This design comes from an exercise in tuning for small area on the open sky130 flow, not from production work. In this exercise RTL edits were held to simulation tests only and were not proved equivalent to the original. Not every run is shown, and edits may drop behaviour that the tests do not exercise. Power is estimated from default activity; no workload was simulated.

--- flow/config.mk ---
export PLATFORM = sky130hd
export DESIGN_NAME = pcpu
export DESIGN_NICKNAME = pcpu
export VERILOG_FILES = /design/flow/design.v
export SDC_FILE = /design/flow/constraint.sdc
export NUM_CORES = 4
export LEC_CHECK = 0
export CAP_MARGIN = 20
export CORE_MARGIN = 2
export CORE_UTILIZATION = 40
export PLACE_DENSITY = 0.6
export SLEW_MARGIN = 20
--- flow/constraint.sdc ---
create_clock -name core_clock -period 8.0 [get_ports {clock}]
set_input_delay 1.6000 -clock core_clock [delete_from_list [all_inputs] [get_ports {clock}]]
set_output_delay 1.6000 -clock core_clock [all_outputs]
set_load 0.01 [all_outputs]
--- flow/design.v ---
`timescale 1ns / 1ps
module pcpu(
 input wire clock, enable, reset, start,
 input wire [15:0] d_datain,   
 input wire [15:0] i_datain,   
 output  [7:0] i_addr,
 output  [7:0] d_addr,
 output  [15:0] d_dataout,
 output  d_we
    );
reg [15:0] gr [7:0];
reg nf, zf, cf;
reg cf_q;
reg state, next_state;
reg dw;
reg [7:0] pc;
reg [15:0] id_ir;
reg [15:0] wb_ir;
reg [15:0] ex_ir;
reg [15:0] mem_ir;
reg [15:0] smdr;
reg [15:0] smdr1;
reg signed [15:0] reg_C1;
reg signed [15:0] reg_A;
reg signed [15:0] reg_B;
reg signed [15:0] reg_C;
reg signed [15:0] ALUo;
reg signed [15:0] alu_last;
always @(posedge clock)
	begin
		if (!reset)
			state <= 1'b0;
		else
			state <= next_state;
	end
always @(*)
	begin
		case (state)
			1'b0 : 
				if ((enable == 1'b1) 
				&& (start == 1'b1))
					next_state = 1'b1;
				else	
					next_state = 1'b0;
			1'b1 :
				if ((enable == 1'b0) 
				|| (wb_ir[15:11] == 5'b00001))
					next_state = 1'b0;
				else
					next_state = 1'b1;
		endcase
	end
assign i_addr = pc;  
always @(posedge clock or negedge reset)
	begin
		if (!reset)
			begin
            id_ir <= 16'b0;
            pc <= 8'b0;
			end
		else if (state ==1'b1)
		begin
			if((i_datain[15:11] == 5'b01000 
				||i_datain[15:11] == 5'b10001
				||i_datain[15:11] == 5'b01011
				||i_datain[15:11] == 5'b10111 
				||i_datain[15:11] == 5'b01100 
				||i_datain[15:11] == 5'b01101 
				||i_datain[15:11] == 5'b01111 
				||i_datain[15:11] == 5'b01110) 
			  &&( (id_ir[15:11] == 5'b00010 && (id_ir[10:8]  == i_datain[6:4] || id_ir[10:8]  == i_datain[2:0])) 
			    ||(ex_ir[15:11] == 5'b00010 && (ex_ir[10:8]  == i_datain[6:4] || ex_ir[10:8]  == i_datain[2:0]))
				)
			  )  
			    begin
				   id_ir <= 16'b0;
				   pc <= pc;   
			    end		  			
  			else if (( i_datain[15:11] == 5'b00100
			         ||i_datain[15:11] == 5'b00110
					 ||i_datain[15:11] == 5'b00101
					 ||i_datain[15:11] == 5'b00111
					 ||i_datain[15:11] == 5'b00011)
                    &&((id_ir[15:11] == 5'b00010 &&(id_ir[10:8]  == i_datain[6:4])) 
					  ||(ex_ir[15:11] == 5'b00010 &&(ex_ir[10:8]  == i_datain[6:4]))
					  )
					)
					begin
					   id_ir <= 16'b0;
					   pc <= pc;   
					end 
			else if(id_ir[15:14] == 2'b11 || ex_ir[15:14] == 2'b11)
			        begin
				       id_ir <= 16'b0;
					   pc <= pc;   
					end 
			else
			  begin
				if(((mem_ir[15:11] == 5'b11010)
					&& (zf == 1'b1)) 
				|| ((mem_ir[15:11] == 5'b11011)
					&& (zf == 1'b0)))
				begin
					id_ir <= 16'b0;
					pc <= reg_C[7:0];
				end
				else if(((mem_ir[15:11] == 5'b11100)
					&& (nf == 1'b1)) 
				|| ((mem_ir[15:11] == 5'b11101)
					&& (nf == 1'b0)))
				begin
					id_ir <= 16'b0;
					pc <= reg_C[7:0];
				end
				else if(((mem_ir[15:11] == 5'b11110)
					&& (cf == 1'b1)) 
				|| ((mem_ir[15:11] == 5'b11111)
					&& (cf == 1'b0)))
				begin
					id_ir <= 16'b0;
					pc <= reg_C[7:0];
				end
				else if((mem_ir[15:11] == 5'b11000)			
				|| (mem_ir[15:11] == 5'b11001))
				begin
					id_ir <= 16'b0;
					pc <= reg_C[7:0];
				end
				else
				begin
				    id_ir <= i_datain;
					pc <= pc + 1;
				end
			  end   
		end  
	end  
always @(posedge clock or negedge reset) 
    begin
	    if (!reset)
			begin
				ex_ir <= 16'b0;
				reg_A <= 16'b0;
				reg_B <= 16'b0;
				smdr <= 16'b0;
			end
		else if (state == 1'b1)
			begin
				ex_ir <= id_ir;
				 if ((id_ir[15:14] == 2'b11 && id_ir[15:11] != 5'b11000) 
				|| (id_ir[15:11] == 5'b10000)
				|| (id_ir[15:11] == 5'b01001)
				|| (id_ir[15:11] == 5'b10011))
					reg_A <= gr[id_ir[10:8]];
				else if (id_ir[15:11] == 5'b00010) 
					reg_A <= gr[id_ir[6:4]];
				 else if(id_ir[6:4] == ex_ir[10:8])
				      reg_A <= ALUo;
			    else if(id_ir[6:4] == wb_ir[10:8]) 
				      reg_A <= reg_C1;
			    else if(id_ir[6:4] == mem_ir[10:8]) 
				      reg_A <= reg_C;
				else 
					reg_A <= gr[id_ir[6:4]];
			  if (id_ir[15:11] == 5'b00011)
					begin
						reg_B <= {12'b0000_0000_0000, id_ir[3:0]};  
						smdr <= gr[id_ir[10:8]];  
			      end
				else if(id_ir[2:0] == ex_ir[10:8])
				      reg_B <= ALUo;
			    else if(id_ir[2:0] == wb_ir[10:8]) 
				      reg_B <= reg_C1;
			    else if(id_ir[2:0] == mem_ir[10:8]) 
				      reg_B <= reg_C;
				else if  ((id_ir[15:11] == 5'b01000)
                || (id_ir[15:11] == 5'b10001)
				    || (id_ir[15:11] == 5'b01011)
				    || (id_ir[15:11] == 5'b10111)
				    || (id_ir[15:11] == 5'b01100)
					 || (id_ir[15:11] == 5'b01101)
					 || (id_ir[15:11] == 5'b01111)
					 || (id_ir[15:11] == 5'b01110))
					reg_B <= gr[id_ir[2:0]];
			end
	end		
always @ (*) 
    begin
		ALUo = alu_last;
		cf = cf_q;
		if  (ex_ir[15:11] == 5'b11000)
			ALUo = {8'b0, ex_ir[7:0]};
		else if  (ex_ir[15:14] == 2'b11)
		    ALUo = reg_A + {8'b0, ex_ir[7:0]};
		else 
		begin
			case(ex_ir[15:11])
			5'b00010: ALUo = reg_A + {12'b0000_0000_0000, ex_ir[3:0]};
			5'b00011: ALUo = reg_A + reg_B;
			5'b10000: {cf, ALUo} = reg_A + { ex_ir[7:0], 8'b0 };
			5'b01000: {cf, ALUo} = reg_A + reg_B;
			5'b01001:{cf, ALUo} = reg_A + { 8'b0, ex_ir[7:0] };
			5'b10001: {cf, ALUo} = reg_A + reg_B + cf_q;
			5'b01011: {cf, ALUo} = {{1'b0, reg_A} - reg_B};
			5'b10011: {cf, ALUo} = {1'b0, reg_A }- { 8'b0, ex_ir[7:0] };
			5'b10111:{cf, ALUo} = {{1'b0, reg_A} - reg_B - cf_q};
			5'b01100: {cf, ALUo} = {{1'b0, reg_A} - reg_B};
			5'b01101: {cf, ALUo} = {1'b0, reg_A & reg_B};
			5'b01111: {cf, ALUo} = {1'b0, reg_A | reg_B};
			5'b01110: {cf, ALUo} = {1'b0, reg_A ^ reg_B};
			5'b00100: {cf, ALUo} = {reg_A[4'b1111 - ex_ir[3:0]], reg_A << ex_ir[3:0]};
			5'b00110: {cf, ALUo} = {reg_A[ex_ir[3:0] - 4'b0001], reg_A >> ex_ir[3:0]};
			5'b00101: {cf, ALUo} = {reg_A[ex_ir[3:0] - 4'b0001], reg_A <<< ex_ir[3:0]};
			5'b00111: {cf, ALUo} = {reg_A[4'b1111 - ex_ir[3:0]], reg_A >>> ex_ir[3:0]};
			default: begin
					 end
        endcase								
		end
 end
always @(posedge clock or negedge reset)
    begin
	    if (!reset)
			begin
				alu_last <= 16'b0;
				cf_q <= 1'b0;
			end
		else if (state == 1'b1)
			begin
				alu_last <= ALUo;
				cf_q <= cf;
			end
	end
always @(posedge clock or negedge reset) 
    begin
	    if (!reset)
			begin
				mem_ir <= 16'b0;
				reg_C <= 16'b0;
				dw <= 0;
				nf <= 0;
				zf <= 0;
				smdr1 <= 16'b0;
			end
		else if (state == 1'b1)
			begin
				mem_ir <= ex_ir;
				reg_C <= ALUo;
				if (ex_ir[15:11] == 5'b00011)
					begin
						dw <= 1'b1;
						smdr1 <= smdr;
					end
				else if(ex_ir[15:14] != 2'b11 && ex_ir[15:11] != 5'b00010)
				     begin
				       zf <= (ALUo == 0)? 1:0;
					   nf <= (ALUo[15] == 1'b1)? 1:0;
						dw <= 1'b0;
				     end	
            else		
                 dw <= 1'b0;				
			end		
    end
assign d_dataout = smdr1;
assign d_we = dw;
assign d_addr = reg_C[7:0];
always @(posedge clock or negedge reset) 
    begin
	    if (!reset)
			begin
				wb_ir <= 16'b0;
				reg_C1 <= 16'b0;
			end
		else if (state == 1'b1)
			begin
				wb_ir <= mem_ir;			
				if (mem_ir[15:11] == 5'b00010)
					reg_C1 <= d_datain;
				else if(mem_ir[15:14] != 2'b11)
					reg_C1 <= reg_C;				
			end			
	end
always @(posedge clock or negedge reset) 
    begin
	    if (!reset)
			begin
			   gr[0] <= 16'b0;
				gr[1] <= 16'b0;
				gr[2] <= 16'b0;
				gr[3] <= 16'b0;
				gr[4] <= 16'b0;
				gr[5] <= 16'b0;
				gr[6] <= 16'b0;
				gr[7] <= 16'b0;
			end			
		else if (state == 1'b1)
			begin
				if ((wb_ir[15:14] != 2'b11) 
				   &&(wb_ir[15:11] != 5'b00011)		  
				   &&(wb_ir[15:11] != 5'b01100)
				)
					gr[wb_ir[10:8]] <= reg_C1;
			end	
   end
endmodule
--- flow/run.sh ---
#!/bin/bash
# synth_recipe.tcl (not shown) runs the flow's synth.tcl, then flattens the netlist and writes it again
# the make line also repeats each setting of config.mk as NAME=value (left out here)
make -C /OpenROAD-flow-scripts/flow DESIGN_CONFIG=/design/flow/config.mk WORK_HOME=/design/flow/orfs CLKGATE_MAP_FILE= SYNTH_SCRIPT=/design/flow/synth_recipe.tcl finish
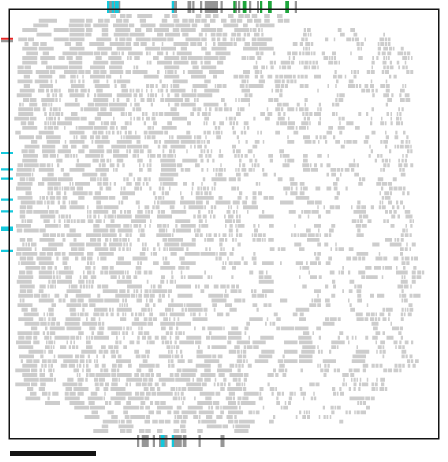
Figure 1: run 1, pin map.
Scale bar: 50 um. Pins as bars across the die edge, other pins in grey.
colour	port	pins	direction	edge
cyan	d_datain	16	input	8 west, 5 north, 3 south
green	i_addr	8	output	north
red	clock	1	input	west

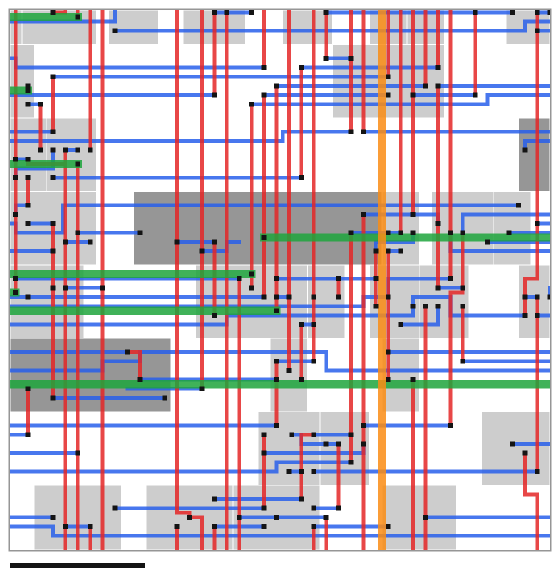
Figure 2: run 1, a small window of the routed layout.
Scale bar: 5 um. Window x 52 to 72, y 52 to 72 um. Cells in grey, sequential cells in the stronger grey; small squares are vias.
colour	layer
blue	metal 1
orange	metal 4
green	metal 3
red	metal 2
netlist names of flops here include	gr (2)
cells with their middle in the window	25
sequential cells in the window	2
most frequent	nor2_1 (5), xnor2_1 (4), mux2_2 (3)

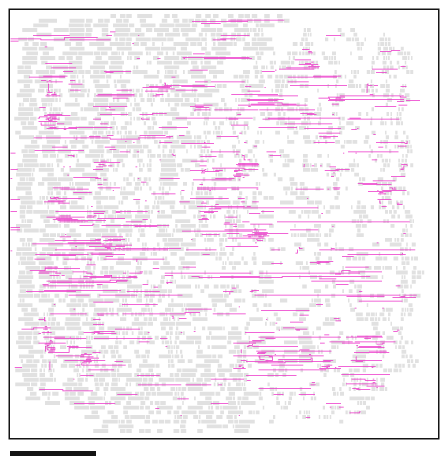
Figure 3: run 1, the metal 3 layer.
Scale bar: 50 um. Cells faint in the background.
longest straight run	84.6 um
nets with wire on the layer	340
share of all routed wire	6.0%
met3 capacity usage during global routing: 0.0358
routed vias: 23096
routed wire length: 110000 um

==> impl_results.rst, run 1 <==
.. list-table::
   :header-rows: 1

   * - Metric
     - Value
   * - EDFF count, synth
     - 0
   * - Final GP Congestion
     - 1.06
   * - Wire length per cell
     - 31.7 um
   * - Die X-Extent
     - 250 um
   * - Power density over the cells
     - 514 nW/um^2
   * - Initial core utilization
     - 0.402
   * - Remaining design rule violation count
     - 0
   * - Register bank with the most flops
     - gr
   * - Number of well taps
     - 782
   * - Top FF cell, synth
     - sky130_fd_sc_hd__dfrtp_1
   * - Hold violation count in the final report
     - 0
   * - Sequential fraction of design power
     - 0.214
   * - Clock latency on the worst-skew pair
     - 0.57 ns
   * - Setup repair after global routing missed its margin
     - no
   * - CP Buf/Inv Count
     - 1
   * - Post-placement setup slack
     - about 2.0 ns
   * - TNS Setup
     - 0 ns
   * - Number of antenna cells inserted
     - 1
   * - Most frequent cells after synthesis
     - sky130_fd_sc_hd__dfrtp_1 (284), sky130_fd_sc_hd__nor2_1 (223), sky130_fd_sc_hd__mux2_2 (205), sky130_fd_sc_hd__nand2_1 (202), sky130_fd_sc_hd__clkbuf_1 (193)
   * - Fraction of synthesized cell area taken by the top area cell type
     - 0.294
   * - Total global routing overflow
     - 0
   * - Routed metal-1 wirelength
     - 43700 um
   * - Synthesized netlist cell count
     - approximately 2700
   * - Worst Max-Slew Pin Slew
     - 1.23 ns
   * - Endpoint type of the worst setup path
     - register
   * - Clock tree buffer count of the final layout
     - 38
   * - Top cell family by delay on the critical path
     - simple AND/OR/NAND/NOR gates
   * - CP Class
     - register to register
   * - Cell Count Post-Placement
     - between 3000 and 4000
   * - Layout filler cell count
     - roughly 6000
   * - Setup Viol. Count Final
     - 0
   * - Number of clock buffers inserted by TritonCTS
     - 29
   * - Post-CTS resize count
     - 0
   * - Utilization after layout
     - 0.441
   * - Proportion of final cell area spent on non-clock buffers
     - 0.0463
   * - Routed wl met3
     - 6610 um
   * - GRT Total Usage
     - 0.348
   * - Post-synth ARST share
     - 0.996
   * - Clock tree from TritonCTS
     - built
   * - Starting DRC count in detailed routing
     - 2573
   * - Antenna Violating Nets Remaining
     - 0
   * - Tot Pwr
     - 13.6 mW
   * - Leak
     - around 11 nW
   * - Synth Area in Adders
     - 0.0457
   * - Power share of the combinational group
     - 0.680
   * - Plain + repair buffers
     - 138
   * - Invs w/o clock
     - 98
   * - Critical path, cell by cell
     - inv_1 > ha_1 > nor2b_1 > o21ai_0 > a31oi_1 > nor3b_1 > and2_0 > or4b_4 > o31ai_1 > a311oi_2 > nor3_4 > and2_4 > a22o_1
   * - Die height
     - 250 um
   * - Total number of nets in the final design
     - 2792
   * - Share of cell area taken by muxes after synthesis
     - 0.187
   * - Clock network power consumption
     - 1.44 mW
   * - Signal arrival time at the worst endpoint
     - 6.66 ns
   * - Share of the final layout cell area in multi-input gates
     - 0.595
   * - Hpwl dp
     - 82500 um
   * - Yosys synthesis warning count
     - 2
   * - Period Utilization, post-route
     - 0.769
   * - Top cells by area in the synthesized netlist
     - sky130_fd_sc_hd__dfrtp_1 (29%), sky130_fd_sc_hd__mux2_2 (9.6%), sky130_fd_sc_hd__mux4_2 (5.4%)
   * - Number of buffers added to fix hold violations after cts
     - 0
   * - Highest-delay cell along the critical path
     - sky130_fd_sc_hd__nor3_4
   * - Run status
     - timing/DRC/antenna clean
   * - Number of buffer cells added on primary ports
     - between 60 and 70
   * - Combinational power
     - a little over 9 mW
   * - Slew Viols, Final
     - 0
   * - First-pass GRT wire length
     - about 160000 um
   * - Root buf cell
     - sky130_fd_sc_hd__clkbuf_16
   * - Placement Cell Area
     - roughly 25000 sq um
   * - CP startpoint kind
     - register
   * - Post-layout instance count excluding filler cells
     - 3476
   * - Area taken by multi-input logic gates
     - 15700 sq um
   * - H-Tree Level Count
     - 1
   * - Buffer depth of the longest clock path
     - 3
   * - FP Rows
     - 90
   * - Syn_area_per_cell
     - 8.80 sq um
   * - Count of unique library cells instantiated by Yosys
     - 95
   * - Maximum Capacitance Violations
     - 0
   * - Met2 layer wire length in the routed design
     - between 50000 and 60000 um
   * - Total number of clock tree sinks
     - 285
   * - Max FO, Critical Path
     - 21
   * - Number of buffers added for setup after CTS
     - 0
   * - Area-dominant cell class after layout
     - multi-input gates
   * - Clock transition time at the flip-flop clock pins of the worst setup and hold paths
     - approximately 0.070 ns
   * - Worst Hold Class
     - register to register
   * - Clock network area share
     - 0.0372
   * - Maximum clock skew at final layout
     - 0.0138 ns
   * - Slew Limit Headroom
     - 0.175
   * - Leading power group
     - combinational cells
   * - Int Pwr
     - 6.11 mW
   * - Footprint of the flip-flops and latches
     - 7140 sq um
   * - Share of post-route cells with drive strength above 1
     - 0.159
   * - Compound-gate portion of the synthesized area
     - 0.228
   * - Sequential cell area share
     - 0.270
   * - CP peak stage delay
     - 0.87 ns
   * - Multi-input combinational cell count
     - 2120
   * - Post-synth design cell area
     - about 24000 sq um
   * - Leading cell type by number of instances after synthesis
     - sky130_fd_sc_hd__dfrtp_1
   * - Combinational family with the most area after synthesis
     - compound AO/OA/AOI/OAI gates
   * - Number of detailed-routing iterations run before antenna repair
     - 6
   * - Sequential cell count
     - 285
   * - Final design area excluding fillers
     - 26400 sq um
   * - Number of ports placed on the die boundary
     - between 60 and 70
   * - Worst Hold Slack
     - 0.478 ns
   * - Register area share after synthesis
     - 0.295
   * - Minimum setup slack in the final design
     - 1.85 ns
   * - Clk pwr share
     - 0.106
   * - Via count of the first global-routing pass
     - 22344
[run 1: path summary, 6_finish.rpt]
kind	end	startpoint	slack [ns]	cells past startpoint
max	id_ir[1]	reg_A[4]	1.85	13
min	smdr[9]	smdr[9]	0.48	2
max reg2reg	id_ir[1]	reg_A[4]	1.85	13
min reg2reg	smdr[9]	smdr[9]	0.48	2
max in group asynchronous	reg_B[11]	reset	5.68	2
min in group asynchronous	gr[4][9]	reset	1.00	1
[run 1: per-layer routing]
layer	vias up	global-route usage
met4	0	0.227
met2	1121	0.570
met5	-	0
met1	11587	0.438
li1	10103	-
met3	285	0.0358
[run 1: cell usage in the layout, fill, tap and decap left out, drive strengths merged, types with 31 or more instances in the layout]
cell | synthesis | routed
dfrtp | 284 | 284
nor2 | 223 | 223
mux2 | 205 | 205
nand2 | 202 | 202
o21ai | 194 | 194
a21oi | 176 | 176
inv | 91 | 91
mux2i | 90 | 90
ha | 77 | 77
buf | 49 | 71
clkdlybuf4s50 | 0 | 67
xnor2 | 65 | 65
o211ai | 63 | 63
mux4 | 58 | 58
nand3 | 58 | 58
nor3 | 54 | 54
a211oi | 46 | 46
a22o | 40 | 40
clkbuf | 193 | 38
nor2b | 32 | 32
a221oi | 31 | 31
--- run 2 (changed files replaced; the others as in run 1) ---
==> flow/design.v <==
`timescale 1ns / 1ps
module pcpu(
 input wire clock, enable, reset, start,
 input wire [15:0] d_datain,
 input wire [15:0] i_datain,
 output  [7:0] i_addr,
 output  [7:0] d_addr,
 output  [15:0] d_dataout,
 output  d_we
    );
reg [15:0] gr [7:0];
reg [7:0] gv;           
reg state;
reg [7:0] pc;
reg [15:8] id_hi;       
reg [7:0] id_lo;        
reg [15:8] ex_hi;
reg [7:0] ex_lo;
reg [2:0] mem_d;        
reg m_ctl, m_tk, m_ld, m_nw, m_ht;
reg [2:0] wb_d;
reg w_nw, w_ht, c1v;
reg [15:0] reg_A, reg_B, reg_C, reg_C1, smdr1;
reg nf, zf, cf_q, dw;
wire exec = state;
wire [15:0] id_ir = {id_hi, id_lo};
wire [15:0] ex_ir = {ex_hi, ex_lo};
always @(posedge clock)
  if (!reset) state <= 1'b0;
  else if (state) state <= enable & ~w_ht;
  else state <= enable & start;
assign i_addr = pc;
wire [4:0] iop = i_datain[15:11];
wire [4:0] idop = id_ir[15:11];
wire [4:0] exop = ex_ir[15:11];
wire i_rr = iop == 5'b01000 || iop == 5'b10001 || iop == 5'b01011 || iop == 5'b10111 ||
            iop == 5'b01100 || iop == 5'b01101 || iop == 5'b01111 || iop == 5'b01110;
wire i_sh = iop[4:2] == 3'b001 || iop == 5'b00011;
wire id_ld = idop == 5'b00010;
wire ex_ld = exop == 5'b00010;
wire hz2 = (id_ld && id_ir[10:8] == i_datain[6:4]) || (ex_ld && ex_ir[10:8] == i_datain[6:4]);
wire hz3 = (id_ld && id_ir[10:8] == i_datain[2:0]) || (ex_ld && ex_ir[10:8] == i_datain[2:0]);
wire stall = (i_rr && (hz2 || hz3)) || (i_sh && hz2) ||
             id_ir[15:14] == 2'b11 || ex_ir[15:14] == 2'b11;
wire taken = m_ctl & m_tk;
wire [8:0] pcc;
wire [7:0] pc_inc;
assign pcc[0] = 1'b1;
genvar pj;
generate for (pj = 0; pj < 8; pj = pj + 1) begin : g_inc
  assign pc_inc[pj] = pc[pj] ^ pcc[pj];
  assign pcc[pj+1] = pc[pj] & pcc[pj];
end endgenerate
always @(posedge clock or negedge reset)
  if (!reset) begin
    id_hi <= 8'b0;
    pc <= 8'b0;
  end else if (exec) begin
    if (stall) begin
      id_hi <= 8'b0;
    end else if (taken) begin
      id_hi <= 8'b0;
      pc <= reg_C[7:0];
    end else begin
      id_hi <= i_datain[15:8];
      pc <= pc_inc;
    end
  end
always @(posedge clock)
  if (exec) id_lo <= i_datain[7:0];
wire [2:0] r1 = id_ir[10:8], r2 = id_ir[6:4], r3 = id_ir[2:0];
wire [2:0] exd = ex_ir[10:8];
wire id_ctl = idop[4:3] == 2'b11;
wire id_jmp = idop == 5'b11000;
wire id_st = idop == 5'b00011;
wire id_a1 = (id_ctl && !id_jmp) || idop == 5'b10000 || idop == 5'b01001 || idop == 5'b10011;
wire id_imlo = id_ctl || idop == 5'b01001 || idop == 5'b10011;
wire id_imhi = idop == 5'b10000;
wire a_fw = !id_a1 && !id_ld && !id_jmp;
wire a_ex = r2 == exd;
wire a_wb = r2 == wb_d;
wire a_mm = r2 == mem_d;
wire sa_ex = exec & a_fw & a_ex;
wire sa_wb = exec & a_fw & !a_ex & a_wb;
wire sa_mm = exec & a_fw & !a_ex & !a_wb & a_mm;
wire sa_rf = exec & !id_jmp & !(a_fw & (a_ex | a_wb | a_mm));
wire [2:0] ra = id_a1 ? r1 : r2;
wire b_fw = !id_st && !id_imlo && !id_imhi;
wire b_ex = r3 == exd;
wire b_wb = r3 == wb_d;
wire b_mm = r3 == mem_d;
wire sb_ex = exec & b_fw & b_ex;
wire sb_wb = exec & b_fw & !b_ex & b_wb;
wire sb_mm = exec & b_fw & !b_ex & !b_wb & b_mm;
wire sb_rf = exec & !id_imlo & !id_imhi & !(b_fw & (b_ex | b_wb | b_mm));
wire [2:0] rb = id_st ? r1 : r3;
wire [15:0] ALUo;
reg [15:0] rfa, rfb;
integer k;
always @(*) begin
  rfa = 16'b0;
  rfb = 16'b0;
  for (k = 0; k < 8; k = k + 1) begin
    rfa = rfa | ({16{sa_rf & gv[k] & (ra == k)}} & gr[k]);
    rfb = rfb | ({16{sb_rf & gv[k] & (rb == k)}} & gr[k]);
  end
end
wire [15:0] a_nx = ({16{sa_ex}} & ALUo) | ({16{sa_wb}} & reg_C1) |
                   ({16{sa_mm}} & reg_C) | rfa;
wire [15:0] b_nx = ({16{sb_ex}} & ALUo) | ({16{sb_wb}} & reg_C1) |
                   ({16{sb_mm}} & reg_C) | rfb |
                   ({16{exec & id_imlo}} & {8'b0, id_ir[7:0]}) |
                   ({16{exec & id_imhi}} & {id_ir[7:0], 8'b0});
always @(posedge clock) begin
  reg_A <= a_nx | ({16{~exec}} & reg_A);
  reg_B <= b_nx | ({16{~exec}} & reg_B);
end
always @(posedge clock or negedge reset)
  if (!reset) ex_hi <= 8'b0;
  else if (exec) ex_hi <= id_hi;
always @(posedge clock)
  if (exec) ex_lo <= id_lo;
wire ex_ctl = exop[4:3] == 2'b11;
wire ex_ls = exop[4:1] == 4'b0001;        
wire ex_sub = exop == 5'b01011 || exop == 5'b10011 || exop == 5'b10111 || exop == 5'b01100;
wire ex_add = ex_ctl || ex_ls || exop == 5'b10000 || exop == 5'b01000 ||
              exop == 5'b01001 || exop == 5'b10001 || ex_sub;
wire ex_and = exop == 5'b01101, ex_or = exop == 5'b01111, ex_xor = exop == 5'b01110;
wire ex_shf = exop[4:2] == 3'b001;
wire ex_hold = !(ex_add || ex_and || ex_or || ex_xor || ex_shf);
wire cin = (exop == 5'b10001) ? cf_q : (exop == 5'b10111) ? ~cf_q : ex_sub;
wire [15:0] bop = ex_ls ? {12'b0, ex_ir[3:0]} : reg_B;
wire [15:0] bx = bop ^ {16{ex_sub}};
wire [15:0] p = reg_A ^ bx;
wire [15:0] g = reg_A & bx;
wire [16:0] cy;
assign cy[0] = cin;
genvar gi;
generate for (gi = 0; gi < 16; gi = gi + 1) begin : g_add
  assign cy[gi+1] = g[gi] | (p[gi] & cy[gi]);
end endgenerate
wire cout = cy[16];
wire [15:0] xx = ({16{ex_add}} & cy[15:0]) | ({16{ex_or}} & g) | ({16{ex_and}} & (reg_A | reg_B));
wire [15:0] lo = p ^ xx;
wire [3:0] sh = ex_ir[3:0];
wire sh_r = exop[1];
wire sh_f = exop[1] & exop[0] & reg_A[15];    
wire [15:0] st0, st1, st2, st3, shr;
function [15:0] shstage(input [15:0] x, input en, input r, input f, input integer d);
  integer i;
  begin
    for (i = 0; i < 16; i = i + 1)
      if (!en) shstage[i] = x[i];
      else if (!r) shstage[i] = (i >= d) ? x[i-d] : 1'b0;
      else shstage[i] = (i + d <= 15) ? x[i+d] : f;
  end
endfunction
assign st1 = shstage(reg_A, sh[0], sh_r, sh_f, 1);
assign st2 = shstage(st1, sh[1], sh_r, sh_f, 2);
assign st3 = shstage(st2, sh[2], sh_r, sh_f, 4);
assign shr = shstage(st3, sh[3], sh_r, sh_f, 8);
wire [3:0] shi = (exop[1] ^ exop[0]) ? sh - 4'b0001 : ~sh;
wire shc = reg_A[shi];
assign ALUo = ({16{ex_add | ex_and | ex_or | ex_xor}} & lo) |
              ({16{ex_shf}} & shr) |
              ({16{ex_hold}} & reg_C);
reg cf;
always @(*)
  if (exop == 5'b01000) cf = p[15] ^ cout;
  else if (exop == 5'b10000 || exop == 5'b01001 || exop == 5'b10001) cf = cout;
  else if (ex_sub) cf = ~cout;
  else if (ex_and || ex_or || ex_xor) cf = 1'b0;
  else if (ex_shf) cf = shc;
  else cf = cf_q;
reg cond;
always @(*)
  case (exop[2:0])
    3'b000, 3'b001: cond = 1'b1;
    3'b010: cond = zf;
    3'b011: cond = ~zf;
    3'b100: cond = nf;
    3'b101: cond = ~nf;
    3'b110: cond = cf_q;
    default: cond = ~cf_q;
  endcase
always @(posedge clock or negedge reset)
  if (!reset) begin
    reg_C <= 16'b0;
    cf_q <= 1'b0;
    dw <= 1'b0;
    mem_d <= 3'b0;
    m_ctl <= 1'b0; m_tk <= 1'b0; m_ld <= 1'b0; m_nw <= 1'b0; m_ht <= 1'b0;
  end else if (exec) begin
    reg_C <= ALUo;
    cf_q <= cf;
    dw <= exop == 5'b00011;
    mem_d <= exd;
    m_ctl <= ex_ctl;
    m_tk <= cond;
    m_ld <= ex_ld;
    m_nw <= exop == 5'b00011 || exop == 5'b01100;
    m_ht <= exop == 5'b00001;
  end
always @(posedge clock) if (exec) begin
  smdr1 <= reg_B;
  if (!ex_ctl && !ex_ld && exop != 5'b00011) begin
    zf <= ALUo == 16'b0;
    nf <= ALUo[15];
  end
end
assign d_dataout = smdr1;
assign d_we = dw;
assign d_addr = reg_C[7:0];
always @(posedge clock or negedge reset)
  if (!reset) begin
    wb_d <= 3'b0;
    w_nw <= 1'b0;
    w_ht <= 1'b0;
    c1v <= 1'b0;
  end else if (exec) begin
    wb_d <= mem_d;
    w_nw <= m_ctl | m_nw;
    w_ht <= !m_ctl & m_ht;
    c1v <= 1'b1;
  end
always @(posedge clock)
  if (exec) begin
    if (m_ld) reg_C1 <= d_datain;
    else if (!m_ctl) reg_C1 <= reg_C;
  end
always @(posedge clock or negedge reset)
  if (!reset) gv <= 8'b0;
  else if (exec && !w_nw) gv[wb_d] <= c1v;
always @(posedge clock)
  if (exec && !w_nw) gr[wb_d] <= reg_C1;
endmodule
==> run 2 against run 1 <==
Compared with the run above: sequential cell count fell by 14; via count fell by 40%; first-iteration DRC count fell by 22%; utilization rose by 1.4 points; critical path depth rose by 3; highest routed layer unchanged; global-route usage fell by 7.6 points; wire length fell by 48%; maximum frequency rose by 18%; combinational power fell by 74%; synthesized cell count fell by 43%; non-clock buffer count fell by 42.
==> impl_results.rst, run 2 <==
.. list-table::
   :header-rows: 1

   * - Metric
     - Value
   * - EDFF count, synth
     - 174
   * - Slew Viols, Final
     - 0
   * - Met1 GRT Util
     - 0.366
   * - Worst setup endpoint
     - zf
   * - Total number of nets in the final design
     - 1630
   * - TNS Setup
     - 0 ns
   * - Clock tree buffer count of the final layout
     - 37
   * - Maximum clock skew at final layout
     - 0.0122 ns
   * - Post-placement setup slack
     - 2.90 ns
   * - Hold worst-path end
     - state
   * - Routed wl met3
     - 4940 um
   * - Slew Limit Headroom
     - 0.276
   * - Worst setup path startpoint
     - ex_hi[12]
   * - Final GP Congestion
     - around 0.95
   * - Post-synth ARST share
     - 0.236
   * - Setup Viol. Count Final
     - 0
   * - Routed metal-1 wirelength
     - 23700 um
   * - Leading cell type by number of instances after synthesis
     - sky130_fd_sc_hd__edfxtp_1
   * - Logic depth of the worst path, buffers included
     - 16
   * - Top FF cell, synth
     - sky130_fd_sc_hd__edfxtp_1
   * - Buffer depth of the longest clock path
     - 3
   * - Endpoint type of the worst setup path
     - register
   * - First-pass GRT wire length
     - 85600 um
   * - CP Class
     - register to register
   * - Hold violation count in the final report
     - 0
   * - Top library cells by usage in the layout, fill and taps aside
     - sky130_fd_sc_hd__edfxtp_1 (174), sky130_fd_sc_hd__nand2_1 (148), sky130_fd_sc_hd__nor2_1 (125)
   * - Reg2Reg Capture Point
     - zf
   * - Number of ports placed on the die boundary
     - 69
   * - Instance count along the most critical hold path
     - 1
   * - CP startpoint kind
     - register
   * - Most congested layer reported by global routing
     - met2
   * - Cell Count Post-Placement
     - 2056
   * - GRT Total Usage
     - 0.272
   * - Utilization after layout
     - 0.455
   * - Antenna Violating Nets Remaining
     - 0
   * - Via count of the first global-routing pass
     - 13325
   * - Fraction of synthesized cell area taken by the top area cell type
     - 0.323
   * - Leading cell type in the layout, fill and taps excluded
     - sky130_fd_sc_hd__edfxtp_1
   * - Share of the final layout cell area in multi-input gates
     - 0.442
   * - Minimum setup slack in the final design
     - 2.78 ns
   * - Number of antenna cells inserted
     - 0
   * - Hpwl dp
     - 40100 um
   * - Post-CTS resize count
     - 0
   * - Yosys synthesis warning count
     - 1
   * - Leading power group
     - combinational cells
   * - Critical path, cell by cell
     - buf_4 > ha_1 > mux2_4 > a22o_1 > buf_4 > xnor2_1 > ha_1 > a21o_1 > a21oi_1 > nand2_1 > a2111oi_2 > nor3_1 > nor4_4 > and4_1 > nand4_1 > nor3_2
   * - Register area share after synthesis
     - 0.463
   * - Period Utilization, post-route
     - 0.652
   * - Highest-delay cell along the critical path
     - sky130_fd_sc_hd__ha_1
   * - Clock tree from TritonCTS
     - built
   * - Maximum Capacitance Violations
     - 0
   * - Post-layout instance count excluding filler cells
     - 2112
   * - Power share of the combinational group
     - 0.397
   * - Syn_area_per_cell
     - 10.3 sq um
   * - Top cell family by delay on the critical path
     - simple AND/OR/NAND/NOR gates
   * - Worst reg-to-reg path cell count
     - 16
   * - Die height
     - 205 um
   * - CP peak stage delay
     - approximately 0.68 ns
   * - Number of buffer cells added on primary ports
     - 68
   * - Post-synth design cell area
     - 16200 sq um
   * - Origin of the critical flop-to-flop path
     - ex_hi[12]
   * - Leak
     - 6.35 nW
   * - Clock network area share
     - 0.0543
   * - Hold Path Origin
     - w_ht
   * - Max FO, Critical Path
     - 53
   * - Sequential cell area share
     - 0.414
   * - Setup repair after global routing missed its margin
     - no
   * - Power density over the cells
     - 338 nW/um^2
   * - Placement Cell Area
     - 17100 sq um
   * - Met2 layer wire length in the routed design
     - 26200 um
   * - Routed vias
     - 13748
   * - Worst reg-to-reg setup slack
     - 2.78 ns
   * - Area-dominant cell class after layout
     - multi-input gates
   * - Invs w/o clock
     - 25
   * - Layout filler cell count
     - 3782
   * - Combinational power
     - roughly 2.4 mW
   * - Worst Hold Slack
     - 0.460 ns
   * - Plain + repair buffers
     - 96
   * - CP Buf/Inv Count
     - 2
   * - Total global routing overflow
     - 0
   * - Wire length per cell
     - 27.2 um
   * - Tot Pwr
     - 6.12 mW
   * - Starting DRC count in detailed routing
     - 2002
   * - Root buf cell
     - sky130_fd_sc_hd__clkbuf_16
   * - Synthesized netlist cell count
     - 1572
   * - Met3 capacity usage during global routing
     - 0.0444
   * - Share of post-route cells with drive strength above 1
     - 0.103
   * - Sequential fraction of design power
     - 0.378
   * - Clock transition time at the flip-flop clock pins of the worst setup and hold paths
     - approximately 0.06 ns
   * - Run status
     - timing/DRC/antenna clean
   * - Clk pwr share
     - 0.226
   * - Number of buffers added for setup after CTS
     - 0
   * - FP Rows
     - 73
   * - Number of clock buffers inserted by TritonCTS
     - 30
-- run 2: cell types whose count changed in the layout (fill, tap and decap cells not counted), moves of 54 or more --
cell | previous run | this run
sky130_fd_sc_hd__a21oi_1 | 175 | 81
sky130_fd_sc_hd__mux2_2 | 205 | 34
sky130_fd_sc_hd__dfrtp_1 | 274 | 62
sky130_fd_sc_hd__a222oi_1 | 1 | 63
sky130_fd_sc_hd__o21ai_0 | 190 | 54
sky130_fd_sc_hd__edfxtp_1 | 0 | 174
sky130_fd_sc_hd__nor2_1 | 223 | 125
sky130_fd_sc_hd__inv_1 | 90 | 23
sky130_fd_sc_hd__nand2_1 | 202 | 148
sky130_fd_sc_hd__o211ai_1 | 63 | 6
-- run 2: cells by family after synthesis --
| family | count (synthesis) | synth area share |
|---|---|---|
| and+or+nand+nor | 508 | 0.158 |
| AOI/OAI and AO/OA | 468 | 0.223 |
| DFF | 271 | 0.463 |
| buffers and inverters | 162 | 0.0455 |
| muxes | 82 | 0.0593 |
| xor gates and xnor gates | 50 | 0.0271 |
| adders and majority gates | 31 | 0.0240 |
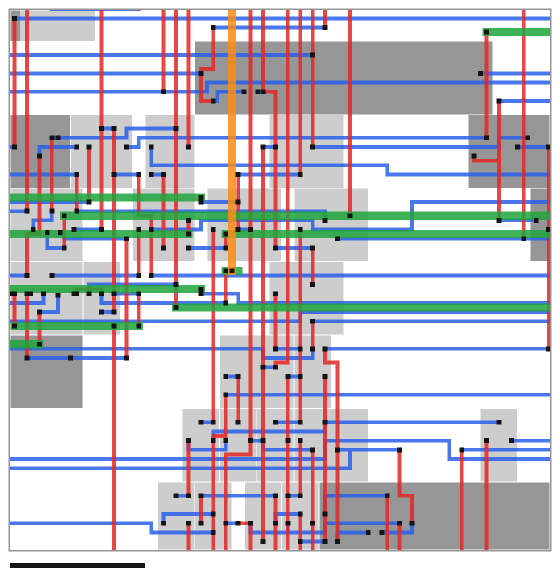
Figure 4: run 2, a small window of the routed layout.
Scale bar: 5 um. Window x 41 to 61, y 41 to 61 um. Cells in grey, sequential cells in the stronger grey; small squares are vias.

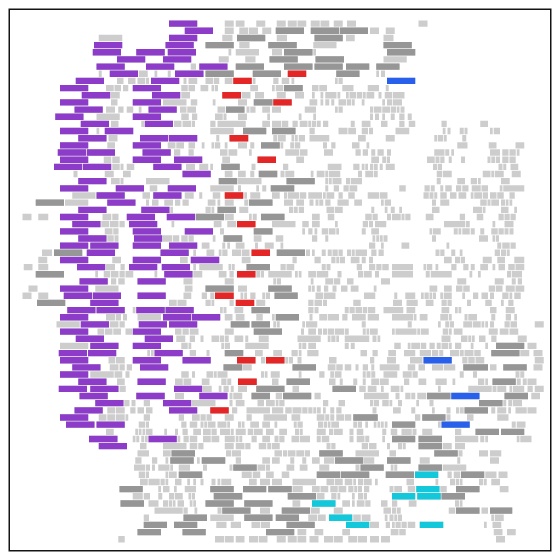
Figure 5: run 2, sequential cells coloured by netlist name.
Other sequential cells in the stronger grey, the rest of the logic in the fainter grey.
colour	signal	flops
cyan	id_hi	8
purple	gr	128
red	reg_B	16
blue	ex_lo	4

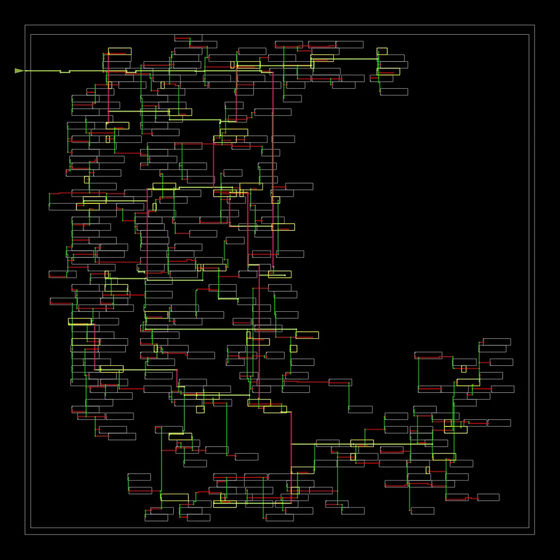
Figure 6: run 2, the clock network.
clock network power consumption: 1.38 mW
total number of clock tree sinks: 271
sequential cell count: 271
clock latency on the worst-skew pair: 0.57 ns

==> inputs of run 3 (changes only) <==
--- a/flow/design.v
+++ b/flow/design.v
@@ -17,7 +17,7 @@
 reg [15:8] ex_hi;
 reg [7:0] ex_lo;
 reg [2:0] mem_d;        
-reg m_ctl, m_tk, m_ld, m_nw, m_ht;
+reg m_ctl, m_a, m_b;
 reg [2:0] wb_d;
 reg w_nw, w_ht, c1v;
 reg [15:0] reg_A, reg_B, reg_C, reg_C1, smdr1;
@@ -42,7 +42,8 @@
 wire hz3 = (id_ld && id_ir[10:8] == i_datain[2:0]) || (ex_ld && ex_ir[10:8] == i_datain[2:0]);
 wire stall = (i_rr && (hz2 || hz3)) || (i_sh && hz2) ||
              id_ir[15:14] == 2'b11 || ex_ir[15:14] == 2'b11;
-wire taken = m_ctl & m_tk;
+wire taken = m_ctl & m_a;
+wire m_ld = !m_ctl & !m_a & m_b;
 wire [8:0] pcc;
 wire [7:0] pc_inc;
 assign pcc[0] = 1'b1;
@@ -161,9 +162,9 @@
 assign shr = shstage(st3, sh[3], sh_r, sh_f, 8);
 wire [3:0] shi = (exop[1] ^ exop[0]) ? sh - 4'b0001 : ~sh;
 wire shc = reg_A[shi];
-assign ALUo = ({16{ex_add | ex_and | ex_or | ex_xor}} & lo) |
-              ({16{ex_shf}} & shr) |
-              ({16{ex_hold}} & reg_C);
+assign ALUo = ({16{exec & (ex_add | ex_and | ex_or | ex_xor)}} & lo) |
+              ({16{exec & ex_shf}} & shr) |
+              ({16{~exec | ex_hold}} & reg_C);
 reg cf;
 always @(*)
   if (exop == 5'b01000) cf = p[15] ^ cout;
@@ -189,17 +190,17 @@
     cf_q <= 1'b0;
     dw <= 1'b0;
     mem_d <= 3'b0;
-    m_ctl <= 1'b0; m_tk <= 1'b0; m_ld <= 1'b0; m_nw <= 1'b0; m_ht <= 1'b0;
-  end else if (exec) begin
+    m_ctl <= 1'b0; m_a <= 1'b0; m_b <= 1'b0;
+  end else begin
     reg_C <= ALUo;
+    if (exec) begin
     cf_q <= cf;
     dw <= exop == 5'b00011;
     mem_d <= exd;
     m_ctl <= ex_ctl;
-    m_tk <= cond;
-    m_ld <= ex_ld;
-    m_nw <= exop == 5'b00011 || exop == 5'b01100;
-    m_ht <= exop == 5'b00001;
+    m_a <= ex_ctl ? cond : (exop == 5'b00011 || exop == 5'b01100 || exop == 5'b00001);
+    m_b <= !ex_ctl && (ex_ld || exop == 5'b00001);
+    end
   end
 always @(posedge clock) if (exec) begin
   smdr1 <= reg_B;
@@ -219,8 +220,8 @@
     c1v <= 1'b0;
   end else if (exec) begin
     wb_d <= mem_d;
-    w_nw <= m_ctl | m_nw;
-    w_ht <= !m_ctl & m_ht;
+    w_nw <= m_ctl | (m_a & !m_b);
+    w_ht <= !m_ctl & m_a & m_b;
     c1v <= 1'b1;
   end
 always @(posedge clock)
==> flow/flow/run.sh (new file) <==
#!/bin/bash
# Own layout flow: the standard flow (standard.sh, the ORFS make flow with
# the standard flow's config.mk and knobs) with two changes:
#  - synthesis is synth_recipe.tcl unchanged except that ABC maps the logic with
#    an area-oriented script (flow/area.abc); every Yosys step that creates or
#    names registers is the standard one, so the registers are the standard
#    synthesis's, by name and cell;
#  - the port buffers that global placement inserts are the smallest buffer;
#  - clock tree synthesis uses clkbuf_4 in clusters of up to 8 sinks (50 um) and
#    inserts no dummy loads.
# Each tool's full output goes to the ORFS logs under orfs/logs and to
# own_flow.log in the work folder.
set -euo pipefail
W=$(pwd)
F=$W/flow
export OWN_ABC_SCRIPT=$F/area.abc
cat > $W/own_synth.tcl <<EOT
proc abc {args} {
  set i [lsearch -exact \$args -script]
  if {\$i >= 0} { lset args [expr {\$i + 1}] \$::env(OWN_ABC_SCRIPT) }
  yosys abc {*}\$args
}
source $W/synth_recipe.tcl
EOT
grep -q "SYNTH_SCRIPT=" standard.sh
sed -e "s#SYNTH_SCRIPT=[^ ]*#SYNTH_SCRIPT=$W/own_synth.tcl 'BUFFER_PORTS_ARGS=-buffer_cell sky130_fd_sc_hd__buf_1' 'CTS_ARGS=-sink_clustering_enable -repair_clock_nets -dont_use_dummy_load -buf_list sky130_fd_sc_hd__clkbuf_4 -sink_clustering_size 8 -sink_clustering_max_diameter 50'#" \
  standard.sh > $W/own_standard.sh
bash $W/own_standard.sh finish > $W/own_flow.log 2>&1
test -s $W/out/final.def
==> flow/flow/area.abc (new file) <==
&get -n
&st
&syn4
&dch
&nf -R 2000
&put
==> flow/standard.sh (new file) <==
#!/bin/bash
# synth_recipe.tcl (not shown) runs the flow's synth.tcl, then flattens the netlist and writes it again
# the make line also repeats each setting of config.mk as NAME=value (left out here)
make -C /OpenROAD-flow-scripts/flow DESIGN_CONFIG=/design/flow/config.mk WORK_HOME=/design/flow/orfs CLKGATE_MAP_FILE= SYNTH_SCRIPT=/design/flow/synth_recipe.tcl "${@:-finish}"
removed: flow/run.sh
==> run 3 against run 2 <==
Compared with the run above: wire length down 15%; die area down 16%; register-to-register slack worse by 1.5 ns; maximum frequency down 22%; clock skew up 0.049 ns; design area down 18%; via count down 13%; largest cell class is now sequential cells.
==> impl_results.rst, run 3 <==
.. list-table::
   :header-rows: 1

   * - Metric
     - Value
   * - Clock transition time at the flip-flop clock pins of the worst setup and hold paths
     - 0.09 ns
   * - CP peak stage delay
     - 0.51 ns
   * - Register area share after synthesis
     - 0.546
   * - Slew Viols, Final
     - 0
   * - Antenna Violating Nets Remaining
     - 0
   * - Multi-input combinational cell count
     - 909
   * - Setup Viol. Count Final
     - 0
   * - Syn_area_per_cell
     - 11.3 sq um
   * - Highest-delay cell along the critical path
     - sky130_fd_sc_hd__ha_1
   * - CP Buf/Inv Count
     - 2
   * - Instance count along the most critical hold path
     - 1
   * - Leading cell type by number of instances after synthesis
     - sky130_fd_sc_hd__edfxtp_1
   * - Signal arrival time at the worst endpoint
     - ~7.1 ns
   * - Clock network area share
     - 0.0212
   * - Remaining design rule violation count
     - 0
   * - Footprint of the flip-flops and latches
     - ~7400 sq um
   * - Via count of the first global-routing pass
     - 11461
   * - Wire length per cell
     - 27.4 um
   * - Layout filler cell count
     - 3192
   * - Synthesized netlist cell count
     - about 1200
   * - Run status
     - timing/DRC/antenna clean
   * - Power share of the combinational group
     - 0.345
   * - Number of buffers added for setup after CTS
     - 0
   * - Worst reg-to-reg path cell count
     - 32
   * - Hold Path Origin
     - w_ht
   * - GRT Total Usage
     - 0.269
   * - Top cells by area in the synthesized netlist
     - sky130_fd_sc_hd__edfxtp_1 (38%), sky130_fd_sc_hd__dfrtp_1 (11%), sky130_fd_sc_hd__a222oi_1 (7.9%)
   * - Count of unique library cells instantiated by Yosys
     - 51
   * - Worst Max-Slew Pin Slew
     - 1.17 ns
   * - Max FO, Critical Path
     - 28
   * - Parity-gate share of the synthesized area counting xor and xnor cells
     - 0.0373
   * - Area taken by multi-input logic gates
     - 6070 sq um
   * - Combinational power
     - 1.51 mW
   * - Sequential fraction of design power
     - 0.496
   * - Number of well taps
     - 448
   * - Area-dominant cell class after layout
     - sequential cells
   * - Simple-Gate Fraction of Synth Area
     - 0.146
   * - FP Rows
     - 67
   * - Clock latency on the worst-skew pair
     - 0.68 ns
   * - Clk pwr share
     - 0.160
   * - Minimum setup slack in the final design
     - 1.30 ns
   * - Post-CTS resize count
     - 0
   * - CP Class
     - register to register
   * - Post-synth ARST share
     - 0.230
   * - Top cell family by delay on the critical path
     - compound AO/OA/AOI/OAI gates
   * - Sequential cell area share
     - 0.499
   * - CP startpoint kind
     - register
   * - Maximum Capacitance Violations
     - 0
   * - Power density over the cells
     - 295 nW/um^2
   * - Endpoint type of the worst setup path
     - register
   * - Worst Hold Class
     - register to register
   * - Number of antenna cells inserted
     - 2
   * - Final GP Congestion
     - 0.931
   * - Post-placement setup slack
     - 1.40 ns
   * - Share of post-route cells with drive strength above 1
     - 0.0548
   * - Hpwl dp
     - 32700 um
   * - Origin of the critical flop-to-flop path
     - ex_hi[12]
   * - Hold violation count in the final report
     - 0
   * - Yosys synthesis warning count
     - 1
   * - Worst reg-to-reg setup slack
     - ~1.3 ns
   * - Number of ports placed on the die boundary
     - 69
   * - Buffer depth of the longest clock path
     - 3
   * - Number of buffer cells added on primary ports
     - 68
   * - Plain + repair buffers
     - 89
   * - Total global routing overflow
     - 0
   * - Register bank with the most flops
     - gr
   * - Most frequent cells after synthesis
     - sky130_fd_sc_hd__edfxtp_1 (174), sky130_fd_sc_hd__nor2_1 (139), sky130_fd_sc_hd__nand2_1 (116), sky130_fd_sc_hd__a222oi_1 (108), sky130_fd_sc_hd__dfrtp_1 (62)
   * - Combinational family with the most area after synthesis
     - compound AO/OA/AOI/OAI gates
   * - H-Tree Level Count
     - 2
   * - Clock tree from TritonCTS
     - built
   * - Clock network power consumption
     - 0.700 mW
   * - Number of buffers added to fix hold violations after cts
     - 0
   * - Period Utilization, post-route
     - 0.837
   * - Leading cell type in the layout, fill and taps excluded
     - sky130_fd_sc_hd__edfxtp_1
   * - Number of clock buffers inserted by TritonCTS
     - 42
   * - Share of the final layout cell area in multi-input gates
     - 0.408
   * - Top FF cell, synth
     - sky130_fd_sc_hd__edfxtp_1
   * - Leak
     - 5.16 nW
   * - Starting DRC count in detailed routing
     - 2367
   * - Proportion of final cell area spent on non-clock buffers
     - 0.0278
   * - Sequential cell count
     - around 270
   * - Setup repair after global routing missed its margin
     - no
   * - Layout overhead on the synthesized area
     - 9.43%
   * - Top library cells by usage in the layout, fill and taps aside
     - sky130_fd_sc_hd__edfxtp_1 (174), sky130_fd_sc_hd__nor2_1 (137), sky130_fd_sc_hd__nand2_1 (116)
   * - Int Pwr
     - 2.60 mW
   * - Synth Area in Adders
     - 0.0285
   * - Total number of clock tree sinks
     - 269
   * - Leading power group
     - sequential cells
   * - Slew Limit Headroom
     - 0.209
   * - Number of detailed-routing iterations run before antenna repair
     - 11
   * - First-pass GRT wire length
     - 71800 um
   * - Compound-gate portion of the synthesized area
     - 0.206
   * - Reg2Reg Capture Point
     - zf
   * - EDFF count, synth
     - 174
   * - Maximum clock skew at final layout
     - 0.0612 ns
   * - Total number of nets in the final design
     - about 1400
   * - Hold worst-path end
     - state
   * - Fraction of synthesized cell area taken by the top area cell type
     - 0.384
   * - Post-synth design cell area
     - 13600 sq um
   * - Invs w/o clock
     - 23
run 3: worst max-delay path by stage:
stage / from / cells past startpoint / to / slack, ns
after global placement: ex_hi[12] / 32 / zf / 1.55
after global routing: ex_hi[12] / 32 / zf / 0.78
final: ex_hi[12] / 32 / zf / 1.30
after CTS: ex_hi[12] / 32 / zf / 1.42
after floorplan: ex_hi[12] / 31 / zf / 1.82
after detailed placement: ex_hi[12] / 32 / zf / 1.40
run 3: per-stage QoR:
stage                     std cells  total power [mW]  hold slack, ns  instance area [sq um]  utilization
after floorplan                1209              3.10           0.428                  13600            -
after global placement         1738              3.65           0.440                  14600        0.435
after detailed placement       1738              3.67           0.441                  14600        0.435
after CTS                      1780              4.35           0.455                  14900        0.444
after global routing           1781              4.63           0.478                  14900        0.444
final                          1782              4.39           0.452                  14900        0.444
run 3: metal layers:
metal | part of all wire | track usage | vias to the layer above
li1 | - | - | 5194
met1 | 0.40 | 0.368 | 5772
met2 | 0.43 | 0.405 | 835
met3 | 0.11 | 0.0548 | 171
met4 | 0.048 | 0.136 | 2
met5 | 0.00033 | 0 | -
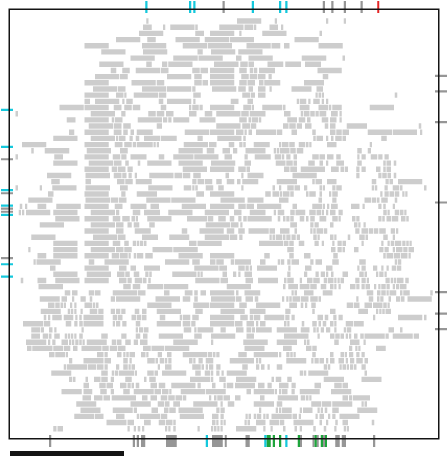
Figure 7: run 3, pin map.
Scale bar: 50 um. Pins as bars across the die edge, other pins in grey.
colour	port	pins	direction	edge
green	i_addr	8	output	south
red	clock	1	input	north
cyan	d_datain	16	input	7 west, 6 north, 3 south
all pins by edge	38 south, 12 north, 12 west, 7 east
Die X-Extent: 188 um
die height: 188 um

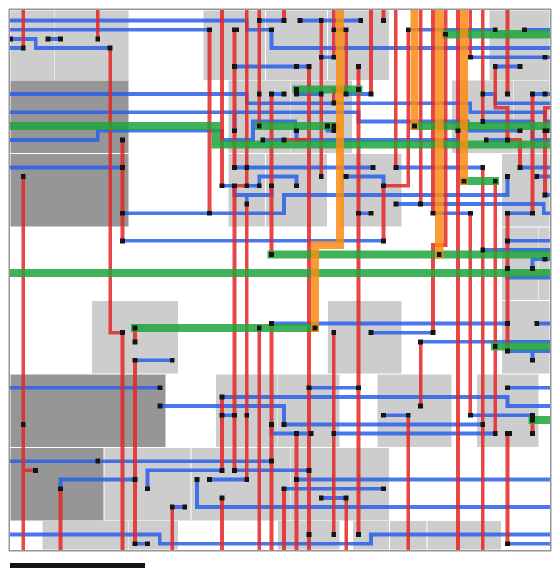
Figure 8: run 3, a small window of the routed layout.
Scale bar: 5 um. Window x 37 to 57, y 37 to 57 um. Cells in grey, sequential cells in the stronger grey; small squares are vias.

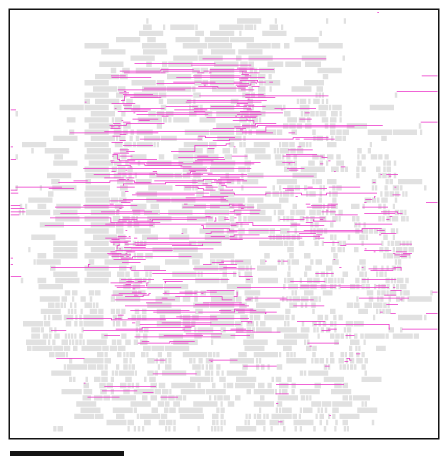
Figure 9: run 3, the metal 3 layer.
Scale bar: 50 um. Cells faint in the background.
share of all routed wire	11%
nets with wire on the layer	224
main direction	horizontal
wire length on this layer	5590 um
routed vias: 11974
routed wire length: 48900 um
met3 capacity usage during global routing: 0.0548

==> inputs of run 4 (changes only) <==
--- a/flow/design.v
+++ b/flow/design.v
@@ -224,14 +224,18 @@
     w_ht <= !m_ctl & m_a & m_b;
     c1v <= 1'b1;
   end
-always @(posedge clock)
-  if (exec) begin
-    if (m_ld) reg_C1 <= d_datain;
-    else if (!m_ctl) reg_C1 <= reg_C;
-  end
-always @(posedge clock or negedge reset)
-  if (!reset) gv <= 8'b0;
-  else if (exec && !w_nw) gv[wb_d] <= c1v;
+wire c1_ld = exec & m_ld;
+wire c1_c = exec & !m_ctl & !m_ld;
+always @(posedge clock)
+  reg_C1 <= ({16{c1_ld}} & d_datain) | ({16{c1_c}} & reg_C) |
+            ({16{!(c1_ld | c1_c)}} & reg_C1);
+wire gwe = exec & !w_nw;
+genvar gj;
+generate for (gj = 0; gj < 8; gj = gj + 1) begin : g_gv
+  always @(posedge clock or negedge reset)
+    if (!reset) gv[gj] <= 1'b0;
+    else if (gwe && c1v && wb_d == gj) gv[gj] <= 1'b1;
+end endgenerate
 always @(posedge clock)
   if (exec && !w_nw) gr[wb_d] <= reg_C1;
 endmodule
==> run 4 against run 3 <==
Compared with the run above: still clean on timing, DRC and antenna; critical path depth shrank 3; maximum frequency shrank 3.3%; area after synthesis shrank 2.0%; clock skew grew 0.087 ns; via count shrank 0.74%; critical endpoint unchanged; largest power group unchanged.
==> impl_results.rst, run 4 <==
.. list-table::
   :header-rows: 1

   * - Metric
     - Value
   * - Top FF cell, synth
     - sky130_fd_sc_hd__edfxtp_1
   * - Number of ports placed on the die boundary
     - 69
   * - Instance count along the most critical hold path
     - 1
   * - Slew Viols, Final
     - 0
   * - Worst reg-to-reg setup slack
     - 1.08 ns
   * - Run status
     - timing/DRC/antenna clean
   * - Sequential fraction of design power
     - 0.530
   * - CP Class
     - register to register
   * - Worst setup endpoint
     - zf
   * - Syn_area_per_cell
     - ~11 sq um
   * - Worst Max-Slew Pin Slew
     - 1.20 ns
   * - Utilization after layout
     - 0.447
   * - Area taken by multi-input logic gates
     - 5990 sq um
   * - Post-CTS resize count
     - 0
   * - Hold violation count in the final report
     - 0
   * - Most congested layer reported by global routing
     - met2
   * - Clk pwr share
     - 0.154
   * - Top library cells by usage in the layout, fill and taps aside
     - sky130_fd_sc_hd__edfxtp_1 (158), sky130_fd_sc_hd__nand2_1 (141), sky130_fd_sc_hd__nor2_1 (123)
   * - Hpwl dp
     - 32400 um
   * - Leading cell type by number of instances after synthesis
     - sky130_fd_sc_hd__edfxtp_1
   * - Total global routing overflow
     - 0
   * - Endpoint type of the worst setup path
     - register
   * - Most frequent cells after synthesis
     - sky130_fd_sc_hd__edfxtp_1 (158), sky130_fd_sc_hd__nand2_1 (141), sky130_fd_sc_hd__nor2_1 (125), sky130_fd_sc_hd__a222oi_1 (98), sky130_fd_sc_hd__dfrtp_1 (62)
   * - TNS Setup
     - 0 ns
   * - CP peak stage delay
     - 0.69 ns
   * - Number of buffers added for setup after CTS
     - 0
   * - Combinational power
     - 1.43 mW
   * - Setup repair after global routing missed its margin
     - no
   * - Highest-delay cell along the critical path
     - sky130_fd_sc_hd__o21ai_0
   * - Parity-gate share of the synthesized area counting xor and xnor cells
     - 0.0361
   * - Clock tree from TritonCTS
     - built
   * - CP Buf/Inv Count
     - 2
   * - Hold Path Origin
     - gr[1][6]
   * - Register bank with the most flops
     - gr
   * - Worst reg-to-reg path cell count
     - 29
   * - Switching part of the total
     - 0.407
   * - Synthesized netlist cell count
     - 1192
   * - Post-placement setup slack
     - 1.27 ns
   * - Worst Hold Class
     - register to register
   * - Count of unique library cells instantiated by Yosys
     - 53
   * - Int Pwr
     - 2.68 mW
   * - Final design area excluding fillers
     - 14600 sq um
   * - Number of antenna violations at the first check in global routing
     - 2
   * - Flip-flop count of the largest register, all copies and words added
     - 128
   * - Total number of clock tree sinks
     - approximately 270
   * - Maximum Capacitance Violations
     - 0
   * - Compound-gate portion of the synthesized area
     - 0.220
   * - Most prevalent standard cell on the critical path
     - sky130_fd_sc_hd__a21o_1
   * - H-Tree Level Count
     - 2
   * - CP startpoint kind
     - register
   * - Worst setup path startpoint
     - ex_hi[12]
   * - Logic depth of the worst path, buffers included
     - 29
   * - Total number of nets in the final design
     - 1379
   * - Power density over the cells
     - 309 nW/um^2
   * - Leading power group
     - sequential cells
   * - Share of post-route cells with drive strength above 1
     - 0.0556
   * - Clock latency on the worst-skew pair
     - 0.71 ns
   * - Hold worst-path end
     - reg_A[6]
   * - Tot Pwr
     - 4.51 mW
   * - Simple-Gate Fraction of Synth Area
     - 0.148
   * - Cell Count Post-Placement
     - 1714
   * - Post-synth design cell area
     - ~13000 sq um
   * - GRT Total Usage
     - 0.279
   * - Final GP Congestion
     - 0.934
   * - Period Utilization, post-route
     - 0.865
   * - Antenna Violating Nets Remaining
     - 0
   * - Total die area
     - 34800 sq um
   * - Drt via density
     - 6.76
   * - Fraction of synthesized cell area taken by the top area cell type
     - 0.356
   * - Clock transition time at the flip-flop clock pins of the worst setup and hold paths
     - about 0.090 ns
   * - Starting DRC count in detailed routing
     - 2176
   * - Register area share after synthesis
     - 0.545
   * - Placement Cell Area
     - about 14000 sq um
   * - Leak
     - 5.28 nW
   * - Slew Limit Headroom
     - 0.201
   * - Top cell family by delay on the critical path
     - compound AO/OA/AOI/OAI gates
   * - Area of the core
     - 32700 sq um
   * - Setup Viol. Count Final
     - 0
   * - Synth Area in Adders
     - 0.0253
   * - Synth area leader
     - sky130_fd_sc_hd__edfxtp_1
   * - Wire length per cell
     - 28.3 um
   * - Number of clock buffers inserted by TritonCTS
     - 42
   * - Origin of the critical flop-to-flop path
     - ex_hi[12]
   * - Maximum resistive drop on vdd
     - 112 uV
   * - Yosys synthesis warning count
     - 1
   * - Root buf cell
     - sky130_fd_sc_hd__clkbuf_4
   * - Leading cell type in the layout, fill and taps excluded
     - sky130_fd_sc_hd__edfxtp_1
   * - Reg2Reg Capture Point
     - zf
   * - Buffer depth of the longest clock path
     - 3
   * - Final critical delay including setup and external delays
     - 6.92 ns
   * - Number of buffers added to fix hold violations after cts
     - 0
   * - Top achievable clock speed
     - 144 MHz
   * - FP Rows
     - 66
   * - Global-route track usage on met2
     - 0.424
   * - Initial core utilization
     - 0.408
   * - Combinational family with the most area after synthesis
     - compound AO/OA/AOI/OAI gates
   * - Top cells by area in the synthesized netlist
     - sky130_fd_sc_hd__edfxtp_1 (36%), sky130_fd_sc_hd__dfrtp_1 (12%), sky130_fd_sc_hd__a222oi_1 (7.4%)
   * - Number of detailed-routing iterations run before antenna repair
     - 12
   * - Largest net degree at the start of global routing
     - 64
   * - Power share of the combinational group
     - 0.316
   * - Layout filler cell count
     - approximately 3200
   * - Remaining design rule violation count
     - 0
   * - Sequential power
     - 2.39 mW
   * - Power dissipated by switching net loads
     - 1.84 mW
   * - Post-synth ARST share
     - 0.230
   * - Met1 GRT Util
     - 0.380
   * - Post-layout instance count excluding filler cells
     - 1757
   * - Max FO, Critical Path
     - 28
   * - Minimum setup slack in the final design
     - 1.08 ns
   * - Share of cell area taken by muxes after synthesis
     - 0.0161
   * - First-pass GRT wire length
     - between 70000 and 80000 um
   * - Post-synthesis register bit count
     - 269
   * - EDFF count, synth
     - 158
   * - Via count of the first global-routing pass
     - approximately 12000
   * - Footprint of the flip-flops and latches
     - 7280 sq um
   * - Layout overhead on the synthesized area
     - 9.45%
   * - Worst Hold Slack
     - 0.468 ns
   * - Signal arrival time at the worst endpoint
     - 7.26 ns
## run 4: cell count changes in the layout (fill, tap and decap cells not counted), sizes merged, moves of 10 or more
| cell | delta |
|---|---|
| nand2 | +25 |
| a221o | +19 |
| a22oi | +19 |
| a21oi | -17 |
| dfxtp | +16 |
| edfxtp | -16 |
| nor2 | -14 |
| mux2 | -13 |
| a222oi | -10 |
| xor2 | -10 |
## run 4: logic make-up (layout without fill, tap and decap cells)
group | count (synthesis) | in the layout
xor+xnor | 55 | 55
flops | 269 | 269
compound gates | 367 | 367
other cells | 0 | 1
buf+inv | 24 | 146
mux | 20 | 20
fa+ha+maj | 27 | 27
simple gates | 430 | 430
## run 4: final cells by class
type                            instances  area share
Clock buffer                           42      0.0216
Timing Repair Buffer                   88      0.0278
Antenna cell                            1    0.000171
Sequential cell                       269       0.498
Multi-Input combinational cell        899       0.410
Inverter                               16     0.00411
Tap cell                              442      0.0379
## run 4: routing by layer
layer,part of all wire,vias up
li1,-,5131
met1,0.40,5756
met2,0.44,812
met3,0.11,184
met4,0.049,2
met5,0.00026,-
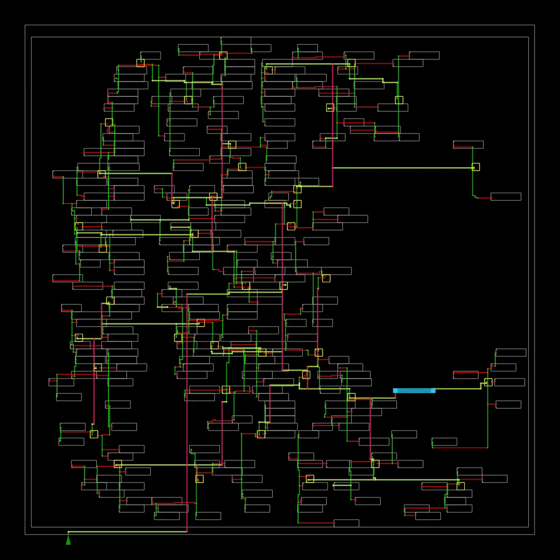
Figure 10: run 4, the clock network.
clock network power consumption: 0.696 mW
maximum clock skew at final layout: 0.148 ns

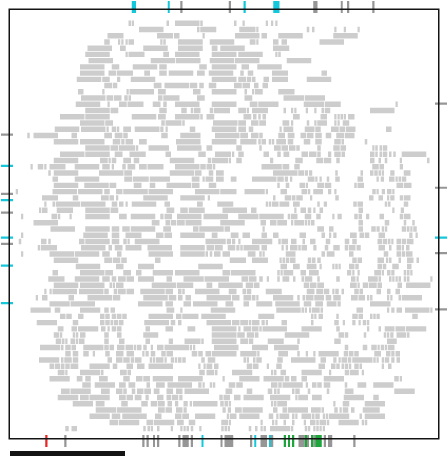
Figure 11: run 4, pin map.
Scale bar: 50 um. Pins as bars across the die edge, other pins in grey.
number of buffer cells added on primary ports: 68
die height: 187 um
Die X-Extent: 187 um

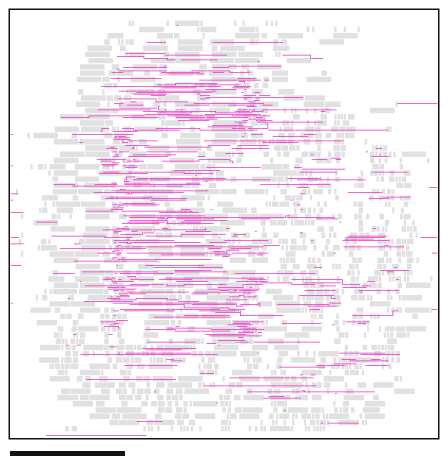
Figure 12: run 4, the metal 3 layer.
Scale bar: 50 um. Cells faint in the background.
main direction	horizontal
wire length on this layer	5620 um
routed wire length: 49700 um
routed vias: 11885
met3 capacity usage during global routing: 0.0574

==> inputs of run 5 (changes only) <==
--- a/flow/design.v
+++ b/flow/design.v
@@ -96,25 +96,23 @@
 wire sb_rf = exec & !id_imlo & !id_imhi & !(b_fw & (b_ex | b_wb | b_mm));
 wire [2:0] rb = id_st ? r1 : r3;
 wire [15:0] ALUo;
-reg [15:0] rfa, rfb;
-integer k;
-always @(*) begin
-  rfa = 16'b0;
-  rfb = 16'b0;
-  for (k = 0; k < 8; k = k + 1) begin
-    rfa = rfa | ({16{sa_rf & gv[k] & (ra == k)}} & gr[k]);
-    rfb = rfb | ({16{sb_rf & gv[k] & (rb == k)}} & gr[k]);
-  end
-end
-wire [15:0] a_nx = ({16{sa_ex}} & ALUo) | ({16{sa_wb}} & reg_C1) |
-                   ({16{sa_mm}} & reg_C) | rfa;
-wire [15:0] b_nx = ({16{sb_ex}} & ALUo) | ({16{sb_wb}} & reg_C1) |
-                   ({16{sb_mm}} & reg_C) | rfb |
-                   ({16{exec & id_imlo}} & {8'b0, id_ir[7:0]}) |
-                   ({16{exec & id_imhi}} & {id_ir[7:0], 8'b0});
+wire [7:0] sga, sgb;
+genvar gk;
+generate for (gk = 0; gk < 8; gk = gk + 1) begin : g_sel
+  assign sga[gk] = sa_rf & gv[gk] & (ra == gk);
+  assign sgb[gk] = sb_rf & gv[gk] & (rb == gk);
+end endgenerate
+wire [15:0] a_nx, b_nx;
+wire [127:0] grv = {gr[7], gr[6], gr[5], gr[4], gr[3], gr[2], gr[1], gr[0]};
+pcpu_sela sel_a(.sg(sga), .se(sa_ex), .sw(sa_wb), .sm(sa_mm), .sh(~exec),
+  .g(grv), .e(ALUo), .w(reg_C1), .m(reg_C), .h(reg_A), .y(a_nx));
+pcpu_sel sel_b(.sg(sgb), .se(sb_ex), .sw(sb_wb), .sm(sb_mm), .sh(~exec),
+  .si(exec & (id_imlo | id_imhi)),
+  .g(grv), .e(ALUo), .w(reg_C1), .m(reg_C), .h(reg_B),
+  .i(id_imhi ? {id_ir[7:0], 8'b0} : {8'b0, id_ir[7:0]}), .y(b_nx));
 always @(posedge clock) begin
-  reg_A <= a_nx | ({16{~exec}} & reg_A);
-  reg_B <= b_nx | ({16{~exec}} & reg_B);
+  reg_A <= a_nx;
+  reg_B <= b_nx;
 end
 always @(posedge clock or negedge reset)
   if (!reset) ex_hi <= 8'b0;
@@ -144,22 +142,8 @@
 wire [15:0] xx = ({16{ex_add}} & cy[15:0]) | ({16{ex_or}} & g) | ({16{ex_and}} & (reg_A | reg_B));
 wire [15:0] lo = p ^ xx;
 wire [3:0] sh = ex_ir[3:0];
-wire sh_r = exop[1];
-wire sh_f = exop[1] & exop[0] & reg_A[15];    
-wire [15:0] st0, st1, st2, st3, shr;
-function [15:0] shstage(input [15:0] x, input en, input r, input f, input integer d);
-  integer i;
-  begin
-    for (i = 0; i < 16; i = i + 1)
-      if (!en) shstage[i] = x[i];
-      else if (!r) shstage[i] = (i >= d) ? x[i-d] : 1'b0;
-      else shstage[i] = (i + d <= 15) ? x[i+d] : f;
-  end
-endfunction
-assign st1 = shstage(reg_A, sh[0], sh_r, sh_f, 1);
-assign st2 = shstage(st1, sh[1], sh_r, sh_f, 2);
-assign st3 = shstage(st2, sh[2], sh_r, sh_f, 4);
-assign shr = shstage(st3, sh[3], sh_r, sh_f, 8);
+wire [15:0] shr;
+pcpu_shf shf(.a(reg_A), .s(sh), .r(exop[1]), .f(exop[1] & exop[0] & reg_A[15]), .y(shr));
 wire [3:0] shi = (exop[1] ^ exop[0]) ? sh - 4'b0001 : ~sh;
 wire shc = reg_A[shi];
 assign ALUo = ({16{exec & (ex_add | ex_and | ex_or | ex_xor)}} & lo) |
@@ -239,3 +223,55 @@
 always @(posedge clock)
   if (exec && !w_nw) gr[wb_d] <= reg_C1;
 endmodule
+module pcpu_sel(
+ input wire [7:0] sg,
+ input wire se, sw, sm, sh, si,
+ input wire [127:0] g,
+ input wire [15:0] e, w, m, h, i,
+ output wire [15:0] y
+    );
+genvar b;
+generate for (b = 0; b < 16; b = b + 1) begin : g_bit
+  wire t0 = (sg[0] & g[b]) | (sg[1] & g[16+b]) | (sg[2] & g[32+b]);
+  wire t1 = (sg[3] & g[48+b]) | (sg[4] & g[64+b]) | (sg[5] & g[80+b]);
+  wire t2 = (sg[6] & g[96+b]) | (sg[7] & g[112+b]) | (sh & h[b]);
+  wire t3 = (se & e[b]) | (sw & w[b]) | (sm & m[b]);
+  assign y[b] = t0 | t1 | t2 | t3 | (si & i[b]);
+end endgenerate
+endmodule
+module pcpu_shf(
+ input wire [15:0] a,
+ input wire [3:0] s,
+ input wire r, f,
+ output wire [15:0] y
+    );
+wire [3:0] kp = ~s, kl = s & {4{~r}}, kr = s & {4{r}};
+wire [15:0] n1, p2, n3;
+genvar b;
+generate for (b = 0; b < 16; b = b + 1) begin : g_bit
+  assign n1[b] = ~((kp[0] & a[b]) | (kl[0] & (b >= 1 ? a[b-1] : 1'b0)) |
+                   (kr[0] & (b <= 14 ? a[b+1] : f)));
+  assign p2[b] = ~((kp[1] & n1[b]) | (kl[1] & (b >= 2 ? n1[b-2] : 1'b1)) |
+                   (kr[1] & (b <= 13 ? n1[b+2] : ~f)));
+  assign n3[b] = ~((kp[2] & p2[b]) | (kl[2] & (b >= 4 ? p2[b-4] : 1'b0)) |
+                   (kr[2] & (b <= 11 ? p2[b+4] : f)));
+  assign y[b] = ~((kp[3] & n3[b]) | (kl[3] & (b >= 8 ? n3[b-8] : 1'b1)) |
+                  (kr[3] & (b <= 7 ? n3[b+8] : ~f)));
+end endgenerate
+endmodule
+module pcpu_sela(
+ input wire [7:0] sg,
+ input wire se, sw, sm, sh,
+ input wire [127:0] g,
+ input wire [15:0] e, w, m, h,
+ output wire [15:0] y
+    );
+genvar b;
+generate for (b = 0; b < 16; b = b + 1) begin : g_bit
+  wire t0 = (sg[0] & g[b]) | (sg[1] & g[16+b]) | (sg[2] & g[32+b]);
+  wire t1 = (sg[3] & g[48+b]) | (sg[4] & g[64+b]) | (sg[5] & g[80+b]);
+  wire t2 = (sg[6] & g[96+b]) | (sg[7] & g[112+b]) | (sh & h[b]);
+  wire t3 = (se & e[b]) | (sw & w[b]) | (sm & m[b]);
+  assign y[b] = t0 | t1 | t2 | t3;
+end endgenerate
+endmodule
==> flow/flow/run.sh (replaced) <==
#!/bin/bash
# Own layout flow: the standard flow (standard.sh, the ORFS make flow with
# the standard flow's config.mk and knobs) with these changes:
#  - the port buffers that global placement inserts are the smallest buffer;
#  - clock tree synthesis uses clkbuf_4 in clusters of up to 8 sinks (50 um) and
#    inserts no dummy loads.
# Each tool's full output goes to the ORFS logs under orfs/logs and to
# own_flow.log in the work folder.
set -euo pipefail
W=$(pwd)
F=$W/flow
export OWN_ABC_SCRIPT=$F/area.abc
export OWN_ABC_PLAIN=$F/plain.abc
cat > $W/own_synth.tcl <<EOT
proc abc {args} {
  set i [lsearch -exact \$args -script]
  if {\$i < 0} { yosys abc {*}\$args; return }
  set a1 \$args
  lset a1 [expr {\$i + 1}] \$::env(OWN_ABC_PLAIN)
  yosys abc {*}\$a1 pcpu_sel pcpu_sela pcpu_shf
  set a2 \$args
  lset a2 [expr {\$i + 1}] \$::env(OWN_ABC_SCRIPT)
  yosys abc {*}\$a2 pcpu
}
source $W/synth_recipe.tcl
EOT
grep -q "SYNTH_SCRIPT=" standard.sh
sed -e "s#SYNTH_SCRIPT=[^ ]*#SYNTH_SCRIPT=$W/own_synth.tcl SYNTH_HIERARCHICAL=1 'BUFFER_PORTS_ARGS=-buffer_cell sky130_fd_sc_hd__buf_1' 'CTS_ARGS=-sink_clustering_enable -repair_clock_nets -dont_use_dummy_load -buf_list sky130_fd_sc_hd__clkbuf_4 -sink_clustering_size 8 -sink_clustering_max_diameter 50'#" \
  standard.sh > $W/own_standard.sh
bash $W/own_standard.sh finish > $W/own_flow.log 2>&1
test -s $W/out/final.def
==> flow/flow/plain.abc (new file) <==
&get -n
&st
&nf -R 2000
&put
==> run 5 against run 4 <==
Compared with the run above: still clean; clock power grew 1%; maximum frequency shrank 4.3%; clock-buffer cell count is the same; global-route usage shrank 1.6 points; sequential cell count is the same; power shrank 1.8%; combinational power shrank 6%; synthesized cell count shrank 3.8%; sequential share of layout area grew 0.11 points; highest routed layer unchanged.
==> impl_results.rst, run 5 <==
.. list-table::
   :header-rows: 1

   * - Metric
     - Value
   * - Run status
     - timing/DRC/antenna clean
   * - Worst reg-to-reg setup slack
     - around 0.77 ns
   * - Number of detailed-routing iterations run before antenna repair
     - 10
   * - Register area share after synthesis
     - 0.548
   * - Share of post-route cells with drive strength above 1
     - 0.0574
   * - Synth Area in Adders
     - 0.0254
   * - Number of buffers added for setup after CTS
     - 0
   * - Routed vias
     - 11515
   * - Utilization after layout
     - 0.447
   * - CP startpoint kind
     - register
   * - Remaining design rule violation count
     - 0
   * - Final critical delay including setup and external delays
     - roughly 7.2 ns
   * - Drt via density
     - 6.71
   * - Routed wire length
     - 45100 um
   * - Yosys synthesis warning count
     - 7
   * - Starting DRC count in detailed routing
     - 2201
   * - Total global routing overflow
     - 0
   * - TNS Setup
     - 0 ns
   * - Signal arrival time at the worst endpoint
     - 7.76 ns
   * - Leading cell type by number of instances after synthesis
     - sky130_fd_sc_hd__a222oi_1
   * - Syn_area_per_cell
     - 11.6 sq um
   * - Minimum setup slack in the final design
     - 0.768 ns
   * - Post-placement setup slack
     - 0.900 ns
   * - Share of cell area taken by muxes after synthesis
     - 0.00970
   * - FP Rows
     - 66
   * - Simple-Gate Fraction of Synth Area
     - 0.124
   * - Top FF cell, synth
     - sky130_fd_sc_hd__edfxtp_1
   * - Top achievable clock speed
     - ~140 MHz
   * - Origin of the critical flop-to-flop path
     - ex_hi[12]
   * - Endpoint type of the worst setup path
     - register
   * - Max FO, Critical Path
     - 22
   * - Root buf cell
     - sky130_fd_sc_hd__clkbuf_4
   * - Clock transition time at the flip-flop clock pins of the worst setup and hold paths
     - 0.09 ns
   * - Worst Hold Slack
     - roughly 0.46 ns
   * - Clock tree from TritonCTS
     - built
   * - Post-layout instance count excluding filler cells
     - 1715
   * - Initial core utilization
     - 0.407
   * - Slew Limit Headroom
     - 0.323
   * - Die height
     - 186 um
   * - Number of buffer cells added on primary ports
     - 68
   * - Tot Pwr
     - 4.43 mW
   * - Layout overhead on the synthesized area
     - 9.69%
   * - Final design area excluding fillers
     - 14600 sq um
   * - Flip-flop count of the largest register, all copies and words added
     - 128
   * - Top library cells by usage in the layout, fill and taps aside
     - sky130_fd_sc_hd__a222oi_1 (161), sky130_fd_sc_hd__edfxtp_1 (158), sky130_fd_sc_hd__nor2_1 (95)
   * - Most prevalent standard cell on the critical path
     - sky130_fd_sc_hd__a21o_1
   * - Largest net degree at the start of global routing
     - 65
   * - Post-CTS resize count
     - 0
   * - Buffer depth of the longest clock path
     - 3
   * - Leading cell type in the layout, fill and taps excluded
     - sky130_fd_sc_hd__a222oi_1
   * - Register bank with the most flops
     - gr
   * - Worst Hold Class
     - register to register
   * - Final GP Congestion
     - around 0.9
   * - Maximum resistive drop on vdd
     - 120 uV
   * - Number of buffers added to fix hold violations after cts
     - 0
   * - EDFF count, synth
     - roughly 160
   * - Post-synth ARST share
     - 0.230
   * - Period Utilization, post-route
     - 0.904
   * - Parity-gate share of the synthesized area counting xor and xnor cells
     - 0.0363
   * - Total die area
     - 34700 sq um
   * - Cell Count Post-Placement
     - about 1700
   * - Hold violation count in the final report
     - 0
   * - Logic depth of the worst path, buffers included
     - 31
   * - Synthesized netlist cell count
     - 1147
   * - Worst Max-Slew Pin Slew
     - 1.00 ns
   * - CP Buf/Inv Count
     - 2
   * - Number of antenna violations at the first check in global routing
     - 2
   * - Top cell family by delay on the critical path
     - compound AO/OA/AOI/OAI gates
   * - Maximum Capacitance Violations
     - 0
   * - Top cells by area in the synthesized netlist
     - sky130_fd_sc_hd__edfxtp_1 (36%), sky130_fd_sc_hd__a222oi_1 (12%), sky130_fd_sc_hd__dfrtp_1 (12%)
   * - Worst reg-to-reg path cell count
     - 31
   * - Compound-gate portion of the synthesized area
     - 0.245
   * - Power density over the cells
     - 304 nW/um^2
   * - GRT Total Usage
     - 0.263
   * - Number of ports placed on the die boundary
     - 69
   * - Combinational family with the most area after synthesis
     - compound AO/OA/AOI/OAI gates
   * - First-pass GRT wire length
     - 68100 um
   * - Post-synthesis register bit count
     - ~270
   * - Die X-Extent
     - about 190 um
   * - Total number of nets in the final design
     - around 1300
   * - Setup repair after global routing missed its margin
     - no
   * - Antenna Violating Nets Remaining
     - 0
   * - Clock latency on the worst-skew pair
     - 0.68 ns
   * - Most frequent cells after synthesis
     - sky130_fd_sc_hd__a222oi_1 (161), sky130_fd_sc_hd__edfxtp_1 (158), sky130_fd_sc_hd__nor2_1 (96), sky130_fd_sc_hd__nand2_1 (83), sky130_fd_sc_hd__dfrtp_1 (62)
   * - Worst setup endpoint
     - reg_B[15]
   * - Count of unique library cells instantiated by Yosys
     - 48
   * - Leak
     - 5.22 nW
   * - Hpwl dp
     - 31300 um
   * - Fraction of synthesized cell area taken by the top area cell type
     - 0.357
   * - Synth area leader
     - sky130_fd_sc_hd__edfxtp_1
## run 5: area by class of cell
class                      count  area [sq um]
fill                        3047         18000
clock buffer                  42           315
sequential                   269          7280
multi-input combinational    841          5890
tap                          442           553
timing repair buffer          91           429
antenna                        1          2.50
inverter                      29           109
## run 5: layer usage
layer	global-route usage	vias to the layer above	wire length, um
li1	-	5075	-
met1	0.374	5636	18600
met2	0.410	696	20200
met3	0.0374	106	4530
met4	0.0929	2	1740
met5	0	-	13
## run 5: power breakdown
group	leakage, nW	switching, mW	total, mW	internal, mW
sequential	2.62	0.561	2.39	1.82
clock	0.193	0.462	0.703	0.241
combinational	2.41	0.763	1.34	0.581
## run 5: worst min path at each step
| stage | startpoint | end | slack [ns] | cells past startpoint |
|---|---|---|---|---|
| floorplan | w_ht | state | 0.43 | 1 |
| global route | w_ht | state | 0.51 | 1 |
| finish | w_ht | state | 0.46 | 1 |
| CTS | w_ht | state | 0.47 | 1 |
| detailed placement | w_ht | state | 0.46 | 1 |
| global placement | w_ht | state | 0.45 | 1 |
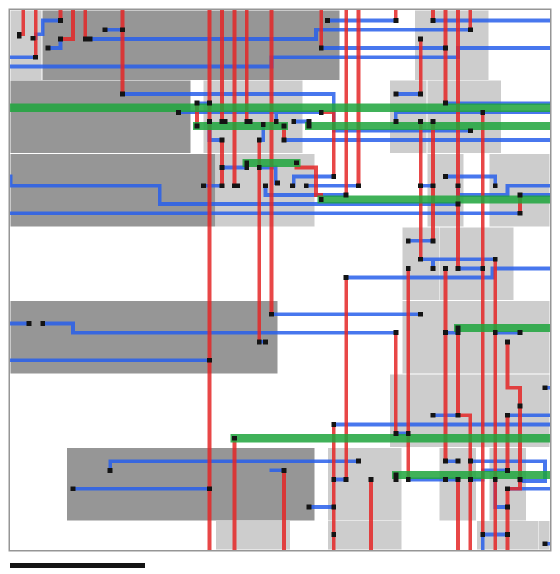
Figure 13: run 5, a small window of the routed layout.
Scale bar: 5 um. Window x 37 to 57, y 37 to 57 um. Cells in grey, sequential cells in the stronger grey; small squares are vias.
colour	layer
red	metal 2
green	metal 3
blue	metal 1
sequential cells in the window	5
most frequent	nor2_1 (4), edfxtp_1 (4), buf_4 (4)
netlist names of flops here include	gr (4), gv (1)
cells with their middle in the window	19

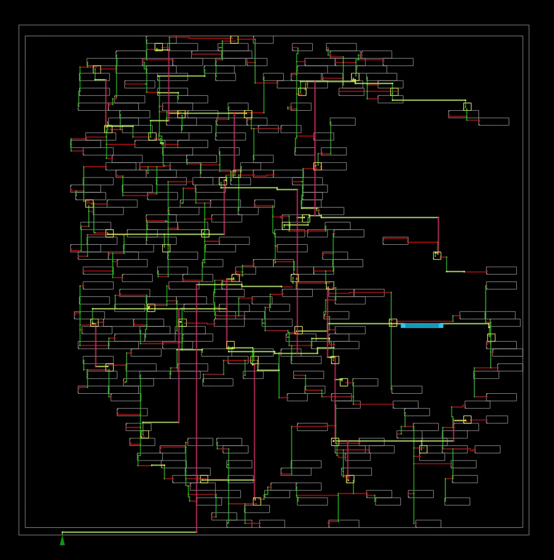
Figure 14: run 5, the clock network.
maximum clock skew at final layout: 0.0963 ns
clock network power consumption: 0.703 mW
number of clock buffers inserted by TritonCTS: 42
total number of clock tree sinks: 269
clock tree buffer count of the final layout: 42

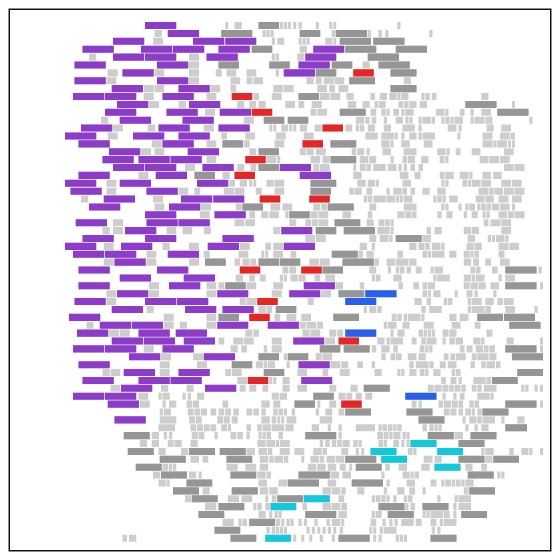
Figure 15: run 5, sequential cells coloured by netlist name.
Other sequential cells in the stronger grey, the rest of the logic in the fainter grey.
colour	signal	flops
blue	ex_lo	4
red	reg_B	16
purple	gr	128
cyan	id_hi	8
not coloured	113

-- afterwards: timing with drivers on the ports --
The results above use ideal ports. As a check the final layouts listed here were re-extracted and re-timed, cells and wires unchanged. Step 1, drivers: a clkbuf_16 drives clock and a buf_2 each remaining input, both assumed. Step 2 adds t to the input delays and takes it off the output delays; t is the mean of the earliest and latest rising clock arrival at the registers after step 1. Input paths then give back, and output paths get back, about the clock's delay inside the block. Slacks: no drivers / after step 1 / after step 2; pairs: no drivers / after step 1.
| run | t, ns | setup WS [ns] | latest minus earliest clock arrival (ns) |
|---|---|---|---|
| run 1 | 0.621 | 1.846 / 1.846 / 1.846 | 0.016 / 0.015 |
| run 2 | 0.617 | 2.780 / 2.780 / 2.780 | 0.013 / 0.013 |
| run 3 | 0.698 | 1.303 / 1.303 / 1.303 | 0.062 / 0.061 |
| run 4 | 0.687 | 1.078 / 1.078 / 1.078 | 0.148 / 0.148 |
| run 5 | 0.676 | 0.768 / 0.768 / 0.768 | 0.113 / 0.113 |
After both steps every run listed still meets setup and hold.
